This design comes from an exercise in tuning for small area, a short achievable clock period and few clock cycles on the open sky130 flow, not from production work. Only simulation tests tie the RTL to the original design; equivalence was not proved. Some runs may be left out. An edit can pass the tests and still lose a function that they never use.

File: design.v
module FFT_TOP #(
    parameter N = 32,
    word_size = 16
) (
    input wire clk, reset, en,
    input wire input_valid, receiver_ready,
    input wire [word_size*2-1: 0] i_input_sample1, i_input_sample2,
    output wire output_valid,
    output wire [word_size*2-1: 0] o_output_sample1, o_output_sample2
);
localparam S_IN = 2'd0, S_COMP = 2'd1, S_OUT = 2'd2;
reg [1:0] state;
reg [3:0] in_cnt;
reg [5:0] q;             
reg [4:0] out_m;         
reg direct;              
reg [2:0] drain;
reg rr_r;                
function [1:0] bank_of;
    input [4:0] a;
    bank_of = {a[1] ^ a[3] ^ a[4], a[0] ^ a[2] ^ a[4]};
endfunction
function [4:0] rotl5;
    input [4:0] x;
    input [2:0] s;
    case (s)
        3'd0: rotl5 = x;
        3'd1: rotl5 = {x[3:0], x[4]};
        3'd2: rotl5 = {x[2:0], x[4:3]};
        3'd3: rotl5 = {x[1:0], x[4:2]};
        default: rotl5 = {x[0], x[4:1]};
    endcase
endfunction
wire comp = (state == S_COMP);
wire pre = (state == S_IN) && (in_cnt >= 4'd7) && (in_cnt != 4'd15);
wire [2:0] t0 = in_cnt[2:0] + 3'd1;                       
wire issuing = comp || pre;
wire [2:0] s = pre ? 3'd0 : {1'b0, q[4:3]} + 3'd1;
wire [2:0] i3 = pre ? {t0[0], t0[1], t0[2]} : q[2:0];
wire slot_v = pre || comp;
reg [4:0] aP1, aP2, aQ1, aQ2;
reg [3:0] twP, twQ;
always @(*) begin
    if (s == 3'd4) begin
        aP1 = {1'b0, i3, 1'b0};
        aP2 = {1'b1, i3, 1'b0};
        aQ1 = {1'b0, i3, 1'b1};
        aQ2 = {1'b1, i3, 1'b1};
        twP = {i3, 1'b0};
        twQ = {i3, 1'b1};
    end else if (s == 3'd3) begin
        aP1 = rotl5({i3[1:0], i3[2], 2'b00}, 3'd3);
        aQ1 = rotl5({i3[1:0], i3[2], 2'b10}, 3'd3);
        aP2 = aP1 | 5'd8;
        aQ2 = aQ1 | 5'd8;
        twP = {i3[1:0], i3[2], 1'b0};
        twQ = {i3[1:0], i3[2], 1'b0};
    end else begin
        aP1 = rotl5({1'b0, i3, 1'b0}, s);
        aQ1 = rotl5({1'b1, i3, 1'b0}, s);
        aP2 = aP1 | (5'd1 << s);
        aQ2 = aQ1 | (5'd1 << s);
        case (s)
            3'd0: begin twP = 4'd0;              twQ = 4'd0; end
            3'd1: begin twP = 4'd0;              twQ = 4'd8; end
            3'd2: begin twP = {1'b0, i3[2], 2'b0}; twQ = {1'b1, i3[2], 2'b0}; end
            default: begin twP = 4'd0;              twQ = 4'd0; end
        endcase
    end
end
wire d_beat, m_beat, d_first;
reg [4:0] out_m_n;
always @(*) begin
    out_m_n = out_m;
    if (d_beat)
        out_m_n = d_first ? (rr_r ? 5'd1 : 5'd0) : (direct ? out_m + 5'd1 : out_m);
    if (m_beat)
        out_m_n = (out_m[3:0] == 4'd15) ? 5'd0 : out_m + 5'd1;
end
wire [4:0] oa1 = {out_m_n[3:0], 1'b0};
wire [4:0] oa2 = {out_m_n[3:0], 1'b1};
wire [4:0] ad0 = issuing ? aP1 : oa1;
wire [4:0] ad1 = issuing ? aP2 : oa2;
wire [4:0] ad2 = aQ1;
wire [4:0] ad3 = aQ2;
wire [1:0] bk0 = bank_of(ad0), bk1 = bank_of(ad1), bk2 = bank_of(ad2), bk3 = bank_of(ad3);
reg [1:0] g_src0, g_src1, g_src2, g_src3;    
reg [1:0] g_op0, g_op1, g_op2, g_op3;        
reg [2:0] g_ix0, g_ix1, g_ix2, g_ix3;        
reg [3:0] g_twP, g_twQ;
reg g_l4, g_v, g_pre;
reg [2:0] g_i;
function [1:0] op_in;        
    input [1:0] b, k0, k1, k2, k3;
    op_in = (k0 == b) ? 2'd0 : (k1 == b) ? 2'd1 : (k2 == b) ? 2'd2 : 2'd3;
endfunction
function [2:0] ix_in;
    input [1:0] b, k0, k1, k2, k3;
    input [4:0] x0, x1, x2, x3;
    ix_in = (k0 == b) ? x0[4:2] : (k1 == b) ? x1[4:2] : (k2 == b) ? x2[4:2] : x3[4:2];
endfunction
always @(posedge clk) begin
    g_src0 <= bk0; g_src1 <= bk1; g_src2 <= bk2; g_src3 <= bk3;
    g_op0 <= op_in(2'd0, bk0, bk1, bk2, bk3);
    g_op1 <= op_in(2'd1, bk0, bk1, bk2, bk3);
    g_op2 <= op_in(2'd2, bk0, bk1, bk2, bk3);
    g_op3 <= op_in(2'd3, bk0, bk1, bk2, bk3);
    g_ix0 <= ix_in(2'd0, bk0, bk1, bk2, bk3, ad0, ad1, ad2, ad3);
    g_ix1 <= ix_in(2'd1, bk0, bk1, bk2, bk3, ad0, ad1, ad2, ad3);
    g_ix2 <= ix_in(2'd2, bk0, bk1, bk2, bk3, ad0, ad1, ad2, ad3);
    g_ix3 <= ix_in(2'd3, bk0, bk1, bk2, bk3, ad0, ad1, ad2, ad3);
    g_twP <= twP;
    g_twQ <= twQ;
    g_l4 <= (s == 3'd4);
    g_i <= i3;
    g_pre <= pre;
end
reg [31:0] bank0 [0:7];
reg [31:0] bank1 [0:7];
reg [31:0] bank2 [0:7];
reg [31:0] bank3 [0:7];
function [71:0] tw_digits;       
    input [3:0] k;
    case (k)
        4'd0: tw_digits = {24'h400005, 24'h000000, 24'h000000};
        4'd1: tw_digits = {24'h42ac71, 24'h195070, 24'h0b1150};
        4'd2: tw_digits = {24'h556200, 24'ha45009, 24'h34102d};
        4'd3: tw_digits = {24'h56e568, 24'ha31188, 24'h2150a8};
        4'd4: tw_digits = {24'h2adc01, 24'hb89405, 24'h2adc01};
        4'd5: tw_digits = {24'h2150a8, 24'hc4ac48, 24'h56e568};
        4'd6: tw_digits = {24'h34102d, 24'hc72a00, 24'h556200};
        4'd7: tw_digits = {24'h0b1030, 24'hc0e555, 24'h42ac71};
        4'd8: tw_digits = {24'h000000, 24'hc00001, 24'h400005};
        4'd9: tw_digits = {24'h195070, 24'hc0e555, 24'h42ac71};
        4'd10: tw_digits = {24'ha45009, 24'hc72a00, 24'h556200};
        4'd11: tw_digits = {24'ha31188, 24'hc4ac48, 24'h56e568};
        4'd12: tw_digits = {24'hb89405, 24'hb89405, 24'h2adc01};
        4'd13: tw_digits = {24'hc4ac48, 24'ha31188, 24'h2150a8};
        4'd14: tw_digits = {24'hc72a00, 24'ha45009, 24'h34102d};
        default: tw_digits = {24'hc0e555, 24'h195070, 24'h0b1150};
    endcase
endfunction
wire [31:0] rd0 = bank0[g_ix0];
wire [31:0] rd1 = bank1[g_ix1];
wire [31:0] rd2 = bank2[g_ix2];
wire [31:0] rd3 = bank3[g_ix3];
function [31:0] pick;
    input [1:0] b;
    input [31:0] x0, x1, x2, x3;
    case (b)
        2'd0: pick = x0;
        2'd1: pick = x1;
        2'd2: pick = x2;
        default: pick = x3;
    endcase
endfunction
wire [31:0] rAP = pick(g_src0, rd0, rd1, rd2, rd3);
wire [31:0] rBP = g_pre ? i_input_sample1 : pick(g_src1, rd0, rd1, rd2, rd3);
wire [31:0] rAQ = pick(g_src2, rd0, rd1, rd2, rd3);
wire [31:0] rBQ = g_pre ? i_input_sample2 : pick(g_src3, rd0, rd1, rd2, rd3);
wire [71:0] dgP = tw_digits(g_twP);
wire [71:0] dgQ = tw_digits(g_twQ);
wire [31:0] outP1, outP2, outQ1, outQ2;
bfu bfP (.clk(clk), .A(rAP), .B(rBP), .dr(dgP[71:48]), .di(dgP[47:24]), .dn(dgP[23:0]),
    .out1(outP1), .out2(outP2));
bfu bfQ (.clk(clk), .A(rAQ), .B(rBQ), .dr(dgQ[71:48]), .di(dgQ[47:24]), .dn(dgQ[23:0]),
    .out1(outQ1), .out2(outQ2));
reg r_v, k_v, m_v;
reg r_l4, k_l4, m_l4;
reg [2:0] r_i, k_i, m_i;
reg [1:0] r_op0, r_op1, r_op2, r_op3, k_op0, k_op1, k_op2, k_op3, m_op0, m_op1, m_op2, m_op3;
reg [2:0] r_ix0, r_ix1, r_ix2, r_ix3, k_ix0, k_ix1, k_ix2, k_ix3, m_ix0, m_ix1, m_ix2, m_ix3;
always @(posedge clk) begin
    r_l4 <= g_l4; k_l4 <= r_l4; m_l4 <= k_l4;
    r_i <= g_i; k_i <= r_i; m_i <= k_i;
    r_op0 <= g_op0; r_op1 <= g_op1; r_op2 <= g_op2; r_op3 <= g_op3;
    k_op0 <= r_op0; k_op1 <= r_op1; k_op2 <= r_op2; k_op3 <= r_op3;
    m_op0 <= k_op0; m_op1 <= k_op1; m_op2 <= k_op2; m_op3 <= k_op3;
    r_ix0 <= g_ix0; r_ix1 <= g_ix1; r_ix2 <= g_ix2; r_ix3 <= g_ix3;
    k_ix0 <= r_ix0; k_ix1 <= r_ix1; k_ix2 <= r_ix2; k_ix3 <= r_ix3;
    m_ix0 <= k_ix0; m_ix1 <= k_ix1; m_ix2 <= k_ix2; m_ix3 <= k_ix3;
end
wire [3:0] in_a = {in_cnt[0], in_cnt[1], in_cnt[2], in_cnt[3]};
wire [1:0] inb1 = bank_of({1'b0, in_a});
wire [1:0] inb2 = bank_of({1'b1, in_a});
wire in_phase = (state == S_IN) && !in_cnt[3];
function [31:0] wsel;
    input in_ph;
    input [1:0] b, inb1, op;
    input [31:0] s1, s2, p1, p2, q1, q2;
    if (in_ph)
        wsel = (inb1 == b) ? s1 : s2;
    else
        wsel = pick(op, p1, p2, q1, q2);
endfunction
wire [31:0] wd0 = wsel(in_phase, 2'd0, inb1, m_op0, i_input_sample1, i_input_sample2, outP1, outP2, outQ1, outQ2);
wire [31:0] wd1 = wsel(in_phase, 2'd1, inb1, m_op1, i_input_sample1, i_input_sample2, outP1, outP2, outQ1, outQ2);
wire [31:0] wd2 = wsel(in_phase, 2'd2, inb1, m_op2, i_input_sample1, i_input_sample2, outP1, outP2, outQ1, outQ2);
wire [31:0] wd3 = wsel(in_phase, 2'd3, inb1, m_op3, i_input_sample1, i_input_sample2, outP1, outP2, outQ1, outQ2);
wire [2:0] in_ix1 = {1'b0, in_a[3:2]};
wire [2:0] in_ix2 = {1'b1, in_a[3:2]};
wire we0 = in_phase ? (inb1 == 2'd0 || inb2 == 2'd0) : m_v;
wire we1 = in_phase ? (inb1 == 2'd1 || inb2 == 2'd1) : m_v;
wire we2 = in_phase ? (inb1 == 2'd2 || inb2 == 2'd2) : m_v;
wire we3 = in_phase ? (inb1 == 2'd3 || inb2 == 2'd3) : m_v;
wire [2:0] wi0 = in_phase ? ((inb1 == 2'd0) ? in_ix1 : in_ix2) : m_ix0;
wire [2:0] wi1 = in_phase ? ((inb1 == 2'd1) ? in_ix1 : in_ix2) : m_ix1;
wire [2:0] wi2 = in_phase ? ((inb1 == 2'd2) ? in_ix1 : in_ix2) : m_ix2;
wire [2:0] wi3 = in_phase ? ((inb1 == 2'd3) ? in_ix1 : in_ix2) : m_ix3;
always @(posedge clk) begin
    if (we0) bank0[wi0] <= wd0;
    if (we1) bank1[wi1] <= wd1;
    if (we2) bank2[wi2] <= wd2;
    if (we3) bank3[wi3] <= wd3;
end
reg [31:0] o1, o2;
reg ov;
assign output_valid = ov;
assign o_output_sample1 = o1;
assign o_output_sample2 = o2;
assign d_beat = m_v && m_l4;                  
assign d_first = (m_i == 3'd0);
assign m_beat = (state == S_OUT) && (drain == 3'd0) && rr_r;
always @(posedge clk) begin
    o1 <= d_beat ? outP1 : rAP;
    o2 <= d_beat ? outQ1 : rBP;
end
always @(posedge clk or posedge reset) begin
    if (reset) begin
        state <= S_IN;
        in_cnt <= 4'd0;
        q <= 6'd0;
        out_m <= 5'd0;
        direct <= 1'b0;
        drain <= 3'd0;
        rr_r <= 1'b0;
        g_v <= 1'b0; r_v <= 1'b0; k_v <= 1'b0; m_v <= 1'b0;
        ov <= 1'b0;
    end else begin
        rr_r <= receiver_ready;
        out_m <= out_m_n;
        g_v <= slot_v;
        r_v <= g_v;
        k_v <= r_v;
        m_v <= k_v;
        ov <= 1'b0;
        case (state)
            S_IN: begin
                if (input_valid) begin
                    in_cnt <= in_cnt + 4'd1;
                    if (in_cnt == 4'd15) begin
                        state <= S_COMP;
                        q <= 6'd0;
                    end
                end
            end
            S_COMP: begin
                q <= q + 6'd1;
                if (q == 6'd31) begin
                    state <= S_OUT;
                    drain <= 3'd4;
                end
            end
            default: ;
        endcase
        if (d_beat) begin
            if (d_first) begin
                direct <= rr_r;
                ov <= rr_r;
            end else
                ov <= direct;
        end
        if (state == S_OUT) begin
            if (drain != 3'd0)
                drain <= drain - 3'd1;
            else if (rr_r) begin
                ov <= 1'b1;
                if (out_m[3:0] == 4'd15)
                    state <= S_IN;
            end
        end
    end
end
endmodule
module bfu (
    input wire clk,
    input wire [31:0] A, B,
    input wire [23:0] dr, di, dn,
    output wire [31:0] out1, out2
);
reg [31:0] r_A, r_B;
reg [23:0] r_dr0, r_dr1, r_di, r_dn;
always @(posedge clk) begin
    r_A <= A;
    r_B <= B;
    r_dr0 <= dr;
    r_dr1 <= dr;
    r_di <= di;
    r_dn <= dn;
end
function [17:0] pprow;
    input [15:0] x;
    input [2:0] d;
    reg [16:0] m;
    begin
        m = d[0] ? {x[15], x} : (d[1] ? {x, 1'b0} : 17'd0);
        pprow = {~(m[16] ^ d[2]), m ^ {17{d[2]}}};
    end
endfunction
localparam [30:0] KROW = 31'h00004000 - 31'h55540000;
wire [15:0] Br = r_B[31:16], Bi = r_B[15:0];
wire [31*19-1:0] re_rows, im_rows;
genvar gi;
generate
    for (gi = 0; gi < 8; gi = gi + 1) begin : pp
        wire [2:0] cr0 = r_dr0[3*gi+2:3*gi];
        wire [2:0] cr1 = r_dr1[3*gi+2:3*gi];
        wire [2:0] ci = r_di[3*gi+2:3*gi];
        wire [2:0] cn = r_dn[3*gi+2:3*gi];                      
        wire [48:0] sr0 = {31'd0, pprow(Br, cr0)} << (2*gi);    
        wire [48:0] sr1 = {31'd0, pprow(Bi, cn)} << (2*gi);     
        wire [48:0] si0 = {31'd0, pprow(Bi, cr1)} << (2*gi);    
        wire [48:0] si1 = {31'd0, pprow(Br, ci)} << (2*gi);     
        assign re_rows[31*(2*gi)+30:31*(2*gi)] = sr0[30:0];
        assign re_rows[31*(2*gi+1)+30:31*(2*gi+1)] = sr1[30:0];
        assign im_rows[31*(2*gi)+30:31*(2*gi)] = si0[30:0];
        assign im_rows[31*(2*gi+1)+30:31*(2*gi+1)] = si1[30:0];
        assign re_rows[31*16+2*gi+1:31*16+2*gi] = {1'b0, cr0[2]};
        assign re_rows[31*17+2*gi+1:31*17+2*gi] = {1'b0, cn[2]};
        assign im_rows[31*16+2*gi+1:31*16+2*gi] = {1'b0, cr1[2]};
        assign im_rows[31*17+2*gi+1:31*17+2*gi] = {1'b0, ci[2]};
    end
endgenerate
assign re_rows[31*17-1:31*16+16] = 15'd0;
assign re_rows[31*18-1:31*17+16] = 15'd0;
assign im_rows[31*17-1:31*16+16] = 15'd0;
assign im_rows[31*18-1:31*17+16] = 15'd0;
assign re_rows[31*19-1:31*18] = KROW;
assign im_rows[31*19-1:31*18] = KROW;
wire [31*4-1:0] re_r4, im_r4;
dadda19to4 re_tree (.rows(re_rows), .o(re_r4));
dadda19to4 im_tree (.rows(im_rows), .o(im_r4));
reg [31*4-1:0] k_re, k_im;
reg [31:0] k_A;
always @(posedge clk) begin
    k_re <= re_r4;
    k_im <= im_r4;
    k_A <= r_A;
end
wire [30:0] re_s, re_c, im_s, im_c;
csa_4to2 re_tree2 (.rows(k_re), .s(re_s), .c(re_c));
csa_4to2 im_tree2 (.rows(k_im), .s(im_s), .c(im_c));
wire [30:0] Rs = re_s + re_c;
wire [30:0] Is = im_s + im_c;
reg [31:0] m_T, m_A;
always @(posedge clk) begin
    m_T <= {Rs[30:15], Is[30:15]};
    m_A <= k_A;
end
wire [15:0] Tr = m_T[31:16], Ti = m_T[15:0];
wire [15:0] Ar = m_A[31:16], Ai = m_A[15:0];
assign out1 = {Ar + Tr, Ai + Ti};
assign out2 = {Ar - Tr, Ai - Ti};
endmodule
module csa_4to2 (
    input wire [31*4-1:0] rows,
    output wire [30:0] s, c
);
function [61:0] csa;
    input [30:0] a, b, d;
    begin
        csa[30:0] = a ^ b ^ d;
        csa[61:31] = {(a[29:0] & b[29:0]) | (a[29:0] & d[29:0]) | (b[29:0] & d[29:0]), 1'b0};
    end
endfunction
wire [61:0] l5_0 = csa(rows[30:0], rows[61:31], rows[92:62]);
wire [61:0] l6_0 = csa(l5_0[30:0], l5_0[61:31], rows[123:93]);
assign s = l6_0[30:0];
assign c = l6_0[61:31];
endmodule
module dadda19to4 (
    input wire [31*19-1:0] rows,
    output wire [31*4-1:0] o
);
wire h0_s = rows[10] ^ rows[41];
wire h0_c = rows[10] & rows[41];
wire f1_s = rows[12] ^ rows[43] ^ rows[74];
wire f1_c = (rows[12] & rows[43]) | (rows[12] & rows[74]) | (rows[43] & rows[74]);
wire h2_s = rows[105] ^ rows[136];
wire h2_c = rows[105] & rows[136];
wire f3_s = rows[13] ^ rows[44] ^ rows[75];
wire f3_c = (rows[13] & rows[44]) | (rows[13] & rows[75]) | (rows[44] & rows[75]);
wire h4_s = rows[106] ^ rows[137];
wire h4_c = rows[106] & rows[137];
wire f5_s = rows[14] ^ rows[45] ^ rows[76];
wire f5_c = (rows[14] & rows[45]) | (rows[14] & rows[76]) | (rows[45] & rows[76]);
wire f6_s = rows[107] ^ rows[138] ^ rows[169];
wire f6_c = (rows[107] & rows[138]) | (rows[107] & rows[169]) | (rows[138] & rows[169]);
wire f7_s = rows[200] ^ rows[231] ^ rows[262];
wire f7_c = (rows[200] & rows[231]) | (rows[200] & rows[262]) | (rows[231] & rows[262]);
wire f8_s = rows[293] ^ rows[324] ^ rows[355];
wire f8_c = (rows[293] & rows[324]) | (rows[293] & rows[355]) | (rows[324] & rows[355]);
wire f9_s = rows[15] ^ rows[46] ^ rows[77];
wire f9_c = (rows[15] & rows[46]) | (rows[15] & rows[77]) | (rows[46] & rows[77]);
wire f10_s = rows[108] ^ rows[139] ^ rows[170];
wire f10_c = (rows[108] & rows[139]) | (rows[108] & rows[170]) | (rows[139] & rows[170]);
wire f11_s = rows[201] ^ rows[232] ^ rows[263];
wire f11_c = (rows[201] & rows[232]) | (rows[201] & rows[263]) | (rows[232] & rows[263]);
wire h12_s = rows[294] ^ rows[325];
wire h12_c = rows[294] & rows[325];
wire f13_s = rows[16] ^ rows[47] ^ rows[78];
wire f13_c = (rows[16] & rows[47]) | (rows[16] & rows[78]) | (rows[47] & rows[78]);
wire f14_s = rows[109] ^ rows[140] ^ rows[171];
wire f14_c = (rows[109] & rows[140]) | (rows[109] & rows[171]) | (rows[140] & rows[171]);
wire f15_s = rows[202] ^ rows[233] ^ rows[264];
wire f15_c = (rows[202] & rows[233]) | (rows[202] & rows[264]) | (rows[233] & rows[264]);
wire h16_s = rows[295] ^ rows[326];
wire h16_c = rows[295] & rows[326];
wire f17_s = rows[17] ^ rows[48] ^ rows[79];
wire f17_c = (rows[17] & rows[48]) | (rows[17] & rows[79]) | (rows[48] & rows[79]);
wire f18_s = rows[110] ^ rows[141] ^ rows[172];
wire f18_c = (rows[110] & rows[141]) | (rows[110] & rows[172]) | (rows[141] & rows[172]);
wire f19_s = rows[203] ^ rows[234] ^ rows[265];
wire f19_c = (rows[203] & rows[234]) | (rows[203] & rows[265]) | (rows[234] & rows[265]);
wire h20_s = rows[296] ^ rows[327];
wire h20_c = rows[296] & rows[327];
wire f21_s = rows[80] ^ rows[111] ^ rows[142];
wire f21_c = (rows[80] & rows[111]) | (rows[80] & rows[142]) | (rows[111] & rows[142]);
wire f22_s = rows[173] ^ rows[204] ^ rows[235];
wire f22_c = (rows[173] & rows[204]) | (rows[173] & rows[235]) | (rows[204] & rows[235]);
wire f23_s = rows[266] ^ rows[297] ^ rows[328];
wire f23_c = (rows[266] & rows[297]) | (rows[266] & rows[328]) | (rows[297] & rows[328]);
wire f24_s = rows[81] ^ rows[112] ^ rows[143];
wire f24_c = (rows[81] & rows[112]) | (rows[81] & rows[143]) | (rows[112] & rows[143]);
wire f25_s = rows[174] ^ rows[205] ^ rows[236];
wire f25_c = (rows[174] & rows[205]) | (rows[174] & rows[236]) | (rows[205] & rows[236]);
wire h26_s = rows[267] ^ rows[298];
wire h26_c = rows[267] & rows[298];
wire f27_s = rows[144] ^ rows[175] ^ rows[206];
wire f27_c = (rows[144] & rows[175]) | (rows[144] & rows[206]) | (rows[175] & rows[206]);
wire h28_s = rows[145] ^ rows[176];
wire h28_c = rows[145] & rows[176];
wire h29_s = rows[6] ^ rows[37];
wire h29_c = rows[6] & rows[37];
wire f30_s = rows[8] ^ rows[39] ^ rows[70];
wire f30_c = (rows[8] & rows[39]) | (rows[8] & rows[70]) | (rows[39] & rows[70]);
wire h31_s = rows[101] ^ rows[132];
wire h31_c = rows[101] & rows[132];
wire f32_s = rows[9] ^ rows[40] ^ rows[71];
wire f32_c = (rows[9] & rows[40]) | (rows[9] & rows[71]) | (rows[40] & rows[71]);
wire h33_s = rows[102] ^ rows[133];
wire h33_c = rows[102] & rows[133];
wire f34_s = h0_s ^ rows[72] ^ rows[103];
wire f34_c = (h0_s & rows[72]) | (h0_s & rows[103]) | (rows[72] & rows[103]);
wire f35_s = rows[134] ^ rows[165] ^ rows[196];
wire f35_c = (rows[134] & rows[165]) | (rows[134] & rows[196]) | (rows[165] & rows[196]);
wire f36_s = rows[227] ^ rows[258] ^ rows[289];
wire f36_c = (rows[227] & rows[258]) | (rows[227] & rows[289]) | (rows[258] & rows[289]);
wire f37_s = rows[11] ^ rows[42] ^ rows[73];
wire f37_c = (rows[11] & rows[42]) | (rows[11] & rows[73]) | (rows[42] & rows[73]);
wire f38_s = rows[104] ^ rows[135] ^ rows[166];
wire f38_c = (rows[104] & rows[135]) | (rows[104] & rows[166]) | (rows[135] & rows[166]);
wire f39_s = rows[197] ^ rows[228] ^ rows[259];
wire f39_c = (rows[197] & rows[228]) | (rows[197] & rows[259]) | (rows[228] & rows[259]);
wire h40_s = rows[290] ^ rows[321];
wire h40_c = rows[290] & rows[321];
wire f41_s = f1_s ^ h2_s ^ rows[167];
wire f41_c = (f1_s & h2_s) | (f1_s & rows[167]) | (h2_s & rows[167]);
wire f42_s = rows[198] ^ rows[229] ^ rows[260];
wire f42_c = (rows[198] & rows[229]) | (rows[198] & rows[260]) | (rows[229] & rows[260]);
wire f43_s = rows[291] ^ rows[322] ^ rows[353];
wire f43_c = (rows[291] & rows[322]) | (rows[291] & rows[353]) | (rows[322] & rows[353]);
wire f44_s = rows[384] ^ rows[415] ^ rows[508];
wire f44_c = (rows[384] & rows[415]) | (rows[384] & rows[508]) | (rows[415] & rows[508]);
wire f45_s = f3_s ^ h4_s ^ rows[168];
wire f45_c = (f3_s & h4_s) | (f3_s & rows[168]) | (h4_s & rows[168]);
wire f46_s = rows[199] ^ rows[230] ^ rows[261];
wire f46_c = (rows[199] & rows[230]) | (rows[199] & rows[261]) | (rows[230] & rows[261]);
wire f47_s = rows[292] ^ rows[323] ^ rows[354];
wire f47_c = (rows[292] & rows[323]) | (rows[292] & rows[354]) | (rows[323] & rows[354]);
wire f48_s = rows[385] ^ rows[416] ^ f1_c;
wire f48_c = (rows[385] & rows[416]) | (rows[385] & f1_c) | (rows[416] & f1_c);
wire f49_s = f5_s ^ f6_s ^ f7_s;
wire f49_c = (f5_s & f6_s) | (f5_s & f7_s) | (f6_s & f7_s);
wire f50_s = f8_s ^ rows[386] ^ rows[417];
wire f50_c = (f8_s & rows[386]) | (f8_s & rows[417]) | (rows[386] & rows[417]);
wire f51_s = rows[448] ^ rows[479] ^ rows[510];
wire f51_c = (rows[448] & rows[479]) | (rows[448] & rows[510]) | (rows[479] & rows[510]);
wire f52_s = rows[541] ^ 1'b1 ^ f3_c;
wire f52_c = (rows[541] & 1'b1) | (rows[541] & f3_c) | (1'b1 & f3_c);
wire f53_s = f9_s ^ f10_s ^ f11_s;
wire f53_c = (f9_s & f10_s) | (f9_s & f11_s) | (f10_s & f11_s);
wire f54_s = h12_s ^ rows[356] ^ rows[387];
wire f54_c = (h12_s & rows[356]) | (h12_s & rows[387]) | (rows[356] & rows[387]);
wire f55_s = rows[418] ^ rows[449] ^ rows[480];
wire f55_c = (rows[418] & rows[449]) | (rows[418] & rows[480]) | (rows[449] & rows[480]);
wire f56_s = f5_c ^ f6_c ^ f7_c;
wire f56_c = (f5_c & f6_c) | (f5_c & f7_c) | (f6_c & f7_c);
wire f57_s = f13_s ^ f14_s ^ f15_s;
wire f57_c = (f13_s & f14_s) | (f13_s & f15_s) | (f14_s & f15_s);
wire f58_s = h16_s ^ rows[357] ^ rows[388];
wire f58_c = (h16_s & rows[357]) | (h16_s & rows[388]) | (rows[357] & rows[388]);
wire f59_s = rows[419] ^ rows[450] ^ rows[481];
wire f59_c = (rows[419] & rows[450]) | (rows[419] & rows[481]) | (rows[450] & rows[481]);
wire f60_s = f9_c ^ f10_c ^ f11_c;
wire f60_c = (f9_c & f10_c) | (f9_c & f11_c) | (f10_c & f11_c);
wire f61_s = f17_s ^ f18_s ^ f19_s;
wire f61_c = (f17_s & f18_s) | (f17_s & f19_s) | (f18_s & f19_s);
wire f62_s = h20_s ^ rows[358] ^ rows[389];
wire f62_c = (h20_s & rows[358]) | (h20_s & rows[389]) | (rows[358] & rows[389]);
wire f63_s = rows[420] ^ rows[451] ^ rows[482];
wire f63_c = (rows[420] & rows[451]) | (rows[420] & rows[482]) | (rows[451] & rows[482]);
wire f64_s = f13_c ^ f14_c ^ f15_c;
wire f64_c = (f13_c & f14_c) | (f13_c & f15_c) | (f14_c & f15_c);
wire f65_s = f21_s ^ f22_s ^ f23_s;
wire f65_c = (f21_s & f22_s) | (f21_s & f23_s) | (f22_s & f23_s);
wire f66_s = rows[359] ^ rows[390] ^ rows[421];
wire f66_c = (rows[359] & rows[390]) | (rows[359] & rows[421]) | (rows[390] & rows[421]);
wire f67_s = rows[452] ^ rows[483] ^ 1'b1;
wire f67_c = (rows[452] & rows[483]) | (rows[452] & 1'b1) | (rows[483] & 1'b1);
wire f68_s = f17_c ^ f18_c ^ f19_c;
wire f68_c = (f17_c & f18_c) | (f17_c & f19_c) | (f18_c & f19_c);
wire f69_s = f24_s ^ f25_s ^ h26_s;
wire f69_c = (f24_s & f25_s) | (f24_s & h26_s) | (f25_s & h26_s);
wire f70_s = rows[329] ^ rows[360] ^ rows[391];
wire f70_c = (rows[329] & rows[360]) | (rows[329] & rows[391]) | (rows[360] & rows[391]);
wire f71_s = rows[422] ^ rows[453] ^ rows[484];
wire f71_c = (rows[422] & rows[453]) | (rows[422] & rows[484]) | (rows[453] & rows[484]);
wire f72_s = 1'b1 ^ f21_c ^ f22_c;
wire f72_c = (1'b1 & f21_c) | (1'b1 & f22_c) | (f21_c & f22_c);
wire f73_s = f27_s ^ rows[237] ^ rows[268];
wire f73_c = (f27_s & rows[237]) | (f27_s & rows[268]) | (rows[237] & rows[268]);
wire f74_s = rows[299] ^ rows[330] ^ rows[361];
wire f74_c = (rows[299] & rows[330]) | (rows[299] & rows[361]) | (rows[330] & rows[361]);
wire f75_s = rows[392] ^ rows[423] ^ rows[454];
wire f75_c = (rows[392] & rows[423]) | (rows[392] & rows[454]) | (rows[423] & rows[454]);
wire f76_s = rows[485] ^ f24_c ^ f25_c;
wire f76_c = (rows[485] & f24_c) | (rows[485] & f25_c) | (f24_c & f25_c);
wire f77_s = h28_s ^ rows[207] ^ rows[238];
wire f77_c = (h28_s & rows[207]) | (h28_s & rows[238]) | (rows[207] & rows[238]);
wire f78_s = rows[269] ^ rows[300] ^ rows[331];
wire f78_c = (rows[269] & rows[300]) | (rows[269] & rows[331]) | (rows[300] & rows[331]);
wire f79_s = rows[362] ^ rows[393] ^ rows[424];
wire f79_c = (rows[362] & rows[393]) | (rows[362] & rows[424]) | (rows[393] & rows[424]);
wire f80_s = rows[455] ^ rows[486] ^ 1'b1;
wire f80_c = (rows[455] & rows[486]) | (rows[455] & 1'b1) | (rows[486] & 1'b1);
wire f81_s = rows[208] ^ rows[239] ^ rows[270];
wire f81_c = (rows[208] & rows[239]) | (rows[208] & rows[270]) | (rows[239] & rows[270]);
wire f82_s = rows[301] ^ rows[332] ^ rows[363];
wire f82_c = (rows[301] & rows[332]) | (rows[301] & rows[363]) | (rows[332] & rows[363]);
wire f83_s = rows[394] ^ rows[425] ^ rows[456];
wire f83_c = (rows[394] & rows[425]) | (rows[394] & rows[456]) | (rows[425] & rows[456]);
wire f84_s = rows[209] ^ rows[240] ^ rows[271];
wire f84_c = (rows[209] & rows[240]) | (rows[209] & rows[271]) | (rows[240] & rows[271]);
wire f85_s = rows[302] ^ rows[333] ^ rows[364];
wire f85_c = (rows[302] & rows[333]) | (rows[302] & rows[364]) | (rows[333] & rows[364]);
wire h86_s = rows[395] ^ rows[426];
wire h86_c = rows[395] & rows[426];
wire f87_s = rows[272] ^ rows[303] ^ rows[334];
wire f87_c = (rows[272] & rows[303]) | (rows[272] & rows[334]) | (rows[303] & rows[334]);
wire h88_s = rows[273] ^ rows[304];
wire h88_c = rows[273] & rows[304];
wire f89_s = rows[4] ^ rows[35] ^ rows[66];
wire f89_c = (rows[4] & rows[35]) | (rows[4] & rows[66]) | (rows[35] & rows[66]);
wire h90_s = rows[5] ^ rows[36];
wire h90_c = rows[5] & rows[36];
wire f91_s = h29_s ^ rows[68] ^ rows[99];
wire f91_c = (h29_s & rows[68]) | (h29_s & rows[99]) | (rows[68] & rows[99]);
wire f92_s = rows[130] ^ rows[161] ^ rows[192];
wire f92_c = (rows[130] & rows[161]) | (rows[130] & rows[192]) | (rows[161] & rows[192]);
wire f93_s = rows[7] ^ rows[38] ^ rows[69];
wire f93_c = (rows[7] & rows[38]) | (rows[7] & rows[69]) | (rows[38] & rows[69]);
wire f94_s = rows[100] ^ rows[131] ^ rows[162];
wire f94_c = (rows[100] & rows[131]) | (rows[100] & rows[162]) | (rows[131] & rows[162]);
wire h95_s = rows[193] ^ rows[224];
wire h95_c = rows[193] & rows[224];
wire f96_s = f30_s ^ h31_s ^ rows[163];
wire f96_c = (f30_s & h31_s) | (f30_s & rows[163]) | (h31_s & rows[163]);
wire f97_s = rows[194] ^ rows[225] ^ rows[256];
wire f97_c = (rows[194] & rows[225]) | (rows[194] & rows[256]) | (rows[225] & rows[256]);
wire f98_s = rows[287] ^ rows[504] ^ rows[535];
wire f98_c = (rows[287] & rows[504]) | (rows[287] & rows[535]) | (rows[504] & rows[535]);
wire f99_s = f32_s ^ h33_s ^ rows[164];
wire f99_c = (f32_s & h33_s) | (f32_s & rows[164]) | (h33_s & rows[164]);
wire f100_s = rows[195] ^ rows[226] ^ rows[257];
wire f100_c = (rows[195] & rows[226]) | (rows[195] & rows[257]) | (rows[226] & rows[257]);
wire f101_s = rows[288] ^ f30_c ^ h31_c;
wire f101_c = (rows[288] & f30_c) | (rows[288] & h31_c) | (f30_c & h31_c);
wire f102_s = f34_s ^ f35_s ^ f36_s;
wire f102_c = (f34_s & f35_s) | (f34_s & f36_s) | (f35_s & f36_s);
wire f103_s = rows[320] ^ rows[351] ^ rows[506];
wire f103_c = (rows[320] & rows[351]) | (rows[320] & rows[506]) | (rows[351] & rows[506]);
wire f104_s = rows[537] ^ f32_c ^ h33_c;
wire f104_c = (rows[537] & f32_c) | (rows[537] & h33_c) | (f32_c & h33_c);
wire f105_s = f37_s ^ f38_s ^ f39_s;
wire f105_c = (f37_s & f38_s) | (f37_s & f39_s) | (f38_s & f39_s);
wire f106_s = h40_s ^ rows[352] ^ h0_c;
wire f106_c = (h40_s & rows[352]) | (h40_s & h0_c) | (rows[352] & h0_c);
wire f107_s = f34_c ^ f35_c ^ f36_c;
wire f107_c = (f34_c & f35_c) | (f34_c & f36_c) | (f35_c & f36_c);
wire f108_s = f41_s ^ f42_s ^ f43_s;
wire f108_c = (f41_s & f42_s) | (f41_s & f43_s) | (f42_s & f43_s);
wire f109_s = f44_s ^ rows[539] ^ f37_c;
wire f109_c = (f44_s & rows[539]) | (f44_s & f37_c) | (rows[539] & f37_c);
wire f110_s = f38_c ^ f39_c ^ h40_c;
wire f110_c = (f38_c & f39_c) | (f38_c & h40_c) | (f39_c & h40_c);
wire f111_s = f45_s ^ f46_s ^ f47_s;
wire f111_c = (f45_s & f46_s) | (f45_s & f47_s) | (f46_s & f47_s);
wire f112_s = f48_s ^ h2_c ^ f41_c;
wire f112_c = (f48_s & h2_c) | (f48_s & f41_c) | (h2_c & f41_c);
wire f113_s = f42_c ^ f43_c ^ f44_c;
wire f113_c = (f42_c & f43_c) | (f42_c & f44_c) | (f43_c & f44_c);
wire f114_s = f49_s ^ f50_s ^ f51_s;
wire f114_c = (f49_s & f50_s) | (f49_s & f51_s) | (f50_s & f51_s);
wire f115_s = f52_s ^ h4_c ^ f45_c;
wire f115_c = (f52_s & h4_c) | (f52_s & f45_c) | (h4_c & f45_c);
wire f116_s = f46_c ^ f47_c ^ f48_c;
wire f116_c = (f46_c & f47_c) | (f46_c & f48_c) | (f47_c & f48_c);
wire f117_s = f53_s ^ f54_s ^ f55_s;
wire f117_c = (f53_s & f54_s) | (f53_s & f55_s) | (f54_s & f55_s);
wire f118_s = f56_s ^ f8_c ^ f49_c;
wire f118_c = (f56_s & f8_c) | (f56_s & f49_c) | (f8_c & f49_c);
wire f119_s = f50_c ^ f51_c ^ f52_c;
wire f119_c = (f50_c & f51_c) | (f50_c & f52_c) | (f51_c & f52_c);
wire f120_s = f57_s ^ f58_s ^ f59_s;
wire f120_c = (f57_s & f58_s) | (f57_s & f59_s) | (f58_s & f59_s);
wire f121_s = f60_s ^ h12_c ^ f53_c;
wire f121_c = (f60_s & h12_c) | (f60_s & f53_c) | (h12_c & f53_c);
wire f122_s = f54_c ^ f55_c ^ f56_c;
wire f122_c = (f54_c & f55_c) | (f54_c & f56_c) | (f55_c & f56_c);
wire f123_s = f61_s ^ f62_s ^ f63_s;
wire f123_c = (f61_s & f62_s) | (f61_s & f63_s) | (f62_s & f63_s);
wire f124_s = f64_s ^ h16_c ^ f57_c;
wire f124_c = (f64_s & h16_c) | (f64_s & f57_c) | (h16_c & f57_c);
wire f125_s = f58_c ^ f59_c ^ f60_c;
wire f125_c = (f58_c & f59_c) | (f58_c & f60_c) | (f59_c & f60_c);
wire f126_s = f65_s ^ f66_s ^ f67_s;
wire f126_c = (f65_s & f66_s) | (f65_s & f67_s) | (f66_s & f67_s);
wire f127_s = f68_s ^ h20_c ^ f61_c;
wire f127_c = (f68_s & h20_c) | (f68_s & f61_c) | (h20_c & f61_c);
wire f128_s = f62_c ^ f63_c ^ f64_c;
wire f128_c = (f62_c & f63_c) | (f62_c & f64_c) | (f63_c & f64_c);
wire f129_s = f69_s ^ f70_s ^ f71_s;
wire f129_c = (f69_s & f70_s) | (f69_s & f71_s) | (f70_s & f71_s);
wire f130_s = f72_s ^ f23_c ^ f65_c;
wire f130_c = (f72_s & f23_c) | (f72_s & f65_c) | (f23_c & f65_c);
wire f131_s = f66_c ^ f67_c ^ f68_c;
wire f131_c = (f66_c & f67_c) | (f66_c & f68_c) | (f67_c & f68_c);
wire f132_s = f73_s ^ f74_s ^ f75_s;
wire f132_c = (f73_s & f74_s) | (f73_s & f75_s) | (f74_s & f75_s);
wire f133_s = f76_s ^ h26_c ^ f69_c;
wire f133_c = (f76_s & h26_c) | (f76_s & f69_c) | (h26_c & f69_c);
wire f134_s = f70_c ^ f71_c ^ f72_c;
wire f134_c = (f70_c & f71_c) | (f70_c & f72_c) | (f71_c & f72_c);
wire f135_s = f77_s ^ f78_s ^ f79_s;
wire f135_c = (f77_s & f78_s) | (f77_s & f79_s) | (f78_s & f79_s);
wire f136_s = f80_s ^ f27_c ^ f73_c;
wire f136_c = (f80_s & f27_c) | (f80_s & f73_c) | (f27_c & f73_c);
wire f137_s = f74_c ^ f75_c ^ f76_c;
wire f137_c = (f74_c & f75_c) | (f74_c & f76_c) | (f75_c & f76_c);
wire f138_s = f81_s ^ f82_s ^ f83_s;
wire f138_c = (f81_s & f82_s) | (f81_s & f83_s) | (f82_s & f83_s);
wire f139_s = rows[487] ^ h28_c ^ f77_c;
wire f139_c = (rows[487] & h28_c) | (rows[487] & f77_c) | (h28_c & f77_c);
wire f140_s = f78_c ^ f79_c ^ f80_c;
wire f140_c = (f78_c & f79_c) | (f78_c & f80_c) | (f79_c & f80_c);
wire f141_s = f84_s ^ f85_s ^ h86_s;
wire f141_c = (f84_s & f85_s) | (f84_s & h86_s) | (f85_s & h86_s);
wire f142_s = rows[457] ^ rows[488] ^ 1'b1;
wire f142_c = (rows[457] & rows[488]) | (rows[457] & 1'b1) | (rows[488] & 1'b1);
wire f143_s = f81_c ^ f82_c ^ f83_c;
wire f143_c = (f81_c & f82_c) | (f81_c & f83_c) | (f82_c & f83_c);
wire f144_s = f87_s ^ rows[365] ^ rows[396];
wire f144_c = (f87_s & rows[365]) | (f87_s & rows[396]) | (rows[365] & rows[396]);
wire f145_s = rows[427] ^ rows[458] ^ rows[489];
wire f145_c = (rows[427] & rows[458]) | (rows[427] & rows[489]) | (rows[458] & rows[489]);
wire f146_s = f84_c ^ f85_c ^ h86_c;
wire f146_c = (f84_c & f85_c) | (f84_c & h86_c) | (f85_c & h86_c);
wire f147_s = h88_s ^ rows[335] ^ rows[366];
wire f147_c = (h88_s & rows[335]) | (h88_s & rows[366]) | (rows[335] & rows[366]);
wire f148_s = rows[397] ^ rows[428] ^ rows[459];
wire f148_c = (rows[397] & rows[428]) | (rows[397] & rows[459]) | (rows[428] & rows[459]);
wire f149_s = rows[490] ^ 1'b1 ^ f87_c;
wire f149_c = (rows[490] & 1'b1) | (rows[490] & f87_c) | (1'b1 & f87_c);
wire f150_s = rows[336] ^ rows[367] ^ rows[398];
wire f150_c = (rows[336] & rows[367]) | (rows[336] & rows[398]) | (rows[367] & rows[398]);
wire f151_s = rows[429] ^ rows[460] ^ rows[491];
wire f151_c = (rows[429] & rows[460]) | (rows[429] & rows[491]) | (rows[460] & rows[491]);
wire f152_s = rows[337] ^ rows[368] ^ rows[399];
wire f152_c = (rows[337] & rows[368]) | (rows[337] & rows[399]) | (rows[368] & rows[399]);
wire h153_s = rows[430] ^ rows[461];
wire h153_c = rows[430] & rows[461];
wire f154_s = rows[2] ^ rows[33] ^ rows[64];
wire f154_c = (rows[2] & rows[33]) | (rows[2] & rows[64]) | (rows[33] & rows[64]);
wire h155_s = rows[3] ^ rows[34];
wire h155_c = rows[3] & rows[34];
wire f156_s = f89_s ^ rows[97] ^ rows[128];
wire f156_c = (f89_s & rows[97]) | (f89_s & rows[128]) | (rows[97] & rows[128]);
wire h157_s = rows[159] ^ rows[500];
wire h157_c = rows[159] & rows[500];
wire f158_s = h90_s ^ rows[67] ^ rows[98];
wire f158_c = (h90_s & rows[67]) | (h90_s & rows[98]) | (rows[67] & rows[98]);
wire f159_s = rows[129] ^ rows[160] ^ f89_c;
wire f159_c = (rows[129] & rows[160]) | (rows[129] & f89_c) | (rows[160] & f89_c);
wire f160_s = f91_s ^ f92_s ^ rows[223];
wire f160_c = (f91_s & f92_s) | (f91_s & rows[223]) | (f92_s & rows[223]);
wire f161_s = rows[502] ^ rows[533] ^ h90_c;
wire f161_c = (rows[502] & rows[533]) | (rows[502] & h90_c) | (rows[533] & h90_c);
wire f162_s = f93_s ^ f94_s ^ h95_s;
wire f162_c = (f93_s & f94_s) | (f93_s & h95_s) | (f94_s & h95_s);
wire f163_s = h29_c ^ f91_c ^ f92_c;
wire f163_c = (h29_c & f91_c) | (h29_c & f92_c) | (f91_c & f92_c);
wire f164_s = f96_s ^ f97_s ^ f98_s;
wire f164_c = (f96_s & f97_s) | (f96_s & f98_s) | (f97_s & f98_s);
wire f165_s = f93_c ^ f94_c ^ h95_c;
wire f165_c = (f93_c & f94_c) | (f93_c & h95_c) | (f94_c & h95_c);
wire f166_s = f99_s ^ f100_s ^ f101_s;
wire f166_c = (f99_s & f100_s) | (f99_s & f101_s) | (f100_s & f101_s);
wire f167_s = f96_c ^ f97_c ^ f98_c;
wire f167_c = (f96_c & f97_c) | (f96_c & f98_c) | (f97_c & f98_c);
wire f168_s = f102_s ^ f103_s ^ f104_s;
wire f168_c = (f102_s & f103_s) | (f102_s & f104_s) | (f103_s & f104_s);
wire f169_s = f99_c ^ f100_c ^ f101_c;
wire f169_c = (f99_c & f100_c) | (f99_c & f101_c) | (f100_c & f101_c);
wire f170_s = f105_s ^ f106_s ^ f107_s;
wire f170_c = (f105_s & f106_s) | (f105_s & f107_s) | (f106_s & f107_s);
wire f171_s = f102_c ^ f103_c ^ f104_c;
wire f171_c = (f102_c & f103_c) | (f102_c & f104_c) | (f103_c & f104_c);
wire f172_s = f108_s ^ f109_s ^ f110_s;
wire f172_c = (f108_s & f109_s) | (f108_s & f110_s) | (f109_s & f110_s);
wire f173_s = f105_c ^ f106_c ^ f107_c;
wire f173_c = (f105_c & f106_c) | (f105_c & f107_c) | (f106_c & f107_c);
wire f174_s = f111_s ^ f112_s ^ f113_s;
wire f174_c = (f111_s & f112_s) | (f111_s & f113_s) | (f112_s & f113_s);
wire f175_s = f108_c ^ f109_c ^ f110_c;
wire f175_c = (f108_c & f109_c) | (f108_c & f110_c) | (f109_c & f110_c);
wire f176_s = f114_s ^ f115_s ^ f116_s;
wire f176_c = (f114_s & f115_s) | (f114_s & f116_s) | (f115_s & f116_s);
wire f177_s = f111_c ^ f112_c ^ f113_c;
wire f177_c = (f111_c & f112_c) | (f111_c & f113_c) | (f112_c & f113_c);
wire f178_s = f117_s ^ f118_s ^ f119_s;
wire f178_c = (f117_s & f118_s) | (f117_s & f119_s) | (f118_s & f119_s);
wire f179_s = f114_c ^ f115_c ^ f116_c;
wire f179_c = (f114_c & f115_c) | (f114_c & f116_c) | (f115_c & f116_c);
wire f180_s = f120_s ^ f121_s ^ f122_s;
wire f180_c = (f120_s & f121_s) | (f120_s & f122_s) | (f121_s & f122_s);
wire f181_s = f117_c ^ f118_c ^ f119_c;
wire f181_c = (f117_c & f118_c) | (f117_c & f119_c) | (f118_c & f119_c);
wire f182_s = f123_s ^ f124_s ^ f125_s;
wire f182_c = (f123_s & f124_s) | (f123_s & f125_s) | (f124_s & f125_s);
wire f183_s = f120_c ^ f121_c ^ f122_c;
wire f183_c = (f120_c & f121_c) | (f120_c & f122_c) | (f121_c & f122_c);
wire f184_s = f126_s ^ f127_s ^ f128_s;
wire f184_c = (f126_s & f127_s) | (f126_s & f128_s) | (f127_s & f128_s);
wire f185_s = f123_c ^ f124_c ^ f125_c;
wire f185_c = (f123_c & f124_c) | (f123_c & f125_c) | (f124_c & f125_c);
wire f186_s = f129_s ^ f130_s ^ f131_s;
wire f186_c = (f129_s & f130_s) | (f129_s & f131_s) | (f130_s & f131_s);
wire f187_s = f126_c ^ f127_c ^ f128_c;
wire f187_c = (f126_c & f127_c) | (f126_c & f128_c) | (f127_c & f128_c);
wire f188_s = f132_s ^ f133_s ^ f134_s;
wire f188_c = (f132_s & f133_s) | (f132_s & f134_s) | (f133_s & f134_s);
wire f189_s = f129_c ^ f130_c ^ f131_c;
wire f189_c = (f129_c & f130_c) | (f129_c & f131_c) | (f130_c & f131_c);
wire f190_s = f135_s ^ f136_s ^ f137_s;
wire f190_c = (f135_s & f136_s) | (f135_s & f137_s) | (f136_s & f137_s);
wire f191_s = f132_c ^ f133_c ^ f134_c;
wire f191_c = (f132_c & f133_c) | (f132_c & f134_c) | (f133_c & f134_c);
wire f192_s = f138_s ^ f139_s ^ f140_s;
wire f192_c = (f138_s & f139_s) | (f138_s & f140_s) | (f139_s & f140_s);
wire f193_s = f135_c ^ f136_c ^ f137_c;
wire f193_c = (f135_c & f136_c) | (f135_c & f137_c) | (f136_c & f137_c);
wire f194_s = f141_s ^ f142_s ^ f143_s;
wire f194_c = (f141_s & f142_s) | (f141_s & f143_s) | (f142_s & f143_s);
wire f195_s = f138_c ^ f139_c ^ f140_c;
wire f195_c = (f138_c & f139_c) | (f138_c & f140_c) | (f139_c & f140_c);
wire f196_s = f144_s ^ f145_s ^ f146_s;
wire f196_c = (f144_s & f145_s) | (f144_s & f146_s) | (f145_s & f146_s);
wire f197_s = f141_c ^ f142_c ^ f143_c;
wire f197_c = (f141_c & f142_c) | (f141_c & f143_c) | (f142_c & f143_c);
wire f198_s = f147_s ^ f148_s ^ f149_s;
wire f198_c = (f147_s & f148_s) | (f147_s & f149_s) | (f148_s & f149_s);
wire f199_s = f144_c ^ f145_c ^ f146_c;
wire f199_c = (f144_c & f145_c) | (f144_c & f146_c) | (f145_c & f146_c);
wire f200_s = f150_s ^ f151_s ^ h88_c;
wire f200_c = (f150_s & f151_s) | (f150_s & h88_c) | (f151_s & h88_c);
wire f201_s = f147_c ^ f148_c ^ f149_c;
wire f201_c = (f147_c & f148_c) | (f147_c & f149_c) | (f148_c & f149_c);
wire f202_s = f152_s ^ h153_s ^ rows[492];
wire f202_c = (f152_s & h153_s) | (f152_s & rows[492]) | (h153_s & rows[492]);
wire f203_s = 1'b1 ^ f150_c ^ f151_c;
wire f203_c = (1'b1 & f150_c) | (1'b1 & f151_c) | (f150_c & f151_c);
wire f204_s = rows[400] ^ rows[431] ^ rows[462];
wire f204_c = (rows[400] & rows[431]) | (rows[400] & rows[462]) | (rows[431] & rows[462]);
wire f205_s = rows[493] ^ f152_c ^ h153_c;
wire f205_c = (rows[493] & f152_c) | (rows[493] & h153_c) | (f152_c & h153_c);
wire f206_s = rows[401] ^ rows[432] ^ rows[463];
wire f206_c = (rows[401] & rows[432]) | (rows[401] & rows[463]) | (rows[432] & rows[463]);
wire h207_s = rows[494] ^ 1'b1;
wire h207_c = rows[494] & 1'b1;
assign o[30:0] = {rows[464], f206_s, f204_s, f202_s, f200_s, f198_s, f196_s, f194_s, f192_s, f190_s, f188_s, f186_s, f184_s, f182_s, f180_s, f178_s, f176_s, f174_s, f172_s, f170_s, f168_s, f166_s, f164_s, f162_s, f160_s, f158_s, f156_s, h155_s, f154_s, rows[1], rows[0]};
assign o[61:31] = {rows[495], h207_s, f205_s, f203_s, f201_s, f199_s, f197_s, f195_s, f193_s, f191_s, f189_s, f187_s, f185_s, f183_s, f181_s, f179_s, f177_s, f175_s, f173_s, f171_s, f169_s, f167_s, f165_s, f163_s, f161_s, f159_s, h157_s, rows[65], rows[95], rows[32], rows[31]};
assign o[92:62] = {f206_c, f204_c, f202_c, f200_c, f198_c, f196_c, f194_c, f192_c, f190_c, f188_c, f186_c, f184_c, f182_c, f180_c, f178_c, f176_c, f174_c, f172_c, f170_c, f168_c, f166_c, f164_c, f162_c, f160_c, f158_c, f156_c, rows[531], rows[96], rows[498], 1'b0, rows[496]};
assign o[123:93] = {h207_c, f205_c, f203_c, f201_c, f199_c, f197_c, f195_c, f193_c, f191_c, f189_c, f187_c, f185_c, f183_c, f181_c, f179_c, f177_c, f175_c, f173_c, f171_c, f169_c, f167_c, f165_c, f163_c, f161_c, f159_c, h157_c, h155_c, f154_c, rows[529], 1'b0, rows[527]};
endmodule
File: flow/run.sh
#!/bin/bash
# The standard layout, with timing repair aimed at a 3.6 ns period: the clock
# stays at the design's period, repair_timing is only told to keep a 6.4 ns
# setup margin, without gate cloning (clones overloaded some nets).
# Every step's output goes to its own log here.
set -e
export SETUP_SLACK_MARGIN=6.4
export SKIP_GATE_CLONING=1
bash standard.sh > standard.log 2>&1
File: standard.sh
#!/bin/bash
# synth_recipe.tcl (not shown) runs the flow's synth.tcl, then flattens the netlist and writes it again
# the make line also repeats each setting of config.mk as NAME=value (left out here)
make -C /OpenROAD-flow-scripts/flow DESIGN_CONFIG=/design/flow/config.mk WORK_HOME=/design/flow/orfs CLKGATE_MAP_FILE= SYNTH_SCRIPT=/design/flow/synth_recipe.tcl "${@:-finish}"
File: config.mk
export PLATFORM = sky130hd
export DESIGN_NAME = FFT_TOP
export DESIGN_NICKNAME = FFT_TOP
export VERILOG_FILES = /design/flow/design.v
export SDC_FILE = /design/flow/constraint.sdc
export NUM_CORES = 4
export LEC_CHECK = 0
export CAP_MARGIN = 20
export CORE_MARGIN = 2
export CORE_UTILIZATION = 55
export CTS_CLUSTER_SIZE = 30
export SLEW_MARGIN = 20
File: constraint.sdc
create_clock -name core_clock -period 10.0 [get_ports {clk}]
set_input_delay 2.0000 -clock core_clock [delete_from_list [all_inputs] [get_ports {clk}]]
set_output_delay 2.0000 -clock core_clock [all_outputs]
set_load 0.01 [all_outputs]
**Run 1: zoomed window**

Region (94, 331) to (144, 381) um. Cells in gray, sequential cells in the stronger gray; small squares are vias.
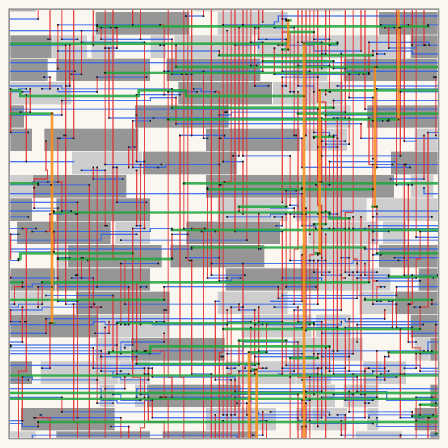
green -> met3
blue -> met1
orange -> met4
red -> met2
sequential cells in the window = 28
cells with their middle in the window = 75
most frequent = edfxtp_1 (28), mux4_2 (17), mux2_2 (9)
netlist names of flops here include = `bank0` (18), `bank2` (10)

**Run 1: the clock tree on the layout**

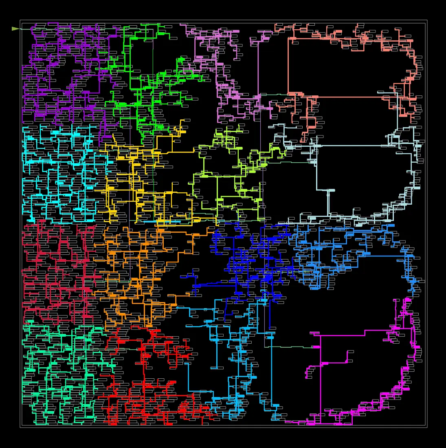
Root Driver: clkbuf_16
seq_cells: 2,084
H-tree level count: 4
CTS Sinks: 2,084
CTS Buf Count: 217

==> metrics.md, run 1 <==
| Metric | Value |
|---|---|
| Max Cap Viol | `0` |
| Final Hold Viols | `0` |
| Synth top area share | `25.28%` |
| Fin. max-slew vios | `0` |
| Dominant cell type by area after synthesis | `edfxtp_1` |
| EDFF count, synth | `1,024` |
| Layout cell share with drive strength beyond 1 | `17.54%` |
| Core footprint | `219,700 um^2` |
| GR met2 Demand/Resource | `54.44%` |
| Post-Synthesis Cells | `10,152` |
| CP required | `10.78 ns` |
| Synth area leaders | `edfxtp_1, dfxtp_1, fa_1, mux4_2, xnor2_1` |
| # hold bufs at CTS | `0` |
| Nets | `11,444` |
| Min-delay src | `bfP.r_A[11]$_DFF_P_` |
| Setup tns final | `0 ns` |
| Mapped Avg Cell Area | `11.98 um^2` |
| Gr usage total | `34.74%` |
| Most frequent cell after synthesis | `dfxtp_1` |
| Worst flop-to-flop path startpoint | `bfP.k_im[73]$_DFF_P_` |
| Setup crit end kind | `flop` |
| Yosys warnings | `3` |
| Cell Area, Synth | `121,600 um^2` |
| FF-to-FF End | `bfP.m_T[14]$_DFF_P_` |
| Distinct cells, synth | `91` |
| Routed WL per cell | `29.47 um` |
| CTS tree | `built` |
| Final GP Congestion | `0.9509` |
| Hold Crit Class | `reg2reg` |
| Reg clk slew, reported paths | `0.07 ns` |
| Pre-CTS setup slack | `5.399 ns` |
| First-pass GRT wire length | `562,900 um` |
| Top Ports | `134` |
| Clk buf depth | `3` |
| Die H | `474.3 um` |
| TritonRoute pass-1 iters | `8` |
| Outcome | `timing/DRC/antenna clean` |
| Mapped Nets | `11,497` |
| Antenna Nets Post-Route | `0` |
| DR WL met2 | `180,500 um` |
| First-iteration detailed-routing DRC count | `9,796` |
| Total die area | `224,900 um^2` |
| Worst EP arrival | `4.65 ns` |
| Worst-path maximum fanout | `3` |
| Synth Flop Type | `dfxtp_1` |
| Tmin final | `3.863 ns` |
| Highest clock rate | `258.9 MHz` |
| Worst-Skew Late Latency | `0.92 ns` |
| Worst Tran Pin Value | `1.114 ns` |
| Met1 Resource Use GR | `47.17%` |
| Met1 Routed Length | `154,100 um` |
| Vias in the first global route | `82,282` |
| CP endpoint | `bfP.m_T[14]$_DFF_P_` |
| Kind of critical path | `reg2reg` |
| CP Launch Type | `flop` |
| Top Metal Used | `met5` |
| Site Rows | `172` |
| DR vias/cell | `6.136` |
| Remaining DRCs | `0` |
| I/O Buffers | `132` |
| Metal3 WL | `37,840 um` |
| Die width | `474.3 um` |
| Asr flop ratio synth | `1.248%` |
| Largest net degree at the start of global routing | `159` |
| Max-slew headroom | `25.29%` |
| Hold path depth | `0` |
| Clock Skew | `0.07455 ns` |
| Initial core utilization | `55.36%` |
| Post-synth top cells | `dfxtp_1, edfxtp_1, nand2_1` |
| Post-Route WL | `391,100 um` |
| RSZ-0062 raised after global routing | `true` |
| Setup violations, final | `0` |
| Initial antenna violation count | `32` |
| Register area share after synthesis | `42.83%` |
| Reg2reg path depth | `12` |
| M3 GR Usage | `7.422%` |
| Fin crit share | `38.63%` |
| Final setup margin | `6.137 ns` |
| R2R setup slack | `6.14 ns` |
| Area delta synth->final | `12.66%` |
| GRT busiest layer | `met2` |
| Yosys reg bits | `2,084` |
| HPWL after DPL | `270,800 um` |
| Hold endpoint | `bfP.k_A[11]$_DFF_P_` |
| Grt total ovfl | `0` |
| CP Launch Point | `bfP.k_im[73]$_DFF_P_` |
| Vias | `81,449` |
Testbench counts for the RTL of run 1, summed over its fixed seeds: cycles 15,360.
**Run 1: wire density map**

The die is cut into 24 by 24 equal tiles; dark blue is low, red is high, scaled to the fullest tile. Values are wire area over tile area, all layers added.
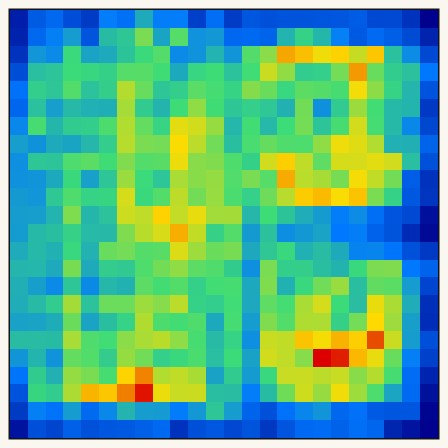
tiles over half the peak = 41%
mean over tiles = 0.29
nearly empty tiles = 0.50%

**Run 1: met2 routing**

Scale: 1.5 px per um.
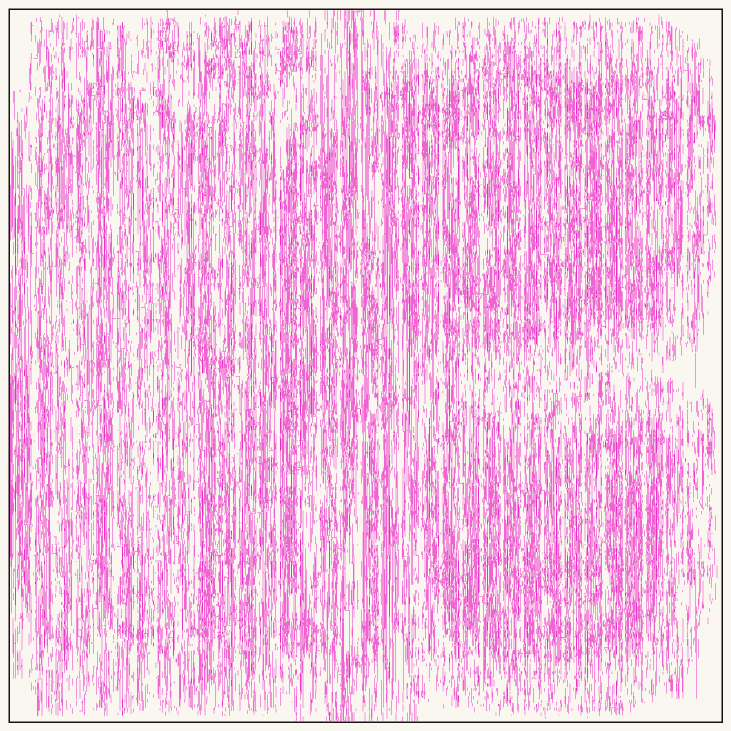
longest straight run = 207 um
nets with wire on the layer = 9,665
share of all routed wire = 46%
main direction = vertical
wire length on this layer = 181 mm

run 1: worst max-delay path, stage by stage (launching register included):
cell     delay, ns
dfxtp_2       0.32
fa_1          0.56
fa_1          0.43
ha_1          0.28
and3_4        0.17
a221o_2       0.45
nor4_4        0.35
o21ai_4       0.14
nand4_1       0.21
a21oi_2       0.12
or3_4         0.44
and2_4        0.15
xor2_1        0.14
run 1: what timing repair did:
item / in CTS / in global routing
gates resized for setup: 366 / 262
buffers inserted: 59 / 50
gates cloned: 0 / 0
setup endpoints to repair: 1188 / 848
pin swaps: 82 / 122
run 1: area by class of cell:
cell class	count	area, um^2
Antenna cell	24	60.06
Clock buffer	293	6105
Clock inverter	118	1499
Fill cell	17103	82690
Inverter	833	3133
Multi-Input combinational cell	6529	66080
Sequential cell	2084	52280
Tap cell	2958	3701
Timing Repair Buffer	434	4190
run 1: cells in the final DEF, fill, tap and decap left out, types with 341 or more instances in the layout:
| master | synthesis | routed |
|---|---|---|
| edfxtp_1 | 1024 | 1024 |
| nand2_1 | 975 | 969 |
| dfxtp_1 | 1034 | 950 |
| fa_1 | 869 | 866 |
| inv_1 | 816 | 811 |
| xnor2_1 | 686 | 658 |
| o21ai_0 | 529 | 502 |
| mux4_2 | 462 | 462 |
| ha_1 | 407 | 389 |
| nor2_1 | 444 | 385 |
| xor2_1 | 352 | 341 |
run 1: cells by family after synthesis:
kind of cell | after synthesis | synth area share, %
AOI/OAI and AO/OA | 1516 | 7.745
xor gates and xnor gates | 1040 | 7.507
adders and majority gates | 1276 | 18.49
buffers and inverters | 1539 | 4.790
DFF | 2084 | 42.83
muxes | 898 | 12.40
and+or+nand+nor | 1799 | 6.238
run 1: registers in the layout, indices dropped and copies added (netlist names), 116 cells and up:
name,count
bfP.k_im,117
bank2,256
bfP.k_re,116
bank0,256
bank3,256
bank1,256
bfQ.k_im,120
bfQ.k_re,122
run 1: through the flow:
stage               util (%)  instance area [um^2]  std cells  hold slack (ns)
global route           62.36                137000      13263           0.3108
finish                 62.37                137000      13273           0.3052
floorplan                  -                121800      10152           0.3096
CTS                    61.59                135300      13199           0.3087
detailed placement     57.26                125800      12729           0.3121
global placement       57.26                125800      12729           0.3100
==> run 1 -> run 2 <==
--- a/config.mk
+++ b/config.mk
@@ -7,6 +7,5 @@
 export LEC_CHECK = 0
 export CAP_MARGIN = 20
 export CORE_MARGIN = 2
-export CORE_UTILIZATION = 55
-export CTS_CLUSTER_SIZE = 30
+export CORE_UTILIZATION = 65
 export SLEW_MARGIN = 20
==> run 2 against run 1 <==
Compared with the run above: still clean; fmax down 0.30%; utilization is 11 points higher; non-clock buffer count increased by 22.
==> metrics.md, run 2 <==
| Metric | Value |
|---|---|
| Max Cap Viol | `0 (unchanged)` |
| Initial antenna violation count | `51 (+59%)` |
| CTS tree | `built` |
| TritonRoute pass-1 iters | `8 (unchanged)` |
| Root Driver | `clkbuf_16` |
| Worst-Skew Late Latency | `0.89 ns (-0.03 ns)` |
| Synth Area in Adders | `18.49% (unchanged)` |
| Post-Route WL | `379,600 um (-2.9%)` |
| Tmin final | `3.874 ns (+0.01160 ns)` |
| I/O Buffers | `132 (unchanged)` |
| Synth Area in Compound Gates | `7.745% (unchanged)` |
| Main combinational cell family by area after synthesis | `adder cells` |
| Design area | `136,500 um^2 (-0.39%)` |
| Hold Crit Class | `reg2reg` |
| Most frequent cells in the layout | `edfxtp_1, nand2_1, dfxtp_1` |
| Antenna Nets Post-Route | `0 (unchanged)` |
| Kind of critical path | `reg2reg` |
| Max-slew headroom | `22.78% (-2.5 points)` |
| Grt total ovfl | `0 (unchanged)` |
| Asr flop ratio synth | `1.248% (unchanged)` |
| Fillers | `12,295 (-28%)` |
| Most frequent cell after synthesis | `dfxtp_1` |
| Core footprint | `185,600 um^2 (-16%)` |
| First-pass GRT wire length | `554,400 um (-1.5%)` |
| Mapped Avg Cell Area | `11.98 um^2 (unchanged)` |
| Yosys reg bits | `2,084 (unchanged)` |
| Largest net degree at the start of global routing | `86 (-46%)` |
| Placed Instances | `12,252 (-3.7%)` |
| Mux share of post-synthesis cell area | `12.40% (unchanged)` |
| Synth top area share | `25.28% (unchanged)` |
| Area delta synth->final | `12.22%` |
| Mapped Nets | `11,497 (unchanged)` |
| Post-synth top cells | `dfxtp_1, edfxtp_1, nand2_1` |
| CP required | `10.77 ns (about the same)` |
| Util after Layout | `73.53% (+11 points)` |
| Yosys warnings | `3 (unchanged)` |
| Setup violations, final | `0 (unchanged)` |
| Routed WL per cell | `29.61 um (+0.50%)` |
| Distinct cells, synth | `91 (unchanged)` |
| Total die area | `190,600 um^2 (-15%)` |
| First-iteration detailed-routing DRC count | `10,244 (+4.6%)` |
| Vias | `82,888 (+1.8%)` |
| Die width | `436.6 um (-7.9%)` |
| Post-synthesis simple-gate area fraction | `6.238% (unchanged)` |
| Layout cell share with drive strength beyond 1 | `17.53% (about the same)` |
| CTS Buf Count | `210 (-3.2%)` |
| Top Ports | `134 (unchanged)` |
| H-tree level count | `4 (unchanged)` |
| CTS Sinks | `2,084 (unchanged)` |
| # hold bufs at CTS | `0 (unchanged)` |
| Synth Flop Type | `dfxtp_1` |
| HPWL after DPL | `260,000 um (-4.0%)` |
| Post-DP Area | `125,200 um^2 (-0.48%)` |
| GRT busiest layer | `met2` |
| Initial core utilization | `65.53% (+10 points)` |
| Setup crit end kind | `flop` |
| Final Hold Viols | `0 (unchanged)` |
| EDFF count, synth | `1,024 (unchanged)` |
| Fin. max-slew vios | `0 (unchanged)` |
| Cell Area, Synth | `121,600 um^2 (unchanged)` |
| Clock Skew | `0.06016 ns (-0.01439 ns)` |
| Outcome | `timing/DRC/antenna clean` |
| Setup tns final | `0 ns (unchanged)` |
| M3 GR Usage | `10.31% (+2.9 points)` |
| DR vias/cell | `6.466 (+5.4%)` |
| Site Rows | `158 (-8.1%)` |
| Post-Synthesis Cells | `10,152 (unchanged)` |
| Pre-CTS setup slack | `5.354 ns (-0.04517 ns)` |
| Clk buf depth | `3 (unchanged)` |
| Commonest non-fill, non-tap cell in the layout | `edfxtp_1` |
| Highest clock rate | `258.1 MHz (-0.30%)` |
| Register area share after synthesis | `42.83% (unchanged)` |
| Reg clk slew, reported paths | `0.06 ns (about the same)` |
| Gr usage total | `39.98% (+5.2 points)` |
| Nets | `11,459 (+0.13%)` |
| Vias in the first global route | `84,112 (+2.2%)` |
| WHS | `0.3133 ns (+0.008084 ns)` |
| Die H | `436.6 um (-7.9%)` |
| Final setup margin | `6.126 ns (-0.01160 ns)` |
| Final GP Congestion | `0.9769 (+2.7%)` |
| Worst Tran Pin Value | `1.158 ns (+0.04444 ns)` |
| Dominant cell type by area after synthesis | `edfxtp_1` |
| Xor-xnor portion of the synthesized cell area | `7.507% (unchanged)` |
| Met1 Resource Use GR | `51.74% (+4.6 points)` |
| Worst-path maximum fanout | `3 (unchanged)` |
| GR met2 Demand/Resource | `61.50% (+7.1 points)` |
| Synth area leaders | `edfxtp_1, dfxtp_1, fa_1, mux4_2, xnor2_1` |
| Fin crit share | `38.74% (+0.12 points)` |
| Worst EP arrival | `4.64 ns (about the same)` |
| CP Launch Type | `flop` |
| Layout Cells excl Fill | `12,819 (-3.4%)` |
| RSZ-0062 raised after global routing | `true` |
| Remaining DRCs | `0 (unchanged)` |
==> run 2: cell counts after synthesis <==
No cell type changed its count.
==> run 2: logic make-up after synthesis <==
family	Yosys count
adder cells (fa/ha/maj)	1276
AND/OR/NAND/NOR	1799
multiplexers	898
buffers and inverters	1539
flip-flops	2084
AO/OA/AOI/OAI	1516
XOR/XNOR	1040
==> run 2: path summary, 6_finish.rpt <==
path                                      from                   to  slack, ns  depth (start not counted)
max                        bfP.k_im[7]$_DFF_P_   bfP.m_T[8]$_DFF_P_       6.13                         14
min                        bfP.r_A[18]$_DFF_P_  bfP.k_A[18]$_DFF_P_       0.31                          0
max reg2reg                bfP.k_im[7]$_DFF_P_   bfP.m_T[8]$_DFF_P_       6.13                         14
min reg2reg                bfP.r_A[18]$_DFF_P_  bfP.k_A[18]$_DFF_P_       0.31                          0
max in group asynchronous                reset     q[3]$_DFFE_PP0P_       8.00                          2
min in group asynchronous                reset         ov$_DFF_PP0_       1.51                          2
==> run 2: layer usage <==
| layer | wire, um | part of all wire, % | vias to the layer above |
|---|---|---|---|
| met2 | 173000 | 46 | 5427 |
| met4 | 25650 | 6.8 | 30 |
| met3 | 46390 | 12 | 1244 |
| li1 | - | - | 34807 |
| met5 | 209 | 0.055 | - |
| met1 | 134400 | 35 | 41380 |
==> run 2: cell type report <==
| cell class | instances | area, um^2 | share of cell area [%] |
|---|---|---|---|
| multi-input combinational | 6529 | 65980 | 48.34 |
| sequential | 2084 | 52310 | 38.32 |
| clock buffer | 284 | 5869 | 4.300 |
| timing repair buffer | 456 | 4462 | 3.269 |
| inverter | 833 | 3133 | 2.295 |
| tap | 2480 | 3103 | 2.273 |
| clock inverter | 111 | 1535 | 1.125 |
| antenna | 42 | 105.1 | 0.07700 |
==> run 2: what timing repair did <==
item	4_1_cts	5_1_grt
pin swaps	95	104
buffers inserted	63	67
setup endpoints to repair	1225	898
gates resized for setup	367	263
==> run 2: critical path: stages, from the launching register on <==
cell	delay, ns
dfxtp_1	0.31
fa_1	0.56
fa_1	0.42
ha_1	0.32
a311o_1	0.30
o221a_4	0.32
nor4_4	0.38
o21ai_4	0.15
buf_4	0.19
buf_6	0.11
nand3_4	0.08
a21boi_4	0.08
o21a_4	0.22
nor2_4	0.13
xnor2_4	0.19
**Run 2: zoomed window**

Region (84, 302) to (134, 352) um. Cells in gray, sequential cells in the stronger gray; small squares are vias.
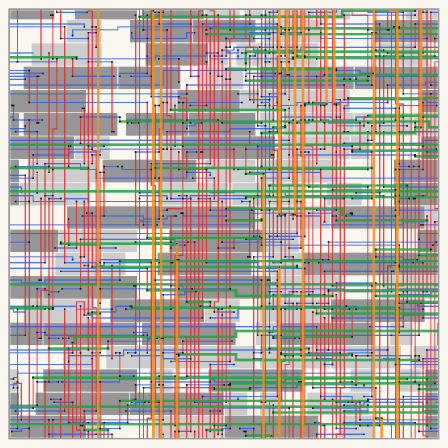
red -> met2
green -> met3
blue -> met1
orange -> met4
most frequent = edfxtp_1 (29), mux4_2 (17), buf_4 (11)
netlist names of flops here include = `bank3` (20), `bank2` (6), `bank0` (3)
sequential cells in the window = 36
cells with their middle in the window = 97

**Run 2: wire density map**

The die is cut into 22 by 22 equal tiles; dark blue is low, red is high, scaled to the fullest tile. Values are wire area over tile area, all layers added.
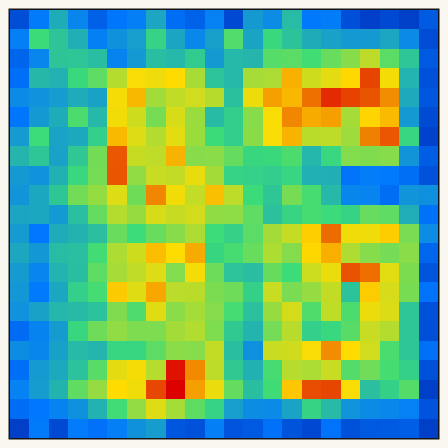
densest ninth of the die = center
fullest tile = 0.71
tiles over half the peak = 49%

==> run 2 -> run 3 <==
--- a/design.v
+++ b/design.v
@@ -350,17 +350,23 @@
 wire [30:0] re_s, re_c, im_s, im_c;
 csa_4to2 re_tree2 (.rows(k_re), .s(re_s), .c(re_c));
 csa_4to2 im_tree2 (.rows(k_im), .s(im_s), .c(im_c));
-wire [30:0] Rs = re_s + re_c;
-wire [30:0] Is = im_s + im_c;
-reg [31:0] m_T, m_A;
+wire [15:0] re_lo = {1'b0, re_s[14:0]} + {1'b0, re_c[14:0]};
+wire [15:0] im_lo = {1'b0, im_s[14:0]} + {1'b0, im_c[14:0]};
+reg [15:0] m_sR, m_cR, m_sI, m_cI;
+reg m_kR, m_kI;
+reg [31:0] m_A;
 always @(posedge clk) begin
-    m_T <= {Rs[30:15], Is[30:15]};
+    m_sR <= re_s[30:15];
+    m_cR <= re_c[30:15];
+    m_kR <= re_lo[15];
+    m_sI <= im_s[30:15];
+    m_cI <= im_c[30:15];
+    m_kI <= im_lo[15];
     m_A <= k_A;
 end
-wire [15:0] Tr = m_T[31:16], Ti = m_T[15:0];
 wire [15:0] Ar = m_A[31:16], Ai = m_A[15:0];
-assign out1 = {Ar + Tr, Ai + Ti};
-assign out2 = {Ar - Tr, Ai - Ti};
+assign out1 = {Ar + m_sR + m_cR + {15'd0, m_kR}, Ai + m_sI + m_cI + {15'd0, m_kI}};
+assign out2 = {Ar + ~m_sR + ~m_cR + {15'd0, ~m_kR} + 16'd1, Ai + ~m_sI + ~m_cI + {15'd0, ~m_kI} + 16'd1};
 endmodule
 module csa_4to2 (
     input wire [31*4-1:0] rows,
--- a/config.mk
+++ b/config.mk
@@ -7,5 +7,5 @@
 export LEC_CHECK = 0
 export CAP_MARGIN = 20
 export CORE_MARGIN = 2
-export CORE_UTILIZATION = 65
+export CORE_UTILIZATION = 55
 export SLEW_MARGIN = 20
==> run 3 against run 2 <==
Compared with the run above: non-clock buffer count rose by 71; wire length rose by 14%; critical endpoint is now bank2[1][14]$_DFFE_PP_.
==> metrics.md, run 3 <==
| Metric | Value |
|---|---|
| I/O Buffers | `132 (unchanged)` |
| Layout cell share with drive strength beyond 1 | `19.97% (+2.4 points)` |
| Mapped Avg Cell Area | `12.21 um^2 (+1.9%)` |
| Setup crit end kind | `flop` |
| GR met2 Demand/Resource | `55.44% (-6.1 points)` |
| Die width | `478.3 um (+9.5%)` |
| CP Buf/Inv Count | `4 (+2)` |
| Initial antenna violation count | `52 (+2.0%)` |
| M3 GR Usage | `9.920% (-0.39 points)` |
| Synth Area in Compound Gates | `7.582% (-0.16 points)` |
| Main combinational cell family by area after synthesis | `adder cells` |
| DR vias/cell | `6.269 (-3.0%)` |
| Clk buf depth | `3 (unchanged)` |
| Initial core utilization | `55.17% (-10 points)` |
| Register area share after synthesis | `43.21% (+0.38 points)` |
| Mux share of post-synthesis cell area | `12.06% (-0.34 points)` |
| Top Metal Used | `met5` |
| Post-Route WL | `432,600 um (+14%)` |
| Asr flop ratio synth | `1.208% (-0.039 points)` |
| Slowest cell on crit path | `fa_1` |
| CP required | `10.71 ns (-0.06 ns)` |
| Routed WL per cell | `32.21 um (+8.8%)` |
| Final Hold Viols | `0 (unchanged)` |
| Top Ports | `134 (unchanged)` |
| Synth Area in Adders | `19.51% (+1.0 points)` |
| Die H | `478.3 um (+9.5%)` |
| Nets | `11,617 (+1.4%)` |
| Antenna Nets Post-Route | `0 (unchanged)` |
| Worst-path maximum fanout | `8 (+5)` |
| GRT busiest layer | `met2` |
| Pre-CTS setup slack | `4.811 ns (-0.5428 ns)` |
| Metal3 WL | `50,090 um (+8.0%)` |
| Final GP Congestion | `1.013 (+3.7%)` |
| Total die area | `228,800 um^2 (+20%)` |
| Post-synthesis simple-gate area fraction | `5.952% (-0.29 points)` |
| Commonest non-fill, non-tap cell in the layout | `edfxtp_1` |
| Most frequent cell after synthesis | `dfxtp_1` |
| Fin. max-slew vios | `0 (unchanged)` |
| Yosys warnings | `3 (unchanged)` |
| TritonRoute pass-1 iters | `6 (-2)` |
| Met1 Routed Length | `165,500 um (+23%)` |
| Post-synth top cells | `dfxtp_1, edfxtp_1, fa_1` |
| Post-DP Area | `128,400 um^2 (+2.6%)` |
| Gr usage total | `37.58% (-2.4 points)` |
| CP Launch Type | `flop` |
| Synth top area share | `24.85% (-0.43 points)` |
| RSZ-0062 raised after global routing | `true` |
| Cell Area, Synth | `123,700 um^2 (+1.7%)` |
| HPWL after DPL | `297,600 um (+14%)` |
| Xor-xnor portion of the synthesized cell area | `6.988% (-0.52 points)` |
| Design area | `141,800 um^2 (+3.9%)` |
| WHS | `0.2860 ns (-0.02736 ns)` |
| Worst Tran Pin Value | `1.215 ns (+0.05651 ns)` |
| Root Driver | `clkbuf_16` |
| Distinct cells, synth | `95 (+4.4%)` |
| CP max stage delay | `0.51 ns (-0.05 ns)` |
| Synth Flop Type | `dfxtp_1` |
| Area delta synth->final | `14.62%` |
| Grt total ovfl | `0 (unchanged)` |
| CTS tree | `built` |
| Met1 Resource Use GR | `50.91% (-0.83 points)` |
| Kind of critical path | `reg2reg` |
| Site Rows | `174 (+10%)` |
| H-tree level count | `4 (unchanged)` |
| First-pass GRT wire length | `610,500 um (+10%)` |
| Highest clock rate | `254.0 MHz (-1.6%)` |
| Fin crit share | `39.38% (+0.63 points)` |
| Max Cap Viol | `0 (unchanged)` |
| Clock Skew | `0.1037 ns (+0.04357 ns)` |
| Reg clk slew, reported paths | `0.07 ns (about the same)` |
| Vias in the first global route | `84,195 (+0.099%)` |
| Delay-heaviest family, CP | `compound AO/OA/AOI/OAI gates` |
| Post-Synthesis Cells | `10,131 (-0.21%)` |
| Tmin final | `3.938 ns (+0.06344 ns)` |
| CTS Sinks | `2,152 (+3.3%)` |
| Core footprint | `224,200 um^2 (+21%)` |
| R2R setup slack | `6.06 ns (-0.06 ns)` |
| Vias | `84,198 (+1.6%)` |
| Outcome | `timing/DRC/antenna clean` |
| Remaining DRCs | `0 (unchanged)` |
| Setup violations, final | `0 (unchanged)` |
| Yosys reg bits | `2,152 (+3.3%)` |
| Max-slew headroom | `19.01% (-3.8 points)` |
| Most frequent cells in the layout | `edfxtp_1, dfxtp_1, fa_1` |
| EDFF count, synth | `1,024 (unchanged)` |
| Hold Crit Class | `reg2reg` |
| First-iteration detailed-routing DRC count | `10,517 (+2.7%)` |
| CTS Buf Count | `223 (+6.2%)` |
| Worst-Skew Late Latency | `0.96 ns (+0.07 ns)` |
| Synth area leaders | `edfxtp_1, dfxtp_1, fa_1, mux4_2, xnor2_1` |
| Dominant cell type by area after synthesis | `edfxtp_1` |
| CP Cell Sequence | `inv_2 > fa_1 > inv_2 > ha_4 > fa_2 > a21o_1 > a21o_1 > a21oi_4 > o21ai_4 > a211oi_4 > buf_6 > mux2i_4 > a21oi_2 > a21oi_2 > a211oi_4 > buf_12` |
| Mapped Nets | `11,536 (+0.34%)` |
Testbench counts for the RTL of run 3, summed over its fixed seeds: cycles 15,360.
-- run 3: changes by cell type in the layout (fill, tap and decap cells not counted), moves of 32 or more --
cell / before / now
buf_4: 227 / 264
nand2_1: 969 / 931
xor2_1: 341 / 307
a21oi_1: 275 / 205
ha_1: 384 / 325
fa_1: 864 / 974
nor2_1: 389 / 318
dfxtp_1: 940 / 1008
o21ai_4: 4 / 42
nand2_2: 3 / 35
xnor2_1: 659 / 626
-- run 3: repair_timing --
action | CTS | global route
setup buffers | 108 | 65
pin swaps | 132 | 101
endpoints found under the setup margin | 1336 | 1285
resized for setup | 636 | 289
-- run 3: cell type report --
| cell class | count | area [um^2] |
|---|---|---|
| clock inverter | 126 | 1563 |
| antenna | 29 | 72.57 |
| inverter | 870 | 3279 |
| fill | 17339 | 82430 |
| timing repair buffer | 527 | 5231 |
| multi-input combinational | 6438 | 67990 |
| sequential | 2152 | 53650 |
| clock buffer | 296 | 6282 |
| tap | 2992 | 3744 |
-- run 3: cell families (layout without fill, tap and decap cells) --
logic type | Yosys count | after routing
buffers and inverters | 1541 | 1819
multiplexers | 867 | 867
adder cells (fa/ha/maj) | 1336 | 1336
AND/OR/NAND/NOR | 1739 | 1739
flip-flops | 2152 | 2152
other | 0 | 29
XOR/XNOR | 982 | 982
AO/OA/AOI/OAI | 1514 | 1514
-- run 3: through the flow --
| step | cells | util, % |
|---|---|---|
| 3_5_place_dp | 12806 | 57.28 |
| 3_3_place_gp | 12805 | 57.27 |
| 5_1_grt | 13415 | 63.22 |
| 4_1_cts | 13336 | 62.36 |
| 6_report | 13430 | 63.24 |
| 2_1_floorplan | 10131 | - |
-- run 3: final timing paths --
kind / start / endpoint / cells after the start
worst min register to register: bfP.k_A[17]$_DFF_P_ / bfP.m_A[17]$_DFF_P_ / 0
min in group asynchronous: reset / r_v$_DFF_PP0_ / 2
max in group asynchronous: reset / q[3]$_DFFE_PP0P_ / 2
worst max register to register: bfQ.m_sI[0]$_DFF_P_ / bank2[1][14]$_DFFE_PP_ / 16
worst min-delay path: bfP.k_A[17]$_DFF_P_ / bfP.m_A[17]$_DFF_P_ / 0
worst max-delay path: bfQ.m_sI[0]$_DFF_P_ / bank2[1][14]$_DFFE_PP_ / 16
**Run 3: critical path on the layout**

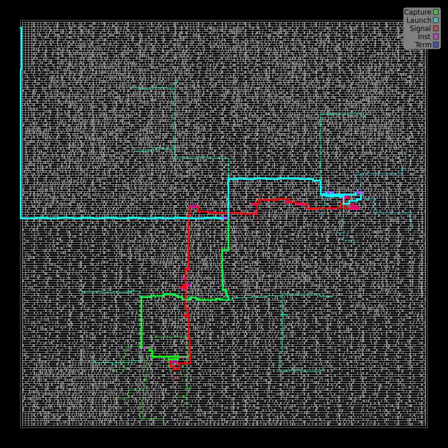
final setup margin: 6.062 ns
setup tns final: 0 ns

**Run 3: zoomed window**

Region (95, 334) to (145, 384) um. Cells in gray, sequential cells in the stronger gray; small squares are vias.
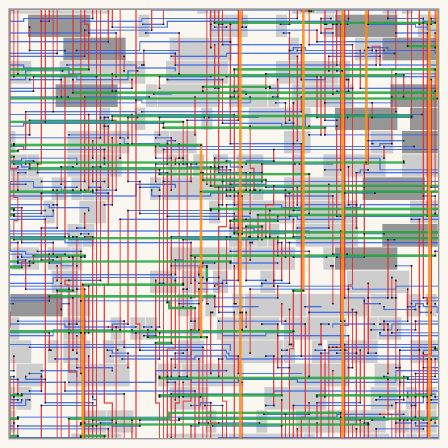
orange -> met4
red -> met2
blue -> met1
green -> met3
most frequent = fa_1 (28), nand2_1 (27), inv_1 (26)
cells with their middle in the window = 142
sequential cells in the window = 12
netlist names of flops here include = `bfQ.k_re` (11), `bfQ.r_di` (1)

==> run 3 -> run 4 <==
==> flow/run.sh (replaced) <==
#!/bin/bash
# The standard layout, with timing repair aimed at a 3.3 ns period: the clock
# stays at the design's period, repair_timing is only told to keep a 6.7 ns
# setup margin, without gate cloning (clones overloaded some nets).
# Every step's output goes to its own log here.
set -e
export SETUP_SLACK_MARGIN=6.7
export SKIP_GATE_CLONING=1
bash standard.sh > standard.log 2>&1
--- a/config.mk
+++ b/config.mk
@@ -7,5 +7,5 @@
 export LEC_CHECK = 0
 export CAP_MARGIN = 20
 export CORE_MARGIN = 2
-export CORE_UTILIZATION = 55
+export CORE_UTILIZATION = 60
 export SLEW_MARGIN = 20
==> run 4 against run 3 <==
Compared with the run above: wire length up 1.2%; sequential share of layout area down 1.1 points; register-to-register slack worse by 0.13 ns; global-route usage up 3.3 points; count of clock-buffer cells in the layout down 13; fmax down 3.2%; non-clock buffer count up 209; final cell count down 0.87%; critical endpoint is now bank0[6][29]$_DFFE_PP_.
==> metrics.md, run 4 <==
| Metric | Value |
|---|---|
| Outcome | `timing/DRC/antenna clean` |
| Grt total ovfl | `0 (unchanged)` |
| CP endpoint | `bank0[6][29]$_DFFE_PP_` |
| Synth top area share | `24.85% (unchanged)` |
| CP required | `10.64 ns (-0.07 ns)` |
| Commonest non-fill, non-tap cell in the layout | `edfxtp_1` |
| Nets | `11,818 (+1.7%)` |
| Synth Flop Type | `dfxtp_1` |
| EDFF count, synth | `1,024 (unchanged)` |
| Cell Area, Synth | `123,700 um^2 (unchanged)` |
| Remaining DRCs | `0 (unchanged)` |
| Final GP Congestion | `1.006 (-0.68%)` |
| Mapped Avg Cell Area | `12.21 um^2 (unchanged)` |
| Distinct cells, synth | `95 (unchanged)` |
| WHS | `0.3166 ns (+0.03066 ns)` |
| Worst-path maximum fanout | `8 (unchanged)` |
| Layout cell share with drive strength beyond 1 | `24.90% (+4.9 points)` |
| Mapped Nets | `11,536 (unchanged)` |
| Reg2reg path depth | `14 (-2)` |
| Worst flop-to-flop path startpoint | `bfP.m_cR[1]$_DFF_P_` |
| Site Rows | `166 (-4.6%)` |
| I/O Buffers | `132 (unchanged)` |
| Setup violations, final | `0 (unchanged)` |
| M3 GR Usage | `14.38% (+4.5 points)` |
| R2R setup slack | `5.93 ns (-0.13 ns)` |
| Hold Crit Class | `reg2reg` |
| Reg clk slew, reported paths | `0.07 ns (about the same)` |
| Routed WL per cell | `32.88 um (+2.1%)` |
| Max-slew headroom | `13.13% (-5.9 points)` |
| CP Launch Point | `bfP.m_cR[1]$_DFF_P_` |
| Die H | `458.1 um (-4.2%)` |
| Vias | `86,454 (+2.7%)` |
| Setup crit end kind | `flop` |
| Area delta synth->final | `18.34%` |
| Fin. max-slew vios | `0 (unchanged)` |
| HPWL after DPL | `285,500 um (-4.1%)` |
| H-tree level count | `4 (unchanged)` |
| Initial core utilization | `60.41% (+5.2 points)` |
| Worst Tran Pin Value | `1.294 ns (+0.07948 ns)` |
| Top Ports | `134 (unchanged)` |
| Kind of critical path | `reg2reg` |
| CTS tree | `built` |
| Yosys reg bits | `2,152 (unchanged)` |
| Fin crit share | `40.68% (+1.3 points)` |
| Post-Synthesis Cells | `10,131 (unchanged)` |
| Initial antenna violation count | `46 (-12%)` |
| DR vias/cell | `6.494 (+3.6%)` |
| Register area share after synthesis | `43.21% (unchanged)` |
| Setup tns final | `0 ns (unchanged)` |
| Post-Route WL | `437,700 um (+1.2%)` |
| First-pass GRT wire length | `608,000 um (-0.41%)` |
| Yosys warnings | `3 (unchanged)` |
| Post-DP Area | `128,300 um^2 (about the same)` |
| CTS Buf Count | `215 (-3.6%)` |
| Final Hold Viols | `0 (unchanged)` |
| TritonRoute pass-1 iters | `8 (+2)` |
| Die width | `458.1 um (-4.2%)` |
| Max Cap Viol | `0 (unchanged)` |
| First-iteration detailed-routing DRC count | `11,469 (+9.1%)` |
[run 4: area by class of cell]
| cell class | count | area (um^2) |
|---|---|---|
| Antenna cell | 26 | 65.06 |
| Timing Repair Buffer | 736 | 8601 |
| Clock buffer | 283 | 6010 |
| Clock inverter | 120 | 1485 |
| Sequential cell | 2152 | 53730 |
| Tap cell | 2688 | 3363 |
| Multi-Input combinational cell | 6438 | 69860 |
| Inverter | 870 | 3299 |
| Fill cell | 14001 | 58380 |
[run 4: critical path: stages, from the launching register on]
cell	delay, ns
dfxtp_2	0.34
fa_2	0.61
ha_4	0.21
a211o_1	0.32
a211oi_2	0.28
o32ai_2	0.17
o41ai_2	0.23
buf_4	0.19
o211ai_1	0.18
xnor2_4	0.47
buf_4	0.20
nor2_2	0.04
a2111oi_4	0.25
a211oi_2	0.08
buf_4	0.22
[run 4: logic make-up after synthesis]
family	count (synthesis)	synth area share, %
AO/OA/AOI/OAI	1514	7.582
XOR/XNOR	982	6.988
adder cells (fa/ha/maj)	1336	19.51
buffers and inverters	1541	4.695
flip-flops	2152	43.21
multiplexers	867	12.06
AND/OR/NAND/NOR	1739	5.952
[run 4: how the worst min path moves through the flow]
stage,startpoint,end,slack (ns),cells past startpoint
floorplan,bfP.k_A[0]$_DFF_P_,bfP.m_A[0]$_DFF_P_,0.31,0
global route,r_op3[0]$_DFF_P_,k_op3[0]$_DFF_P_,0.31,0
CTS,bfP.k_A[13]$_DFF_P_,bfP.m_A[13]$_DFF_P_,0.30,0
detailed placement,bfP.r_A[15]$_DFF_P_,bfP.k_A[15]$_DFF_P_,0.31,0
finish,bfP.k_A[13]$_DFF_P_,bfP.m_A[13]$_DFF_P_,0.32,0
global placement,k_ix1[1]$_DFF_P_,m_ix1[1]$_DFF_P_,0.31,0
[run 4: routing by layer]
layer  routed length [um]  vias to the layer above
met4                35880                       28
met5                  231                        -
met3                59960                     1596
li1                     -                    35326
met2               184400                     6078
met1               157300                    43426
[run 4: repair_timing]
action,CTS,global route
pin swaps,189,251
gates resized for setup,1198,600
setup buffers,215,175
setup endpoints to repair,1879,1297
hold buffers,0,0
**Run 4: critical path on the layout**

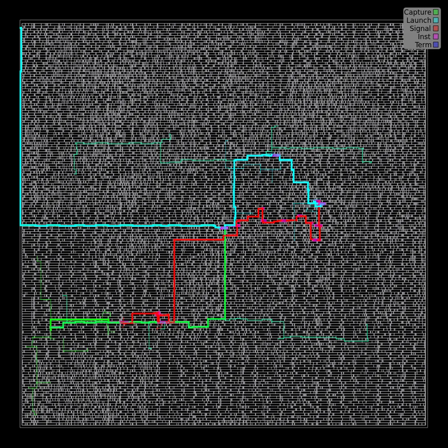
Util after Layout: 71.49%
Layout Cells excl Fill: 13,313
Tmin final: 4.068 ns
final setup margin: 5.932 ns

**Run 4: zoomed window**

Region (90, 319) to (140, 369) um. Cells in gray, sequential cells in the stronger gray; small squares are vias.
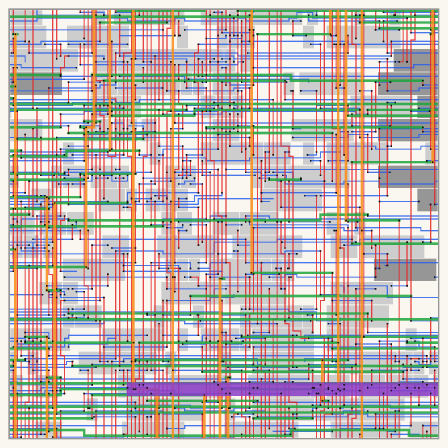
orange -> met4
red -> met2
blue -> met1
green -> met3
purple -> met5
most frequent = fa_1 (32), nand2_1 (31), inv_1 (27)
sequential cells in the window = 6
netlist names of flops here include = `bfQ.k_re` (6)
cells with their middle in the window = 155

==> run 4 -> run 5 <==
--- a/design.v
+++ b/design.v
@@ -352,21 +352,20 @@
 csa_4to2 im_tree2 (.rows(k_im), .s(im_s), .c(im_c));
 wire [15:0] re_lo = {1'b0, re_s[14:0]} + {1'b0, re_c[14:0]};
 wire [15:0] im_lo = {1'b0, im_s[14:0]} + {1'b0, im_c[14:0]};
-reg [15:0] m_sR, m_cR, m_sI, m_cI;
+wire [15:0] re_hi = re_s[30:15] + re_c[30:15];
+wire [15:0] im_hi = im_s[30:15] + im_c[30:15];
+reg [31:0] m_T, m_A;
 reg m_kR, m_kI;
-reg [31:0] m_A;
 always @(posedge clk) begin
-    m_sR <= re_s[30:15];
-    m_cR <= re_c[30:15];
+    m_T <= {re_hi, im_hi};
     m_kR <= re_lo[15];
-    m_sI <= im_s[30:15];
-    m_cI <= im_c[30:15];
     m_kI <= im_lo[15];
     m_A <= k_A;
 end
+wire [15:0] Tr = m_T[31:16], Ti = m_T[15:0];
 wire [15:0] Ar = m_A[31:16], Ai = m_A[15:0];
-assign out1 = {Ar + m_sR + m_cR + {15'd0, m_kR}, Ai + m_sI + m_cI + {15'd0, m_kI}};
-assign out2 = {Ar + ~m_sR + ~m_cR + {15'd0, ~m_kR} + 16'd1, Ai + ~m_sI + ~m_cI + {15'd0, ~m_kI} + 16'd1};
+assign out1 = {Ar + Tr + {15'd0, m_kR}, Ai + Ti + {15'd0, m_kI}};
+assign out2 = {Ar + ~Tr + {15'd0, ~m_kR}, Ai + ~Ti + {15'd0, ~m_kI}};
 endmodule
 module csa_4to2 (
     input wire [31*4-1:0] rows,
==> flow/run.sh (replaced) <==
#!/bin/bash
# The standard layout, with timing repair aimed at a 3.6 ns period: the clock
# stays at the design's period, repair_timing is only told to keep a 6.4 ns
# setup margin, without gate cloning (clones overloaded some nets).
# Every step's output goes to its own log here.
set -e
export SETUP_SLACK_MARGIN=6.4
export SKIP_GATE_CLONING=1
bash standard.sh > standard.log 2>&1
--- a/config.mk
+++ b/config.mk
@@ -7,5 +7,5 @@
 export LEC_CHECK = 0
 export CAP_MARGIN = 20
 export CORE_MARGIN = 2
-export CORE_UTILIZATION = 60
+export CORE_UTILIZATION = 55
 export SLEW_MARGIN = 20
==> run 5 against run 4 <==
Compared with the run above: still clean on timing, DRC and antenna; via count shrank 3.8%; fmax grew 12%; sequential share of layout area grew 1.3 points; count of clock-buffer cells in the layout grew 17; first-iteration DRC count shrank 11%; flip-flop and latch count shrank 64; area after synthesis shrank 1.0%; critical path type unchanged.
==> metrics.md, run 5 <==
| Metric | Value |
|---|---|
| Outcome | `timing/DRC/antenna clean` |
| Initial antenna violation count | `27 (-41%)` |
| Worst Tran Pin Value | `1.130 ns (-0.1641 ns)` |
| CP Launch Point | `bfQ.m_T[16]$_DFF_P_` |
| H-tree level count | `4 (unchanged)` |
| Mapped Nets | `11,642 (+0.92%)` |
| Commonest non-fill, non-tap cell in the layout | `edfxtp_1` |
| Util after Layout | `62.07% (-9.4 points)` |
| Post-DP Area | `126,700 um^2 (-1.3%)` |
| First-iteration detailed-routing DRC count | `10,170 (-11%)` |
| Mapped Avg Cell Area | `11.90 um^2 (-2.6%)` |
| I/O Buffers | `132 (unchanged)` |
| Setup crit end kind | `flop` |
| Post-Route WL | `408,100 um (-6.8%)` |
| Site Rows | `173 (+4.2%)` |
| Distinct cells, synth | `103 (+8.4%)` |
| CP endpoint | `bank1[0][28]$_DFFE_PP_` |
| Reg clk slew, reported paths | `0.07 ns (about the same)` |
| # hold bufs at CTS | `0 (unchanged)` |
| Reg2reg path depth | `12 (-2)` |
| Fillers | `17,590 (+26%)` |
| First-pass GRT wire length | `583,500 um (-4.0%)` |
| Area delta synth->final | `12.46%` |
| WHS | `0.3055 ns (-0.01109 ns)` |
| CP Launch Type | `flop` |
| EDFF count, synth | `1,024 (unchanged)` |
| CP max stage delay | `0.51 ns (-0.10 ns)` |
| Layout cell share with drive strength beyond 1 | `17.46% (-7.4 points)` |
| Remaining DRCs | `0 (unchanged)` |
| Setup violations, final | `0 (unchanged)` |
| Top Ports | `134 (unchanged)` |
| Cell Area, Synth | `122,500 um^2 (-1.0%)` |
| R2R setup slack | `6.36 ns (+0.43 ns)` |
| CP Buf/Inv Count | `1 (-2)` |
| Worst-path maximum fanout | `8 (unchanged)` |
| HPWL after DPL | `274,700 um (-3.8%)` |
| Post-Synthesis Cells | `10,293 (+1.6%)` |
| Kind of critical path | `reg2reg` |
| Synth Flop Type | `dfxtp_1` |
| Final Hold Viols | `0 (unchanged)` |
| Routed WL per cell | `30.43 um (-7.5%)` |
| Delay-heaviest family, CP | `compound AO/OA/AOI/OAI gates` |
| Setup tns final | `0 ns (unchanged)` |
| Final GP Congestion | `0.9698 (-3.6%)` |
| Die width | `475.8 um (+3.9%)` |
| Total die area | `226,400 um^2` |
| Synth top area share | `25.11% (+0.26 points)` |
| Yosys warnings | `3 (unchanged)` |
| Worst flop-to-flop path startpoint | `bfQ.m_T[16]$_DFF_P_` |
| CTS tree | `built` |
| Register area share after synthesis | `42.61% (-0.60 points)` |
| Slowest cell on crit path | `mux4_2` |
| CP Cell Sequence | `inv_2 > fa_2 > fa_2 > or2_4 > a221oi_4 > o221ai_2 > o311ai_2 > and2_4 > xnor2_4 > mux4_2 > nor2_4 > a21oi_4` |
| Vias | `83,209 (-3.8%)` |
| Initial core utilization | `55.19% (-5.2 points)` |
| CP required | `10.59 ns (-0.05 ns)` |
| Hold path depth | `0 (unchanged)` |
| Critical path depth | `12 (-2)` |
| Max Cap Viol | `0 (unchanged)` |
| Tmin final | `3.643 ns (-0.4254 ns)` |
| Max-slew headroom | `23.85% (+11 points)` |
| Grt total ovfl | `0 (unchanged)` |
| Nets | `11,587 (-2.0%)` |
| Min-delay src | `bfP.k_A[2]$_DFF_P_` |
| Hold Crit Class | `reg2reg` |
| Yosys reg bits | `2,088 (-3.0%)` |
| Cell mode on critical path | `fa_2` |
| Fin. max-slew vios | `0 (unchanged)` |
| TritonRoute pass-1 iters | `6 (-2)` |
Testbench counts for the RTL of run 5, summed over its fixed seeds: cycles 15,360.
## run 5: repair_timing
item                                    in CTS  in global routing
gates cloned                                 0                  0
pin swaps                                   44                110
setup buffers                               54                 57
endpoints found under the setup margin    1478                870
resized for setup                          397                249
## run 5: cells by family after synthesis
logic type                 share of synthesized area (%)
DFF                                                42.61
and+or+nand+nor                                    6.541
adders and majority gates                          18.48
xor gates and xnor gates                           7.448
muxes                                              11.81
AOI/OAI and AO/OA                                  8.306
buffers and inverters                              4.802
## run 5: how the worst min path moves through the flow
stage | endpoint | slack (ns)
CTS | bfP.m_A[2]$_DFF_P_ | 0.31
detailed placement | m_op2[0]$_DFF_P_ | 0.31
floorplan | bfP.k_A[0]$_DFF_P_ | 0.31
finish | bfP.m_A[2]$_DFF_P_ | 0.31
global route | bfP.m_A[2]$_DFF_P_ | 0.31
global placement | bfQ.m_A[11]$_DFF_P_ | 0.31
## run 5: through the flow
| step | setup WS, ns | std cells |
|---|---|---|
| detailed placement | 4.533 | 12886 |
| global placement | 4.644 | 12885 |
| finish | 6.357 | 13412 |
| global route | 6.242 | 13402 |
| CTS | 6.317 | 13342 |
| floorplan | 6.007 | 10293 |
## run 5: per-layer routing
layer  wire length (um)  GRT usage (%)
met1             155200          47.61
met5                 99         0.2985
met4              22800          16.87
met2             186400          56.10
met3              43620          8.988
## run 5: worst register-to-register path: stages, from the launching register on
cell and delay (ns):
dfxtp_2 0.34, inv_2 0.04, fa_2 0.40, fa_2 0.36, or2_4 0.25, a221oi_4 0.30, o221ai_2 0.17, o311ai_2 0.34
and2_4 0.24, xnor2_4 0.10, mux4_2 0.51, nor2_4 0.27, a21oi_4 0.10
## run 5: area by class of cell
type | instances | area (um^2) | share of cell area [%]
antenna | 13 | 32.53 | 0.02362
clock buffer | 300 | 6191 | 4.496
clock inverter | 102 | 1225 | 0.8895
inverter | 837 | 3153 | 2.290
multi-input combinational | 6652 | 66620 | 48.38
sequential | 2088 | 52360 | 38.03
tap | 2975 | 3722 | 2.703
timing repair buffer | 445 | 4399 | 3.195
**Run 5: met2 routing**

Scale: 1.5 px per um.
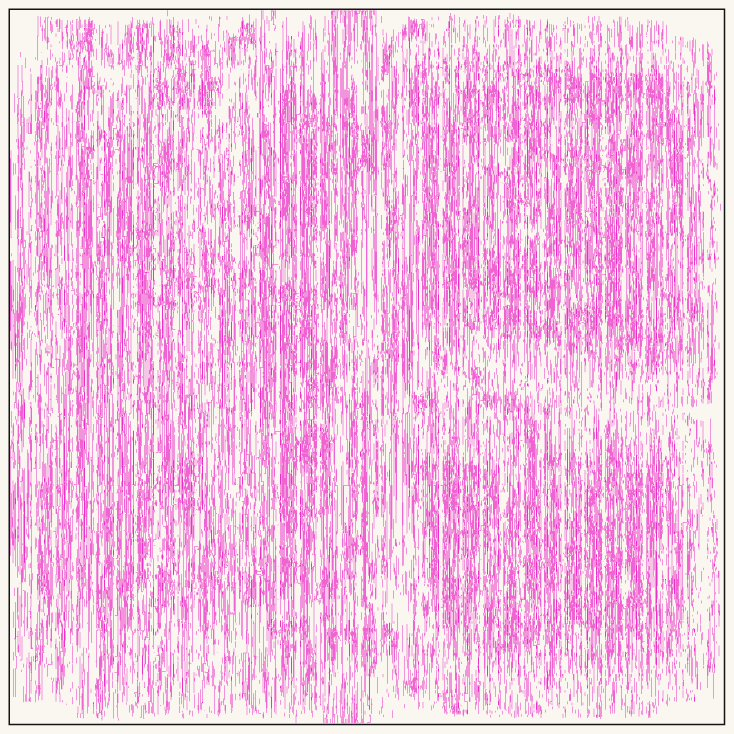
wire length on this layer = 186 mm
share of all routed wire = 46%
longest straight run = 226 um

**Run 5: the clock tree on the layout**

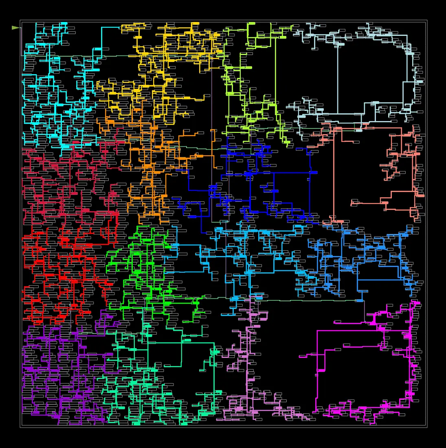
CTS Buf Count: 214
CTS Sinks: 2,088
seq_cells: 2,088

==> run 5 -> run 6 <==
==> flow/run.sh (replaced) <==
#!/bin/bash
# The standard layout, with timing repair aimed at a 3.4 ns period: the clock
# stays at the design's period, repair_timing is only told to keep a 6.6 ns
# setup margin, without gate cloning (clones overloaded some nets).
# Every step's output goes to its own log here.
set -e
export SETUP_SLACK_MARGIN=6.6
export SKIP_GATE_CLONING=1
bash standard.sh > standard.log 2>&1
==> run 6 against run 5 <==
Compared with the run above: fmax up 1.8%; setup slack better by 0.064 ns; clock skew rose by 0.0016 ns; first-iteration DRC count shrank 3.6%; still clean; flip-flop and latch count stayed put; sequential share of layout area is 0.96 points lower; critical endpoint is now bank1[5][28]$_DFFE_PP_.
==> metrics.md, run 6 <==
| Metric | Value |
|---|---|
| Die width | `475.8 um (unchanged)` |
| Multi-input combinational area share | `47.95% (-0.43 points)` |
| Clock buf count | `281 (-6.3%)` |
| # hold bufs at CTS | `0 (unchanged)` |
| Vias | `84,204 (+1.2%)` |
| Core footprint | `221,900 um^2` |
| Dominant cell type by area after synthesis | `edfxtp_1` |
| Post-Synthesis Cells | `10,293 (unchanged)` |
| Setup tns final | `0 ns (unchanged)` |
| Reg clk slew, reported paths | `0.06 ns (about the same)` |
| Synth top area share | `25.11% (unchanged)` |
| Hold Crit Class | `reg2reg` |
| I/O Buffers | `132 (unchanged)` |
| Root Driver | `clkbuf_16` |
| Nonclk buf count | `618 (+39%)` |
| Asr flop ratio synth | `1.245%` |
| Gr usage total | `35.93%` |
| Synth Flop Type | `dfxtp_1` |
| H-tree level count | `4 (unchanged)` |
| DR vias/cell | `6.196` |
| Mapped Nets | `11,642 (unchanged)` |
| Max-slew headroom | `25.10% (+1.2 points)` |
| CTS tree | `built` |
| TAP cells | `2,975 (unchanged)` |
| Commonest non-fill, non-tap cell in the layout | `edfxtp_1` |
| Top Ports | `134 (unchanged)` |
| Largest net degree at the start of global routing | `71` |
| Remaining DRCs | `0 (unchanged)` |
| Fillers | `17,033 (-3.2%)` |
| Ant diodes | `16 (+3)` |
| Final GP Congestion | `0.9462 (-2.4%)` |
| Antenna Nets Post-Route | `0` |
| Most frequent cells in the layout | `edfxtp_1, nand2_1, dfxtp_1` |
| Total die area | `226,400 um^2 (unchanged)` |
| Reg2reg path depth | `12 (unchanged)` |
| Most frequent cell after synthesis | `dfxtp_1` |
| Register share of the cell area | `37.07% (-0.96 points)` |
| Yosys warnings | `3 (unchanged)` |
| ClkCell Share | `5.383% (about the same)` |
| Max Cap Viol | `0 (unchanged)` |
| Post-synth top cells | `dfxtp_1, edfxtp_1, nand2_1` |
| Final Hold Viols | `0 (unchanged)` |
| Worst-Skew Late Latency | `0.92 ns` |
| NonClk Buf Share | `4.691% (+1.5 points)` |
| Worst flop-to-flop path startpoint | `bfQ.m_kR$_DFF_P_` |
| Die H | `475.8 um` |
| Worst-path maximum fanout | `8 (unchanged)` |
| Clock Skew | `0.08409 ns` |
| CTS Buf Count | `214 (unchanged)` |
| Non-clk invs | `837 (unchanged)` |
| WHS | `0.2784 ns (-0.02716 ns)` |
| Cell Area, Synth | `122,500 um^2 (unchanged)` |
| CTS Sinks | `2,088 (unchanged)` |
| Largest class | `multi-input gates` |
| Worst EP arrival | `4.19 ns` |
| Initial core utilization | `55.19% (unchanged)` |
| Multi-input logic area | `67,760 um^2 (+1.7%)` |
| Highest clock rate | `279.5 MHz` |
| Count of multi-input gates | `6,652 (unchanged)` |
| CP endpoint | `bank1[5][28]$_DFFE_PP_` |
| Layout cell share with drive strength beyond 1 | `21.43% (+4.0 points)` |
| Nets | `11,760 (+1.5%)` |
| Tmin final | `3.578 ns (-0.06430 ns)` |
| Routed WL per cell | `30.12 um (-1.0%)` |
| Fin crit share | `35.78%` |
| HPWL after DPL | `271,100 um (-1.3%)` |
| CP Launch Type | `flop` |
| EDFF count, synth | `1,024 (unchanged)` |
| Setup crit end kind | `flop` |
| First-pass GRT wire length | `583,800 um (about the same)` |
| Yosys reg bits | `2,088 (unchanged)` |
| Grt total ovfl | `0 (unchanged)` |
| Seq. cell area | `52,390 um^2 (about the same)` |
| Setup violations, final | `0 (unchanged)` |
| FF-to-FF End | `bank1[5][28]$_DFFE_PP_` |
| CP required | `10.61 ns (+0.02 ns)` |
| R2R setup slack | `6.42 ns (+0.06 ns)` |
| Synth area leaders | `edfxtp_1, dfxtp_1, fa_1, mux4_2, xnor2_1` |
| Seq_cells | `2,088 (unchanged)` |
| Distinct cells, synth | `103 (unchanged)` |
| RSZ-0062 raised after global routing | `true` |
| TritonRoute pass-1 iters | `6 (unchanged)` |
| Register area share after synthesis | `42.61% (unchanged)` |
| First-iteration detailed-routing DRC count | `9,804 (-3.6%)` |
| Worst Tran Pin Value | `1.123 ns (-0.006790 ns)` |
| Kind of critical path | `reg2reg` |
| CP Launch Point | `bfQ.m_kR$_DFF_P_` |
| Initial antenna violation count | `45 (+67%)` |
| Mapped Avg Cell Area | `11.90 um^2 (unchanged)` |
| Vias in the first global route | `84,686` |
| Post-Route WL | `409,400 um (+0.31%)` |
| Area delta synth->final | `15.41%` |
| Clk buf depth | `3` |
| Fin. max-slew vios | `0 (unchanged)` |
| Outcome | `timing/DRC/antenna clean` |
| Site Rows | `173 (unchanged)` |
-- run 6: cell counts after synthesis --
No cell type changed its count.
-- run 6: metrics by stage --
step / setup WS, ns / area (um^2) / instances
detailed placement: 4.684 / 126800 / 12903
finish: 6.422 / 141300 / 13589
global route: 6.328 / 141300 / 13579
global placement: 4.702 / 126800 / 12901
floorplan: 6.217 / 122600 / 10293
CTS: 6.365 / 138300 / 13456
-- run 6: worst min-delay path by stage --
stage | slack [ns] | startpoint | cells past startpoint | end
after detailed placement | 0.31 | k_op0[1]$_DFF_P_ | 0 | m_op0[1]$_DFF_P_
after global routing | 0.28 | bfP.k_A[28]$_DFF_P_ | 0 | bfP.m_A[28]$_DFF_P_
after global placement | 0.31 | r_ix2[0]$_DFF_P_ | 0 | k_ix2[0]$_DFF_P_
final | 0.28 | bfP.k_A[28]$_DFF_P_ | 0 | bfP.m_A[28]$_DFF_P_
after CTS | 0.28 | bfP.k_A[28]$_DFF_P_ | 0 | bfP.m_A[28]$_DFF_P_
after floorplan | 0.31 | bfP.r_A[0]$_DFF_P_ | 0 | bfP.k_A[0]$_DFF_P_
-- run 6: critical path, cell delays in order, from the launching register on --
cell	delay, ns
dfxtp_2	0.34
inv_2	0.04
fa_2	0.39
fa_2	0.36
or2_4	0.25
a221oi_4	0.32
o221ai_4	0.17
o311ai_4	0.29
and2_4	0.23
xnor2_4	0.08
mux4_2	0.60
nor2_4	0.16
a21oi_4	0.07
-- run 6: timing repair --
item | CTS | global route
endpoints found under the setup margin | 1956 | 1406
pin swaps | 151 | 229
hold endpoints to repair | 0 | 0
buffers inserted | 150 | 116
resized for setup | 855 | 497
-- run 6: cell families after synthesis --
group | share of synthesized area, %
DFF | 42.61
AOI/OAI and AO/OA | 8.306
xor gates and xnor gates | 7.448
muxes | 11.81
buffers and inverters | 4.802
adders and majority gates | 18.48
and+or+nand+nor | 6.541
-- run 6: metal layers --
metal,track usage (%),vias up,part of all wire (%)
li1,-,35623,-
met1,47.43,42536,38
met2,55.21,4848,45
met3,10.00,1163,11
met4,16.82,34,5.7
met5,0,-,0.078
**Run 6: critical path on the layout**

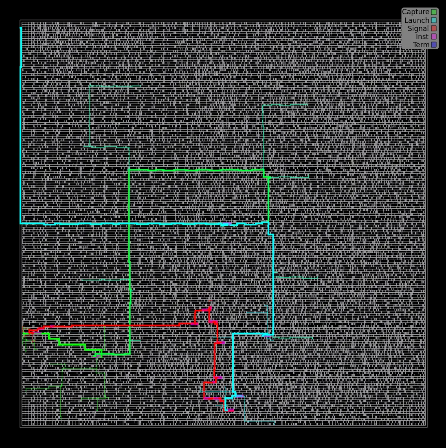
Util after Layout: 63.70%
Layout Cells excl Fill: 13,589
final setup margin: 6.422 ns

**Run 6: wire density map**

The die is cut into 24 by 24 equal tiles; dark blue is low, red is high, scaled to the fullest tile. Values are wire area over tile area, all layers added.
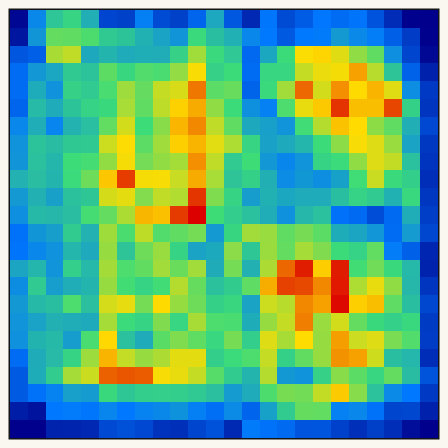
nearly empty tiles = 1.4%
tiles over half the peak = 41%
densest ninth of the die = center
mean over tiles = 0.31


==> notes/layouts.md <==
Pictures saved along the way, in no particular order.

Met2 routing.
(a)
Scale: 1.5 px per um.
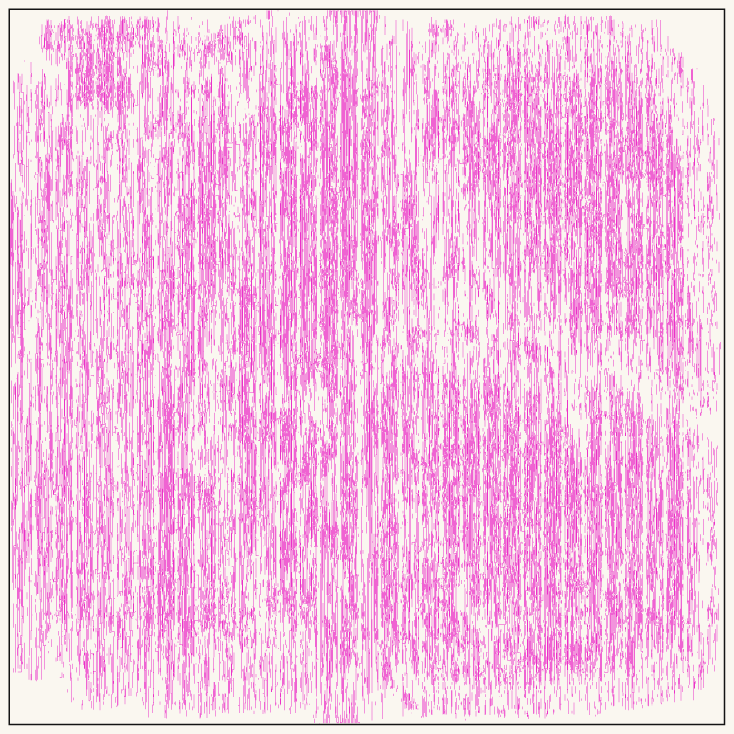
(b)
Scale: 2 px per um.
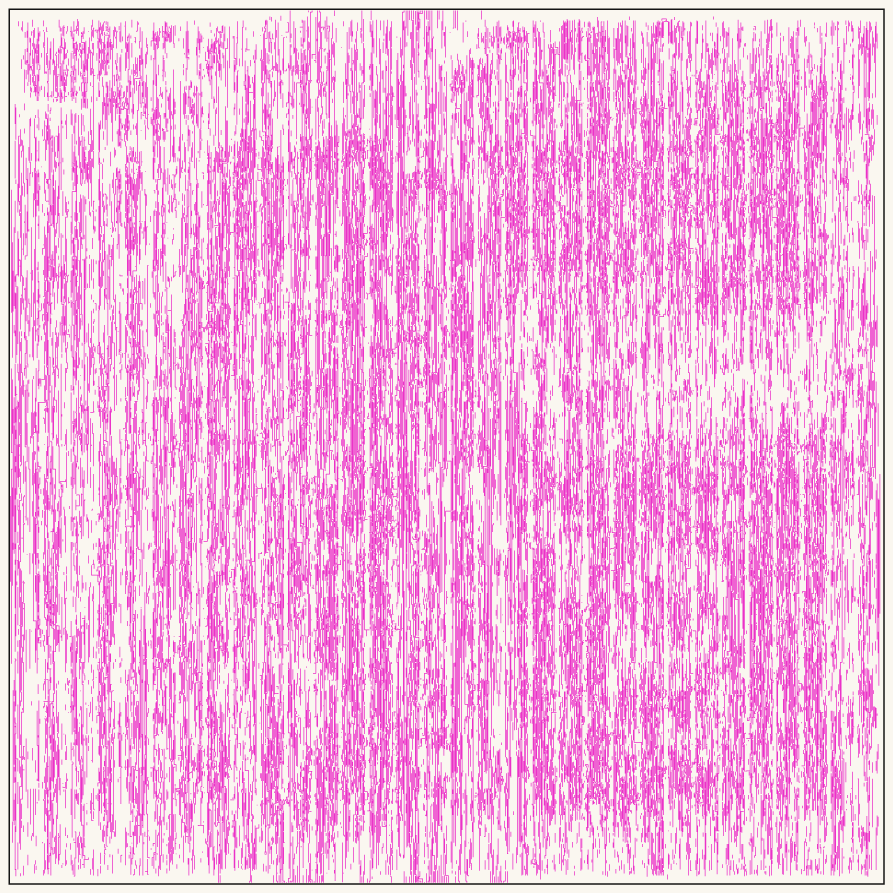
(c)
Scale: 1.5 px per um.
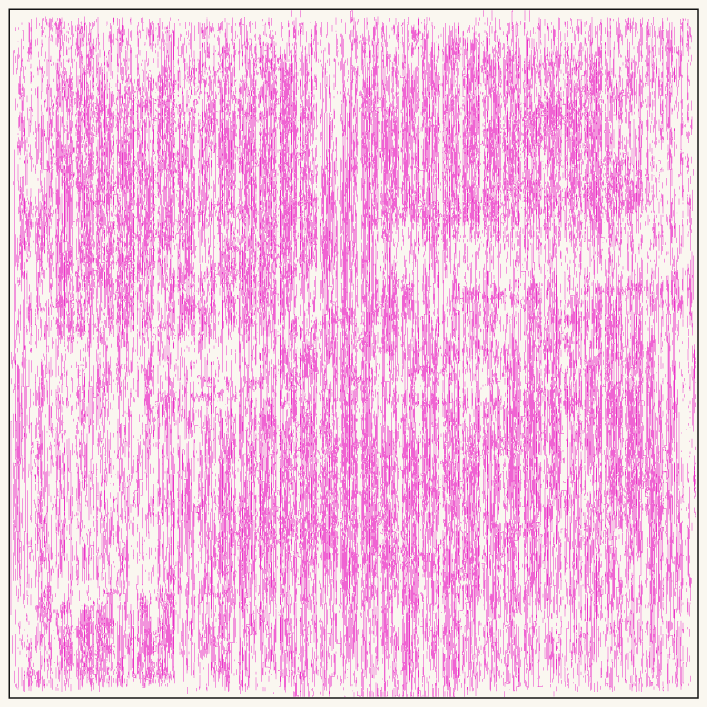
- (a) = run 6
- (b) = run 2
- (c) = run 4

Key to (b):
nets with wire on the layer = 9,808
wire length on this layer = 173 mm
share of all routed wire = 46%
longest straight run = 237 um
main direction = vertical


==> layout pictures side by side <==
The clock tree on the layout.
picture 1
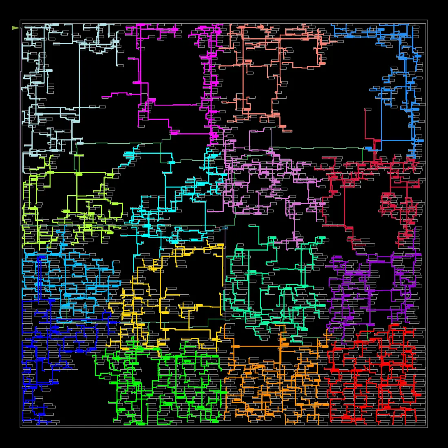
picture 2
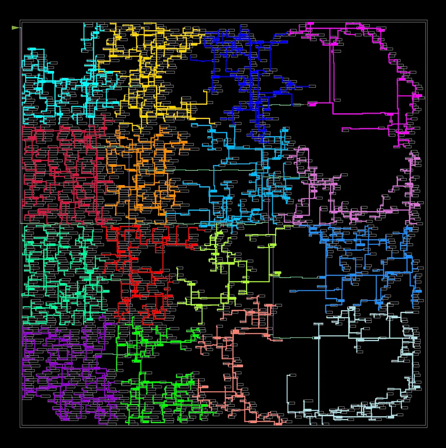
picture 3
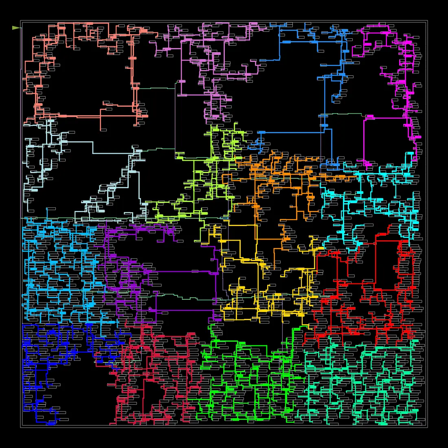
picture 4
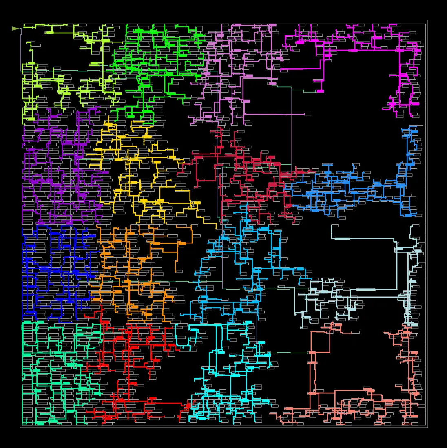
Picture 2 comes from run 6.
Picture 3 comes from run 3.
Picture 1 comes from run 4.
Picture 4 comes from run 2.

-- afterwards: timing with drivers on the ports --
How much do the figures lean on ideal ports? The routed layouts below were timed once more, with nothing changed but the port constraints. Step 1 sets driving cells, clkbuf_16 on the clock port and buf_2 on the other inputs (assumed; they add their load-dependent delay and slew). Step 2 times the ports against the registers' clock, not the clock port: input delays grow and output delays shrink by t, the midpoint of the rising clock arrivals with the driver on. Three values: ideal ports, drivers, drivers and shift; two values: the first two.
| run | t, ns | setup slack, ns | clock arrival spread, ns | slew at the worst register clock pin (ns) |
|---|---|---|---|---|
| run 1 | 0.979 | 6.137 / 6.137 / 5.827 | 0.080 / 0.079 | 0.07 / 0.07 |
| run 2 | 0.966 | 6.126 / 6.126 / 5.835 | 0.074 / 0.073 | 0.09 / 0.09 |
| run 3 | 1.000 | 6.062 / 6.062 / 5.776 | 0.107 / 0.106 | 0.07 / 0.07 |
| run 4 | 0.964 | 5.932 / 5.932 / 5.932 | 0.056 / 0.055 | 0.07 / 0.07 |
| run 5 | 0.963 | 6.357 / 6.357 / 5.908 | 0.084 / 0.084 | 0.07 / 0.07 |
| run 6 | 0.977 | 6.422 / 6.422 / 5.949 | 0.084 / 0.084 | 0.07 / 0.07 |
After both steps setup and hold are still met in every run listed. The setup slack of run 6, which loses most, moves by 0.000 ns with the drivers and by -0.473 ns with both steps.
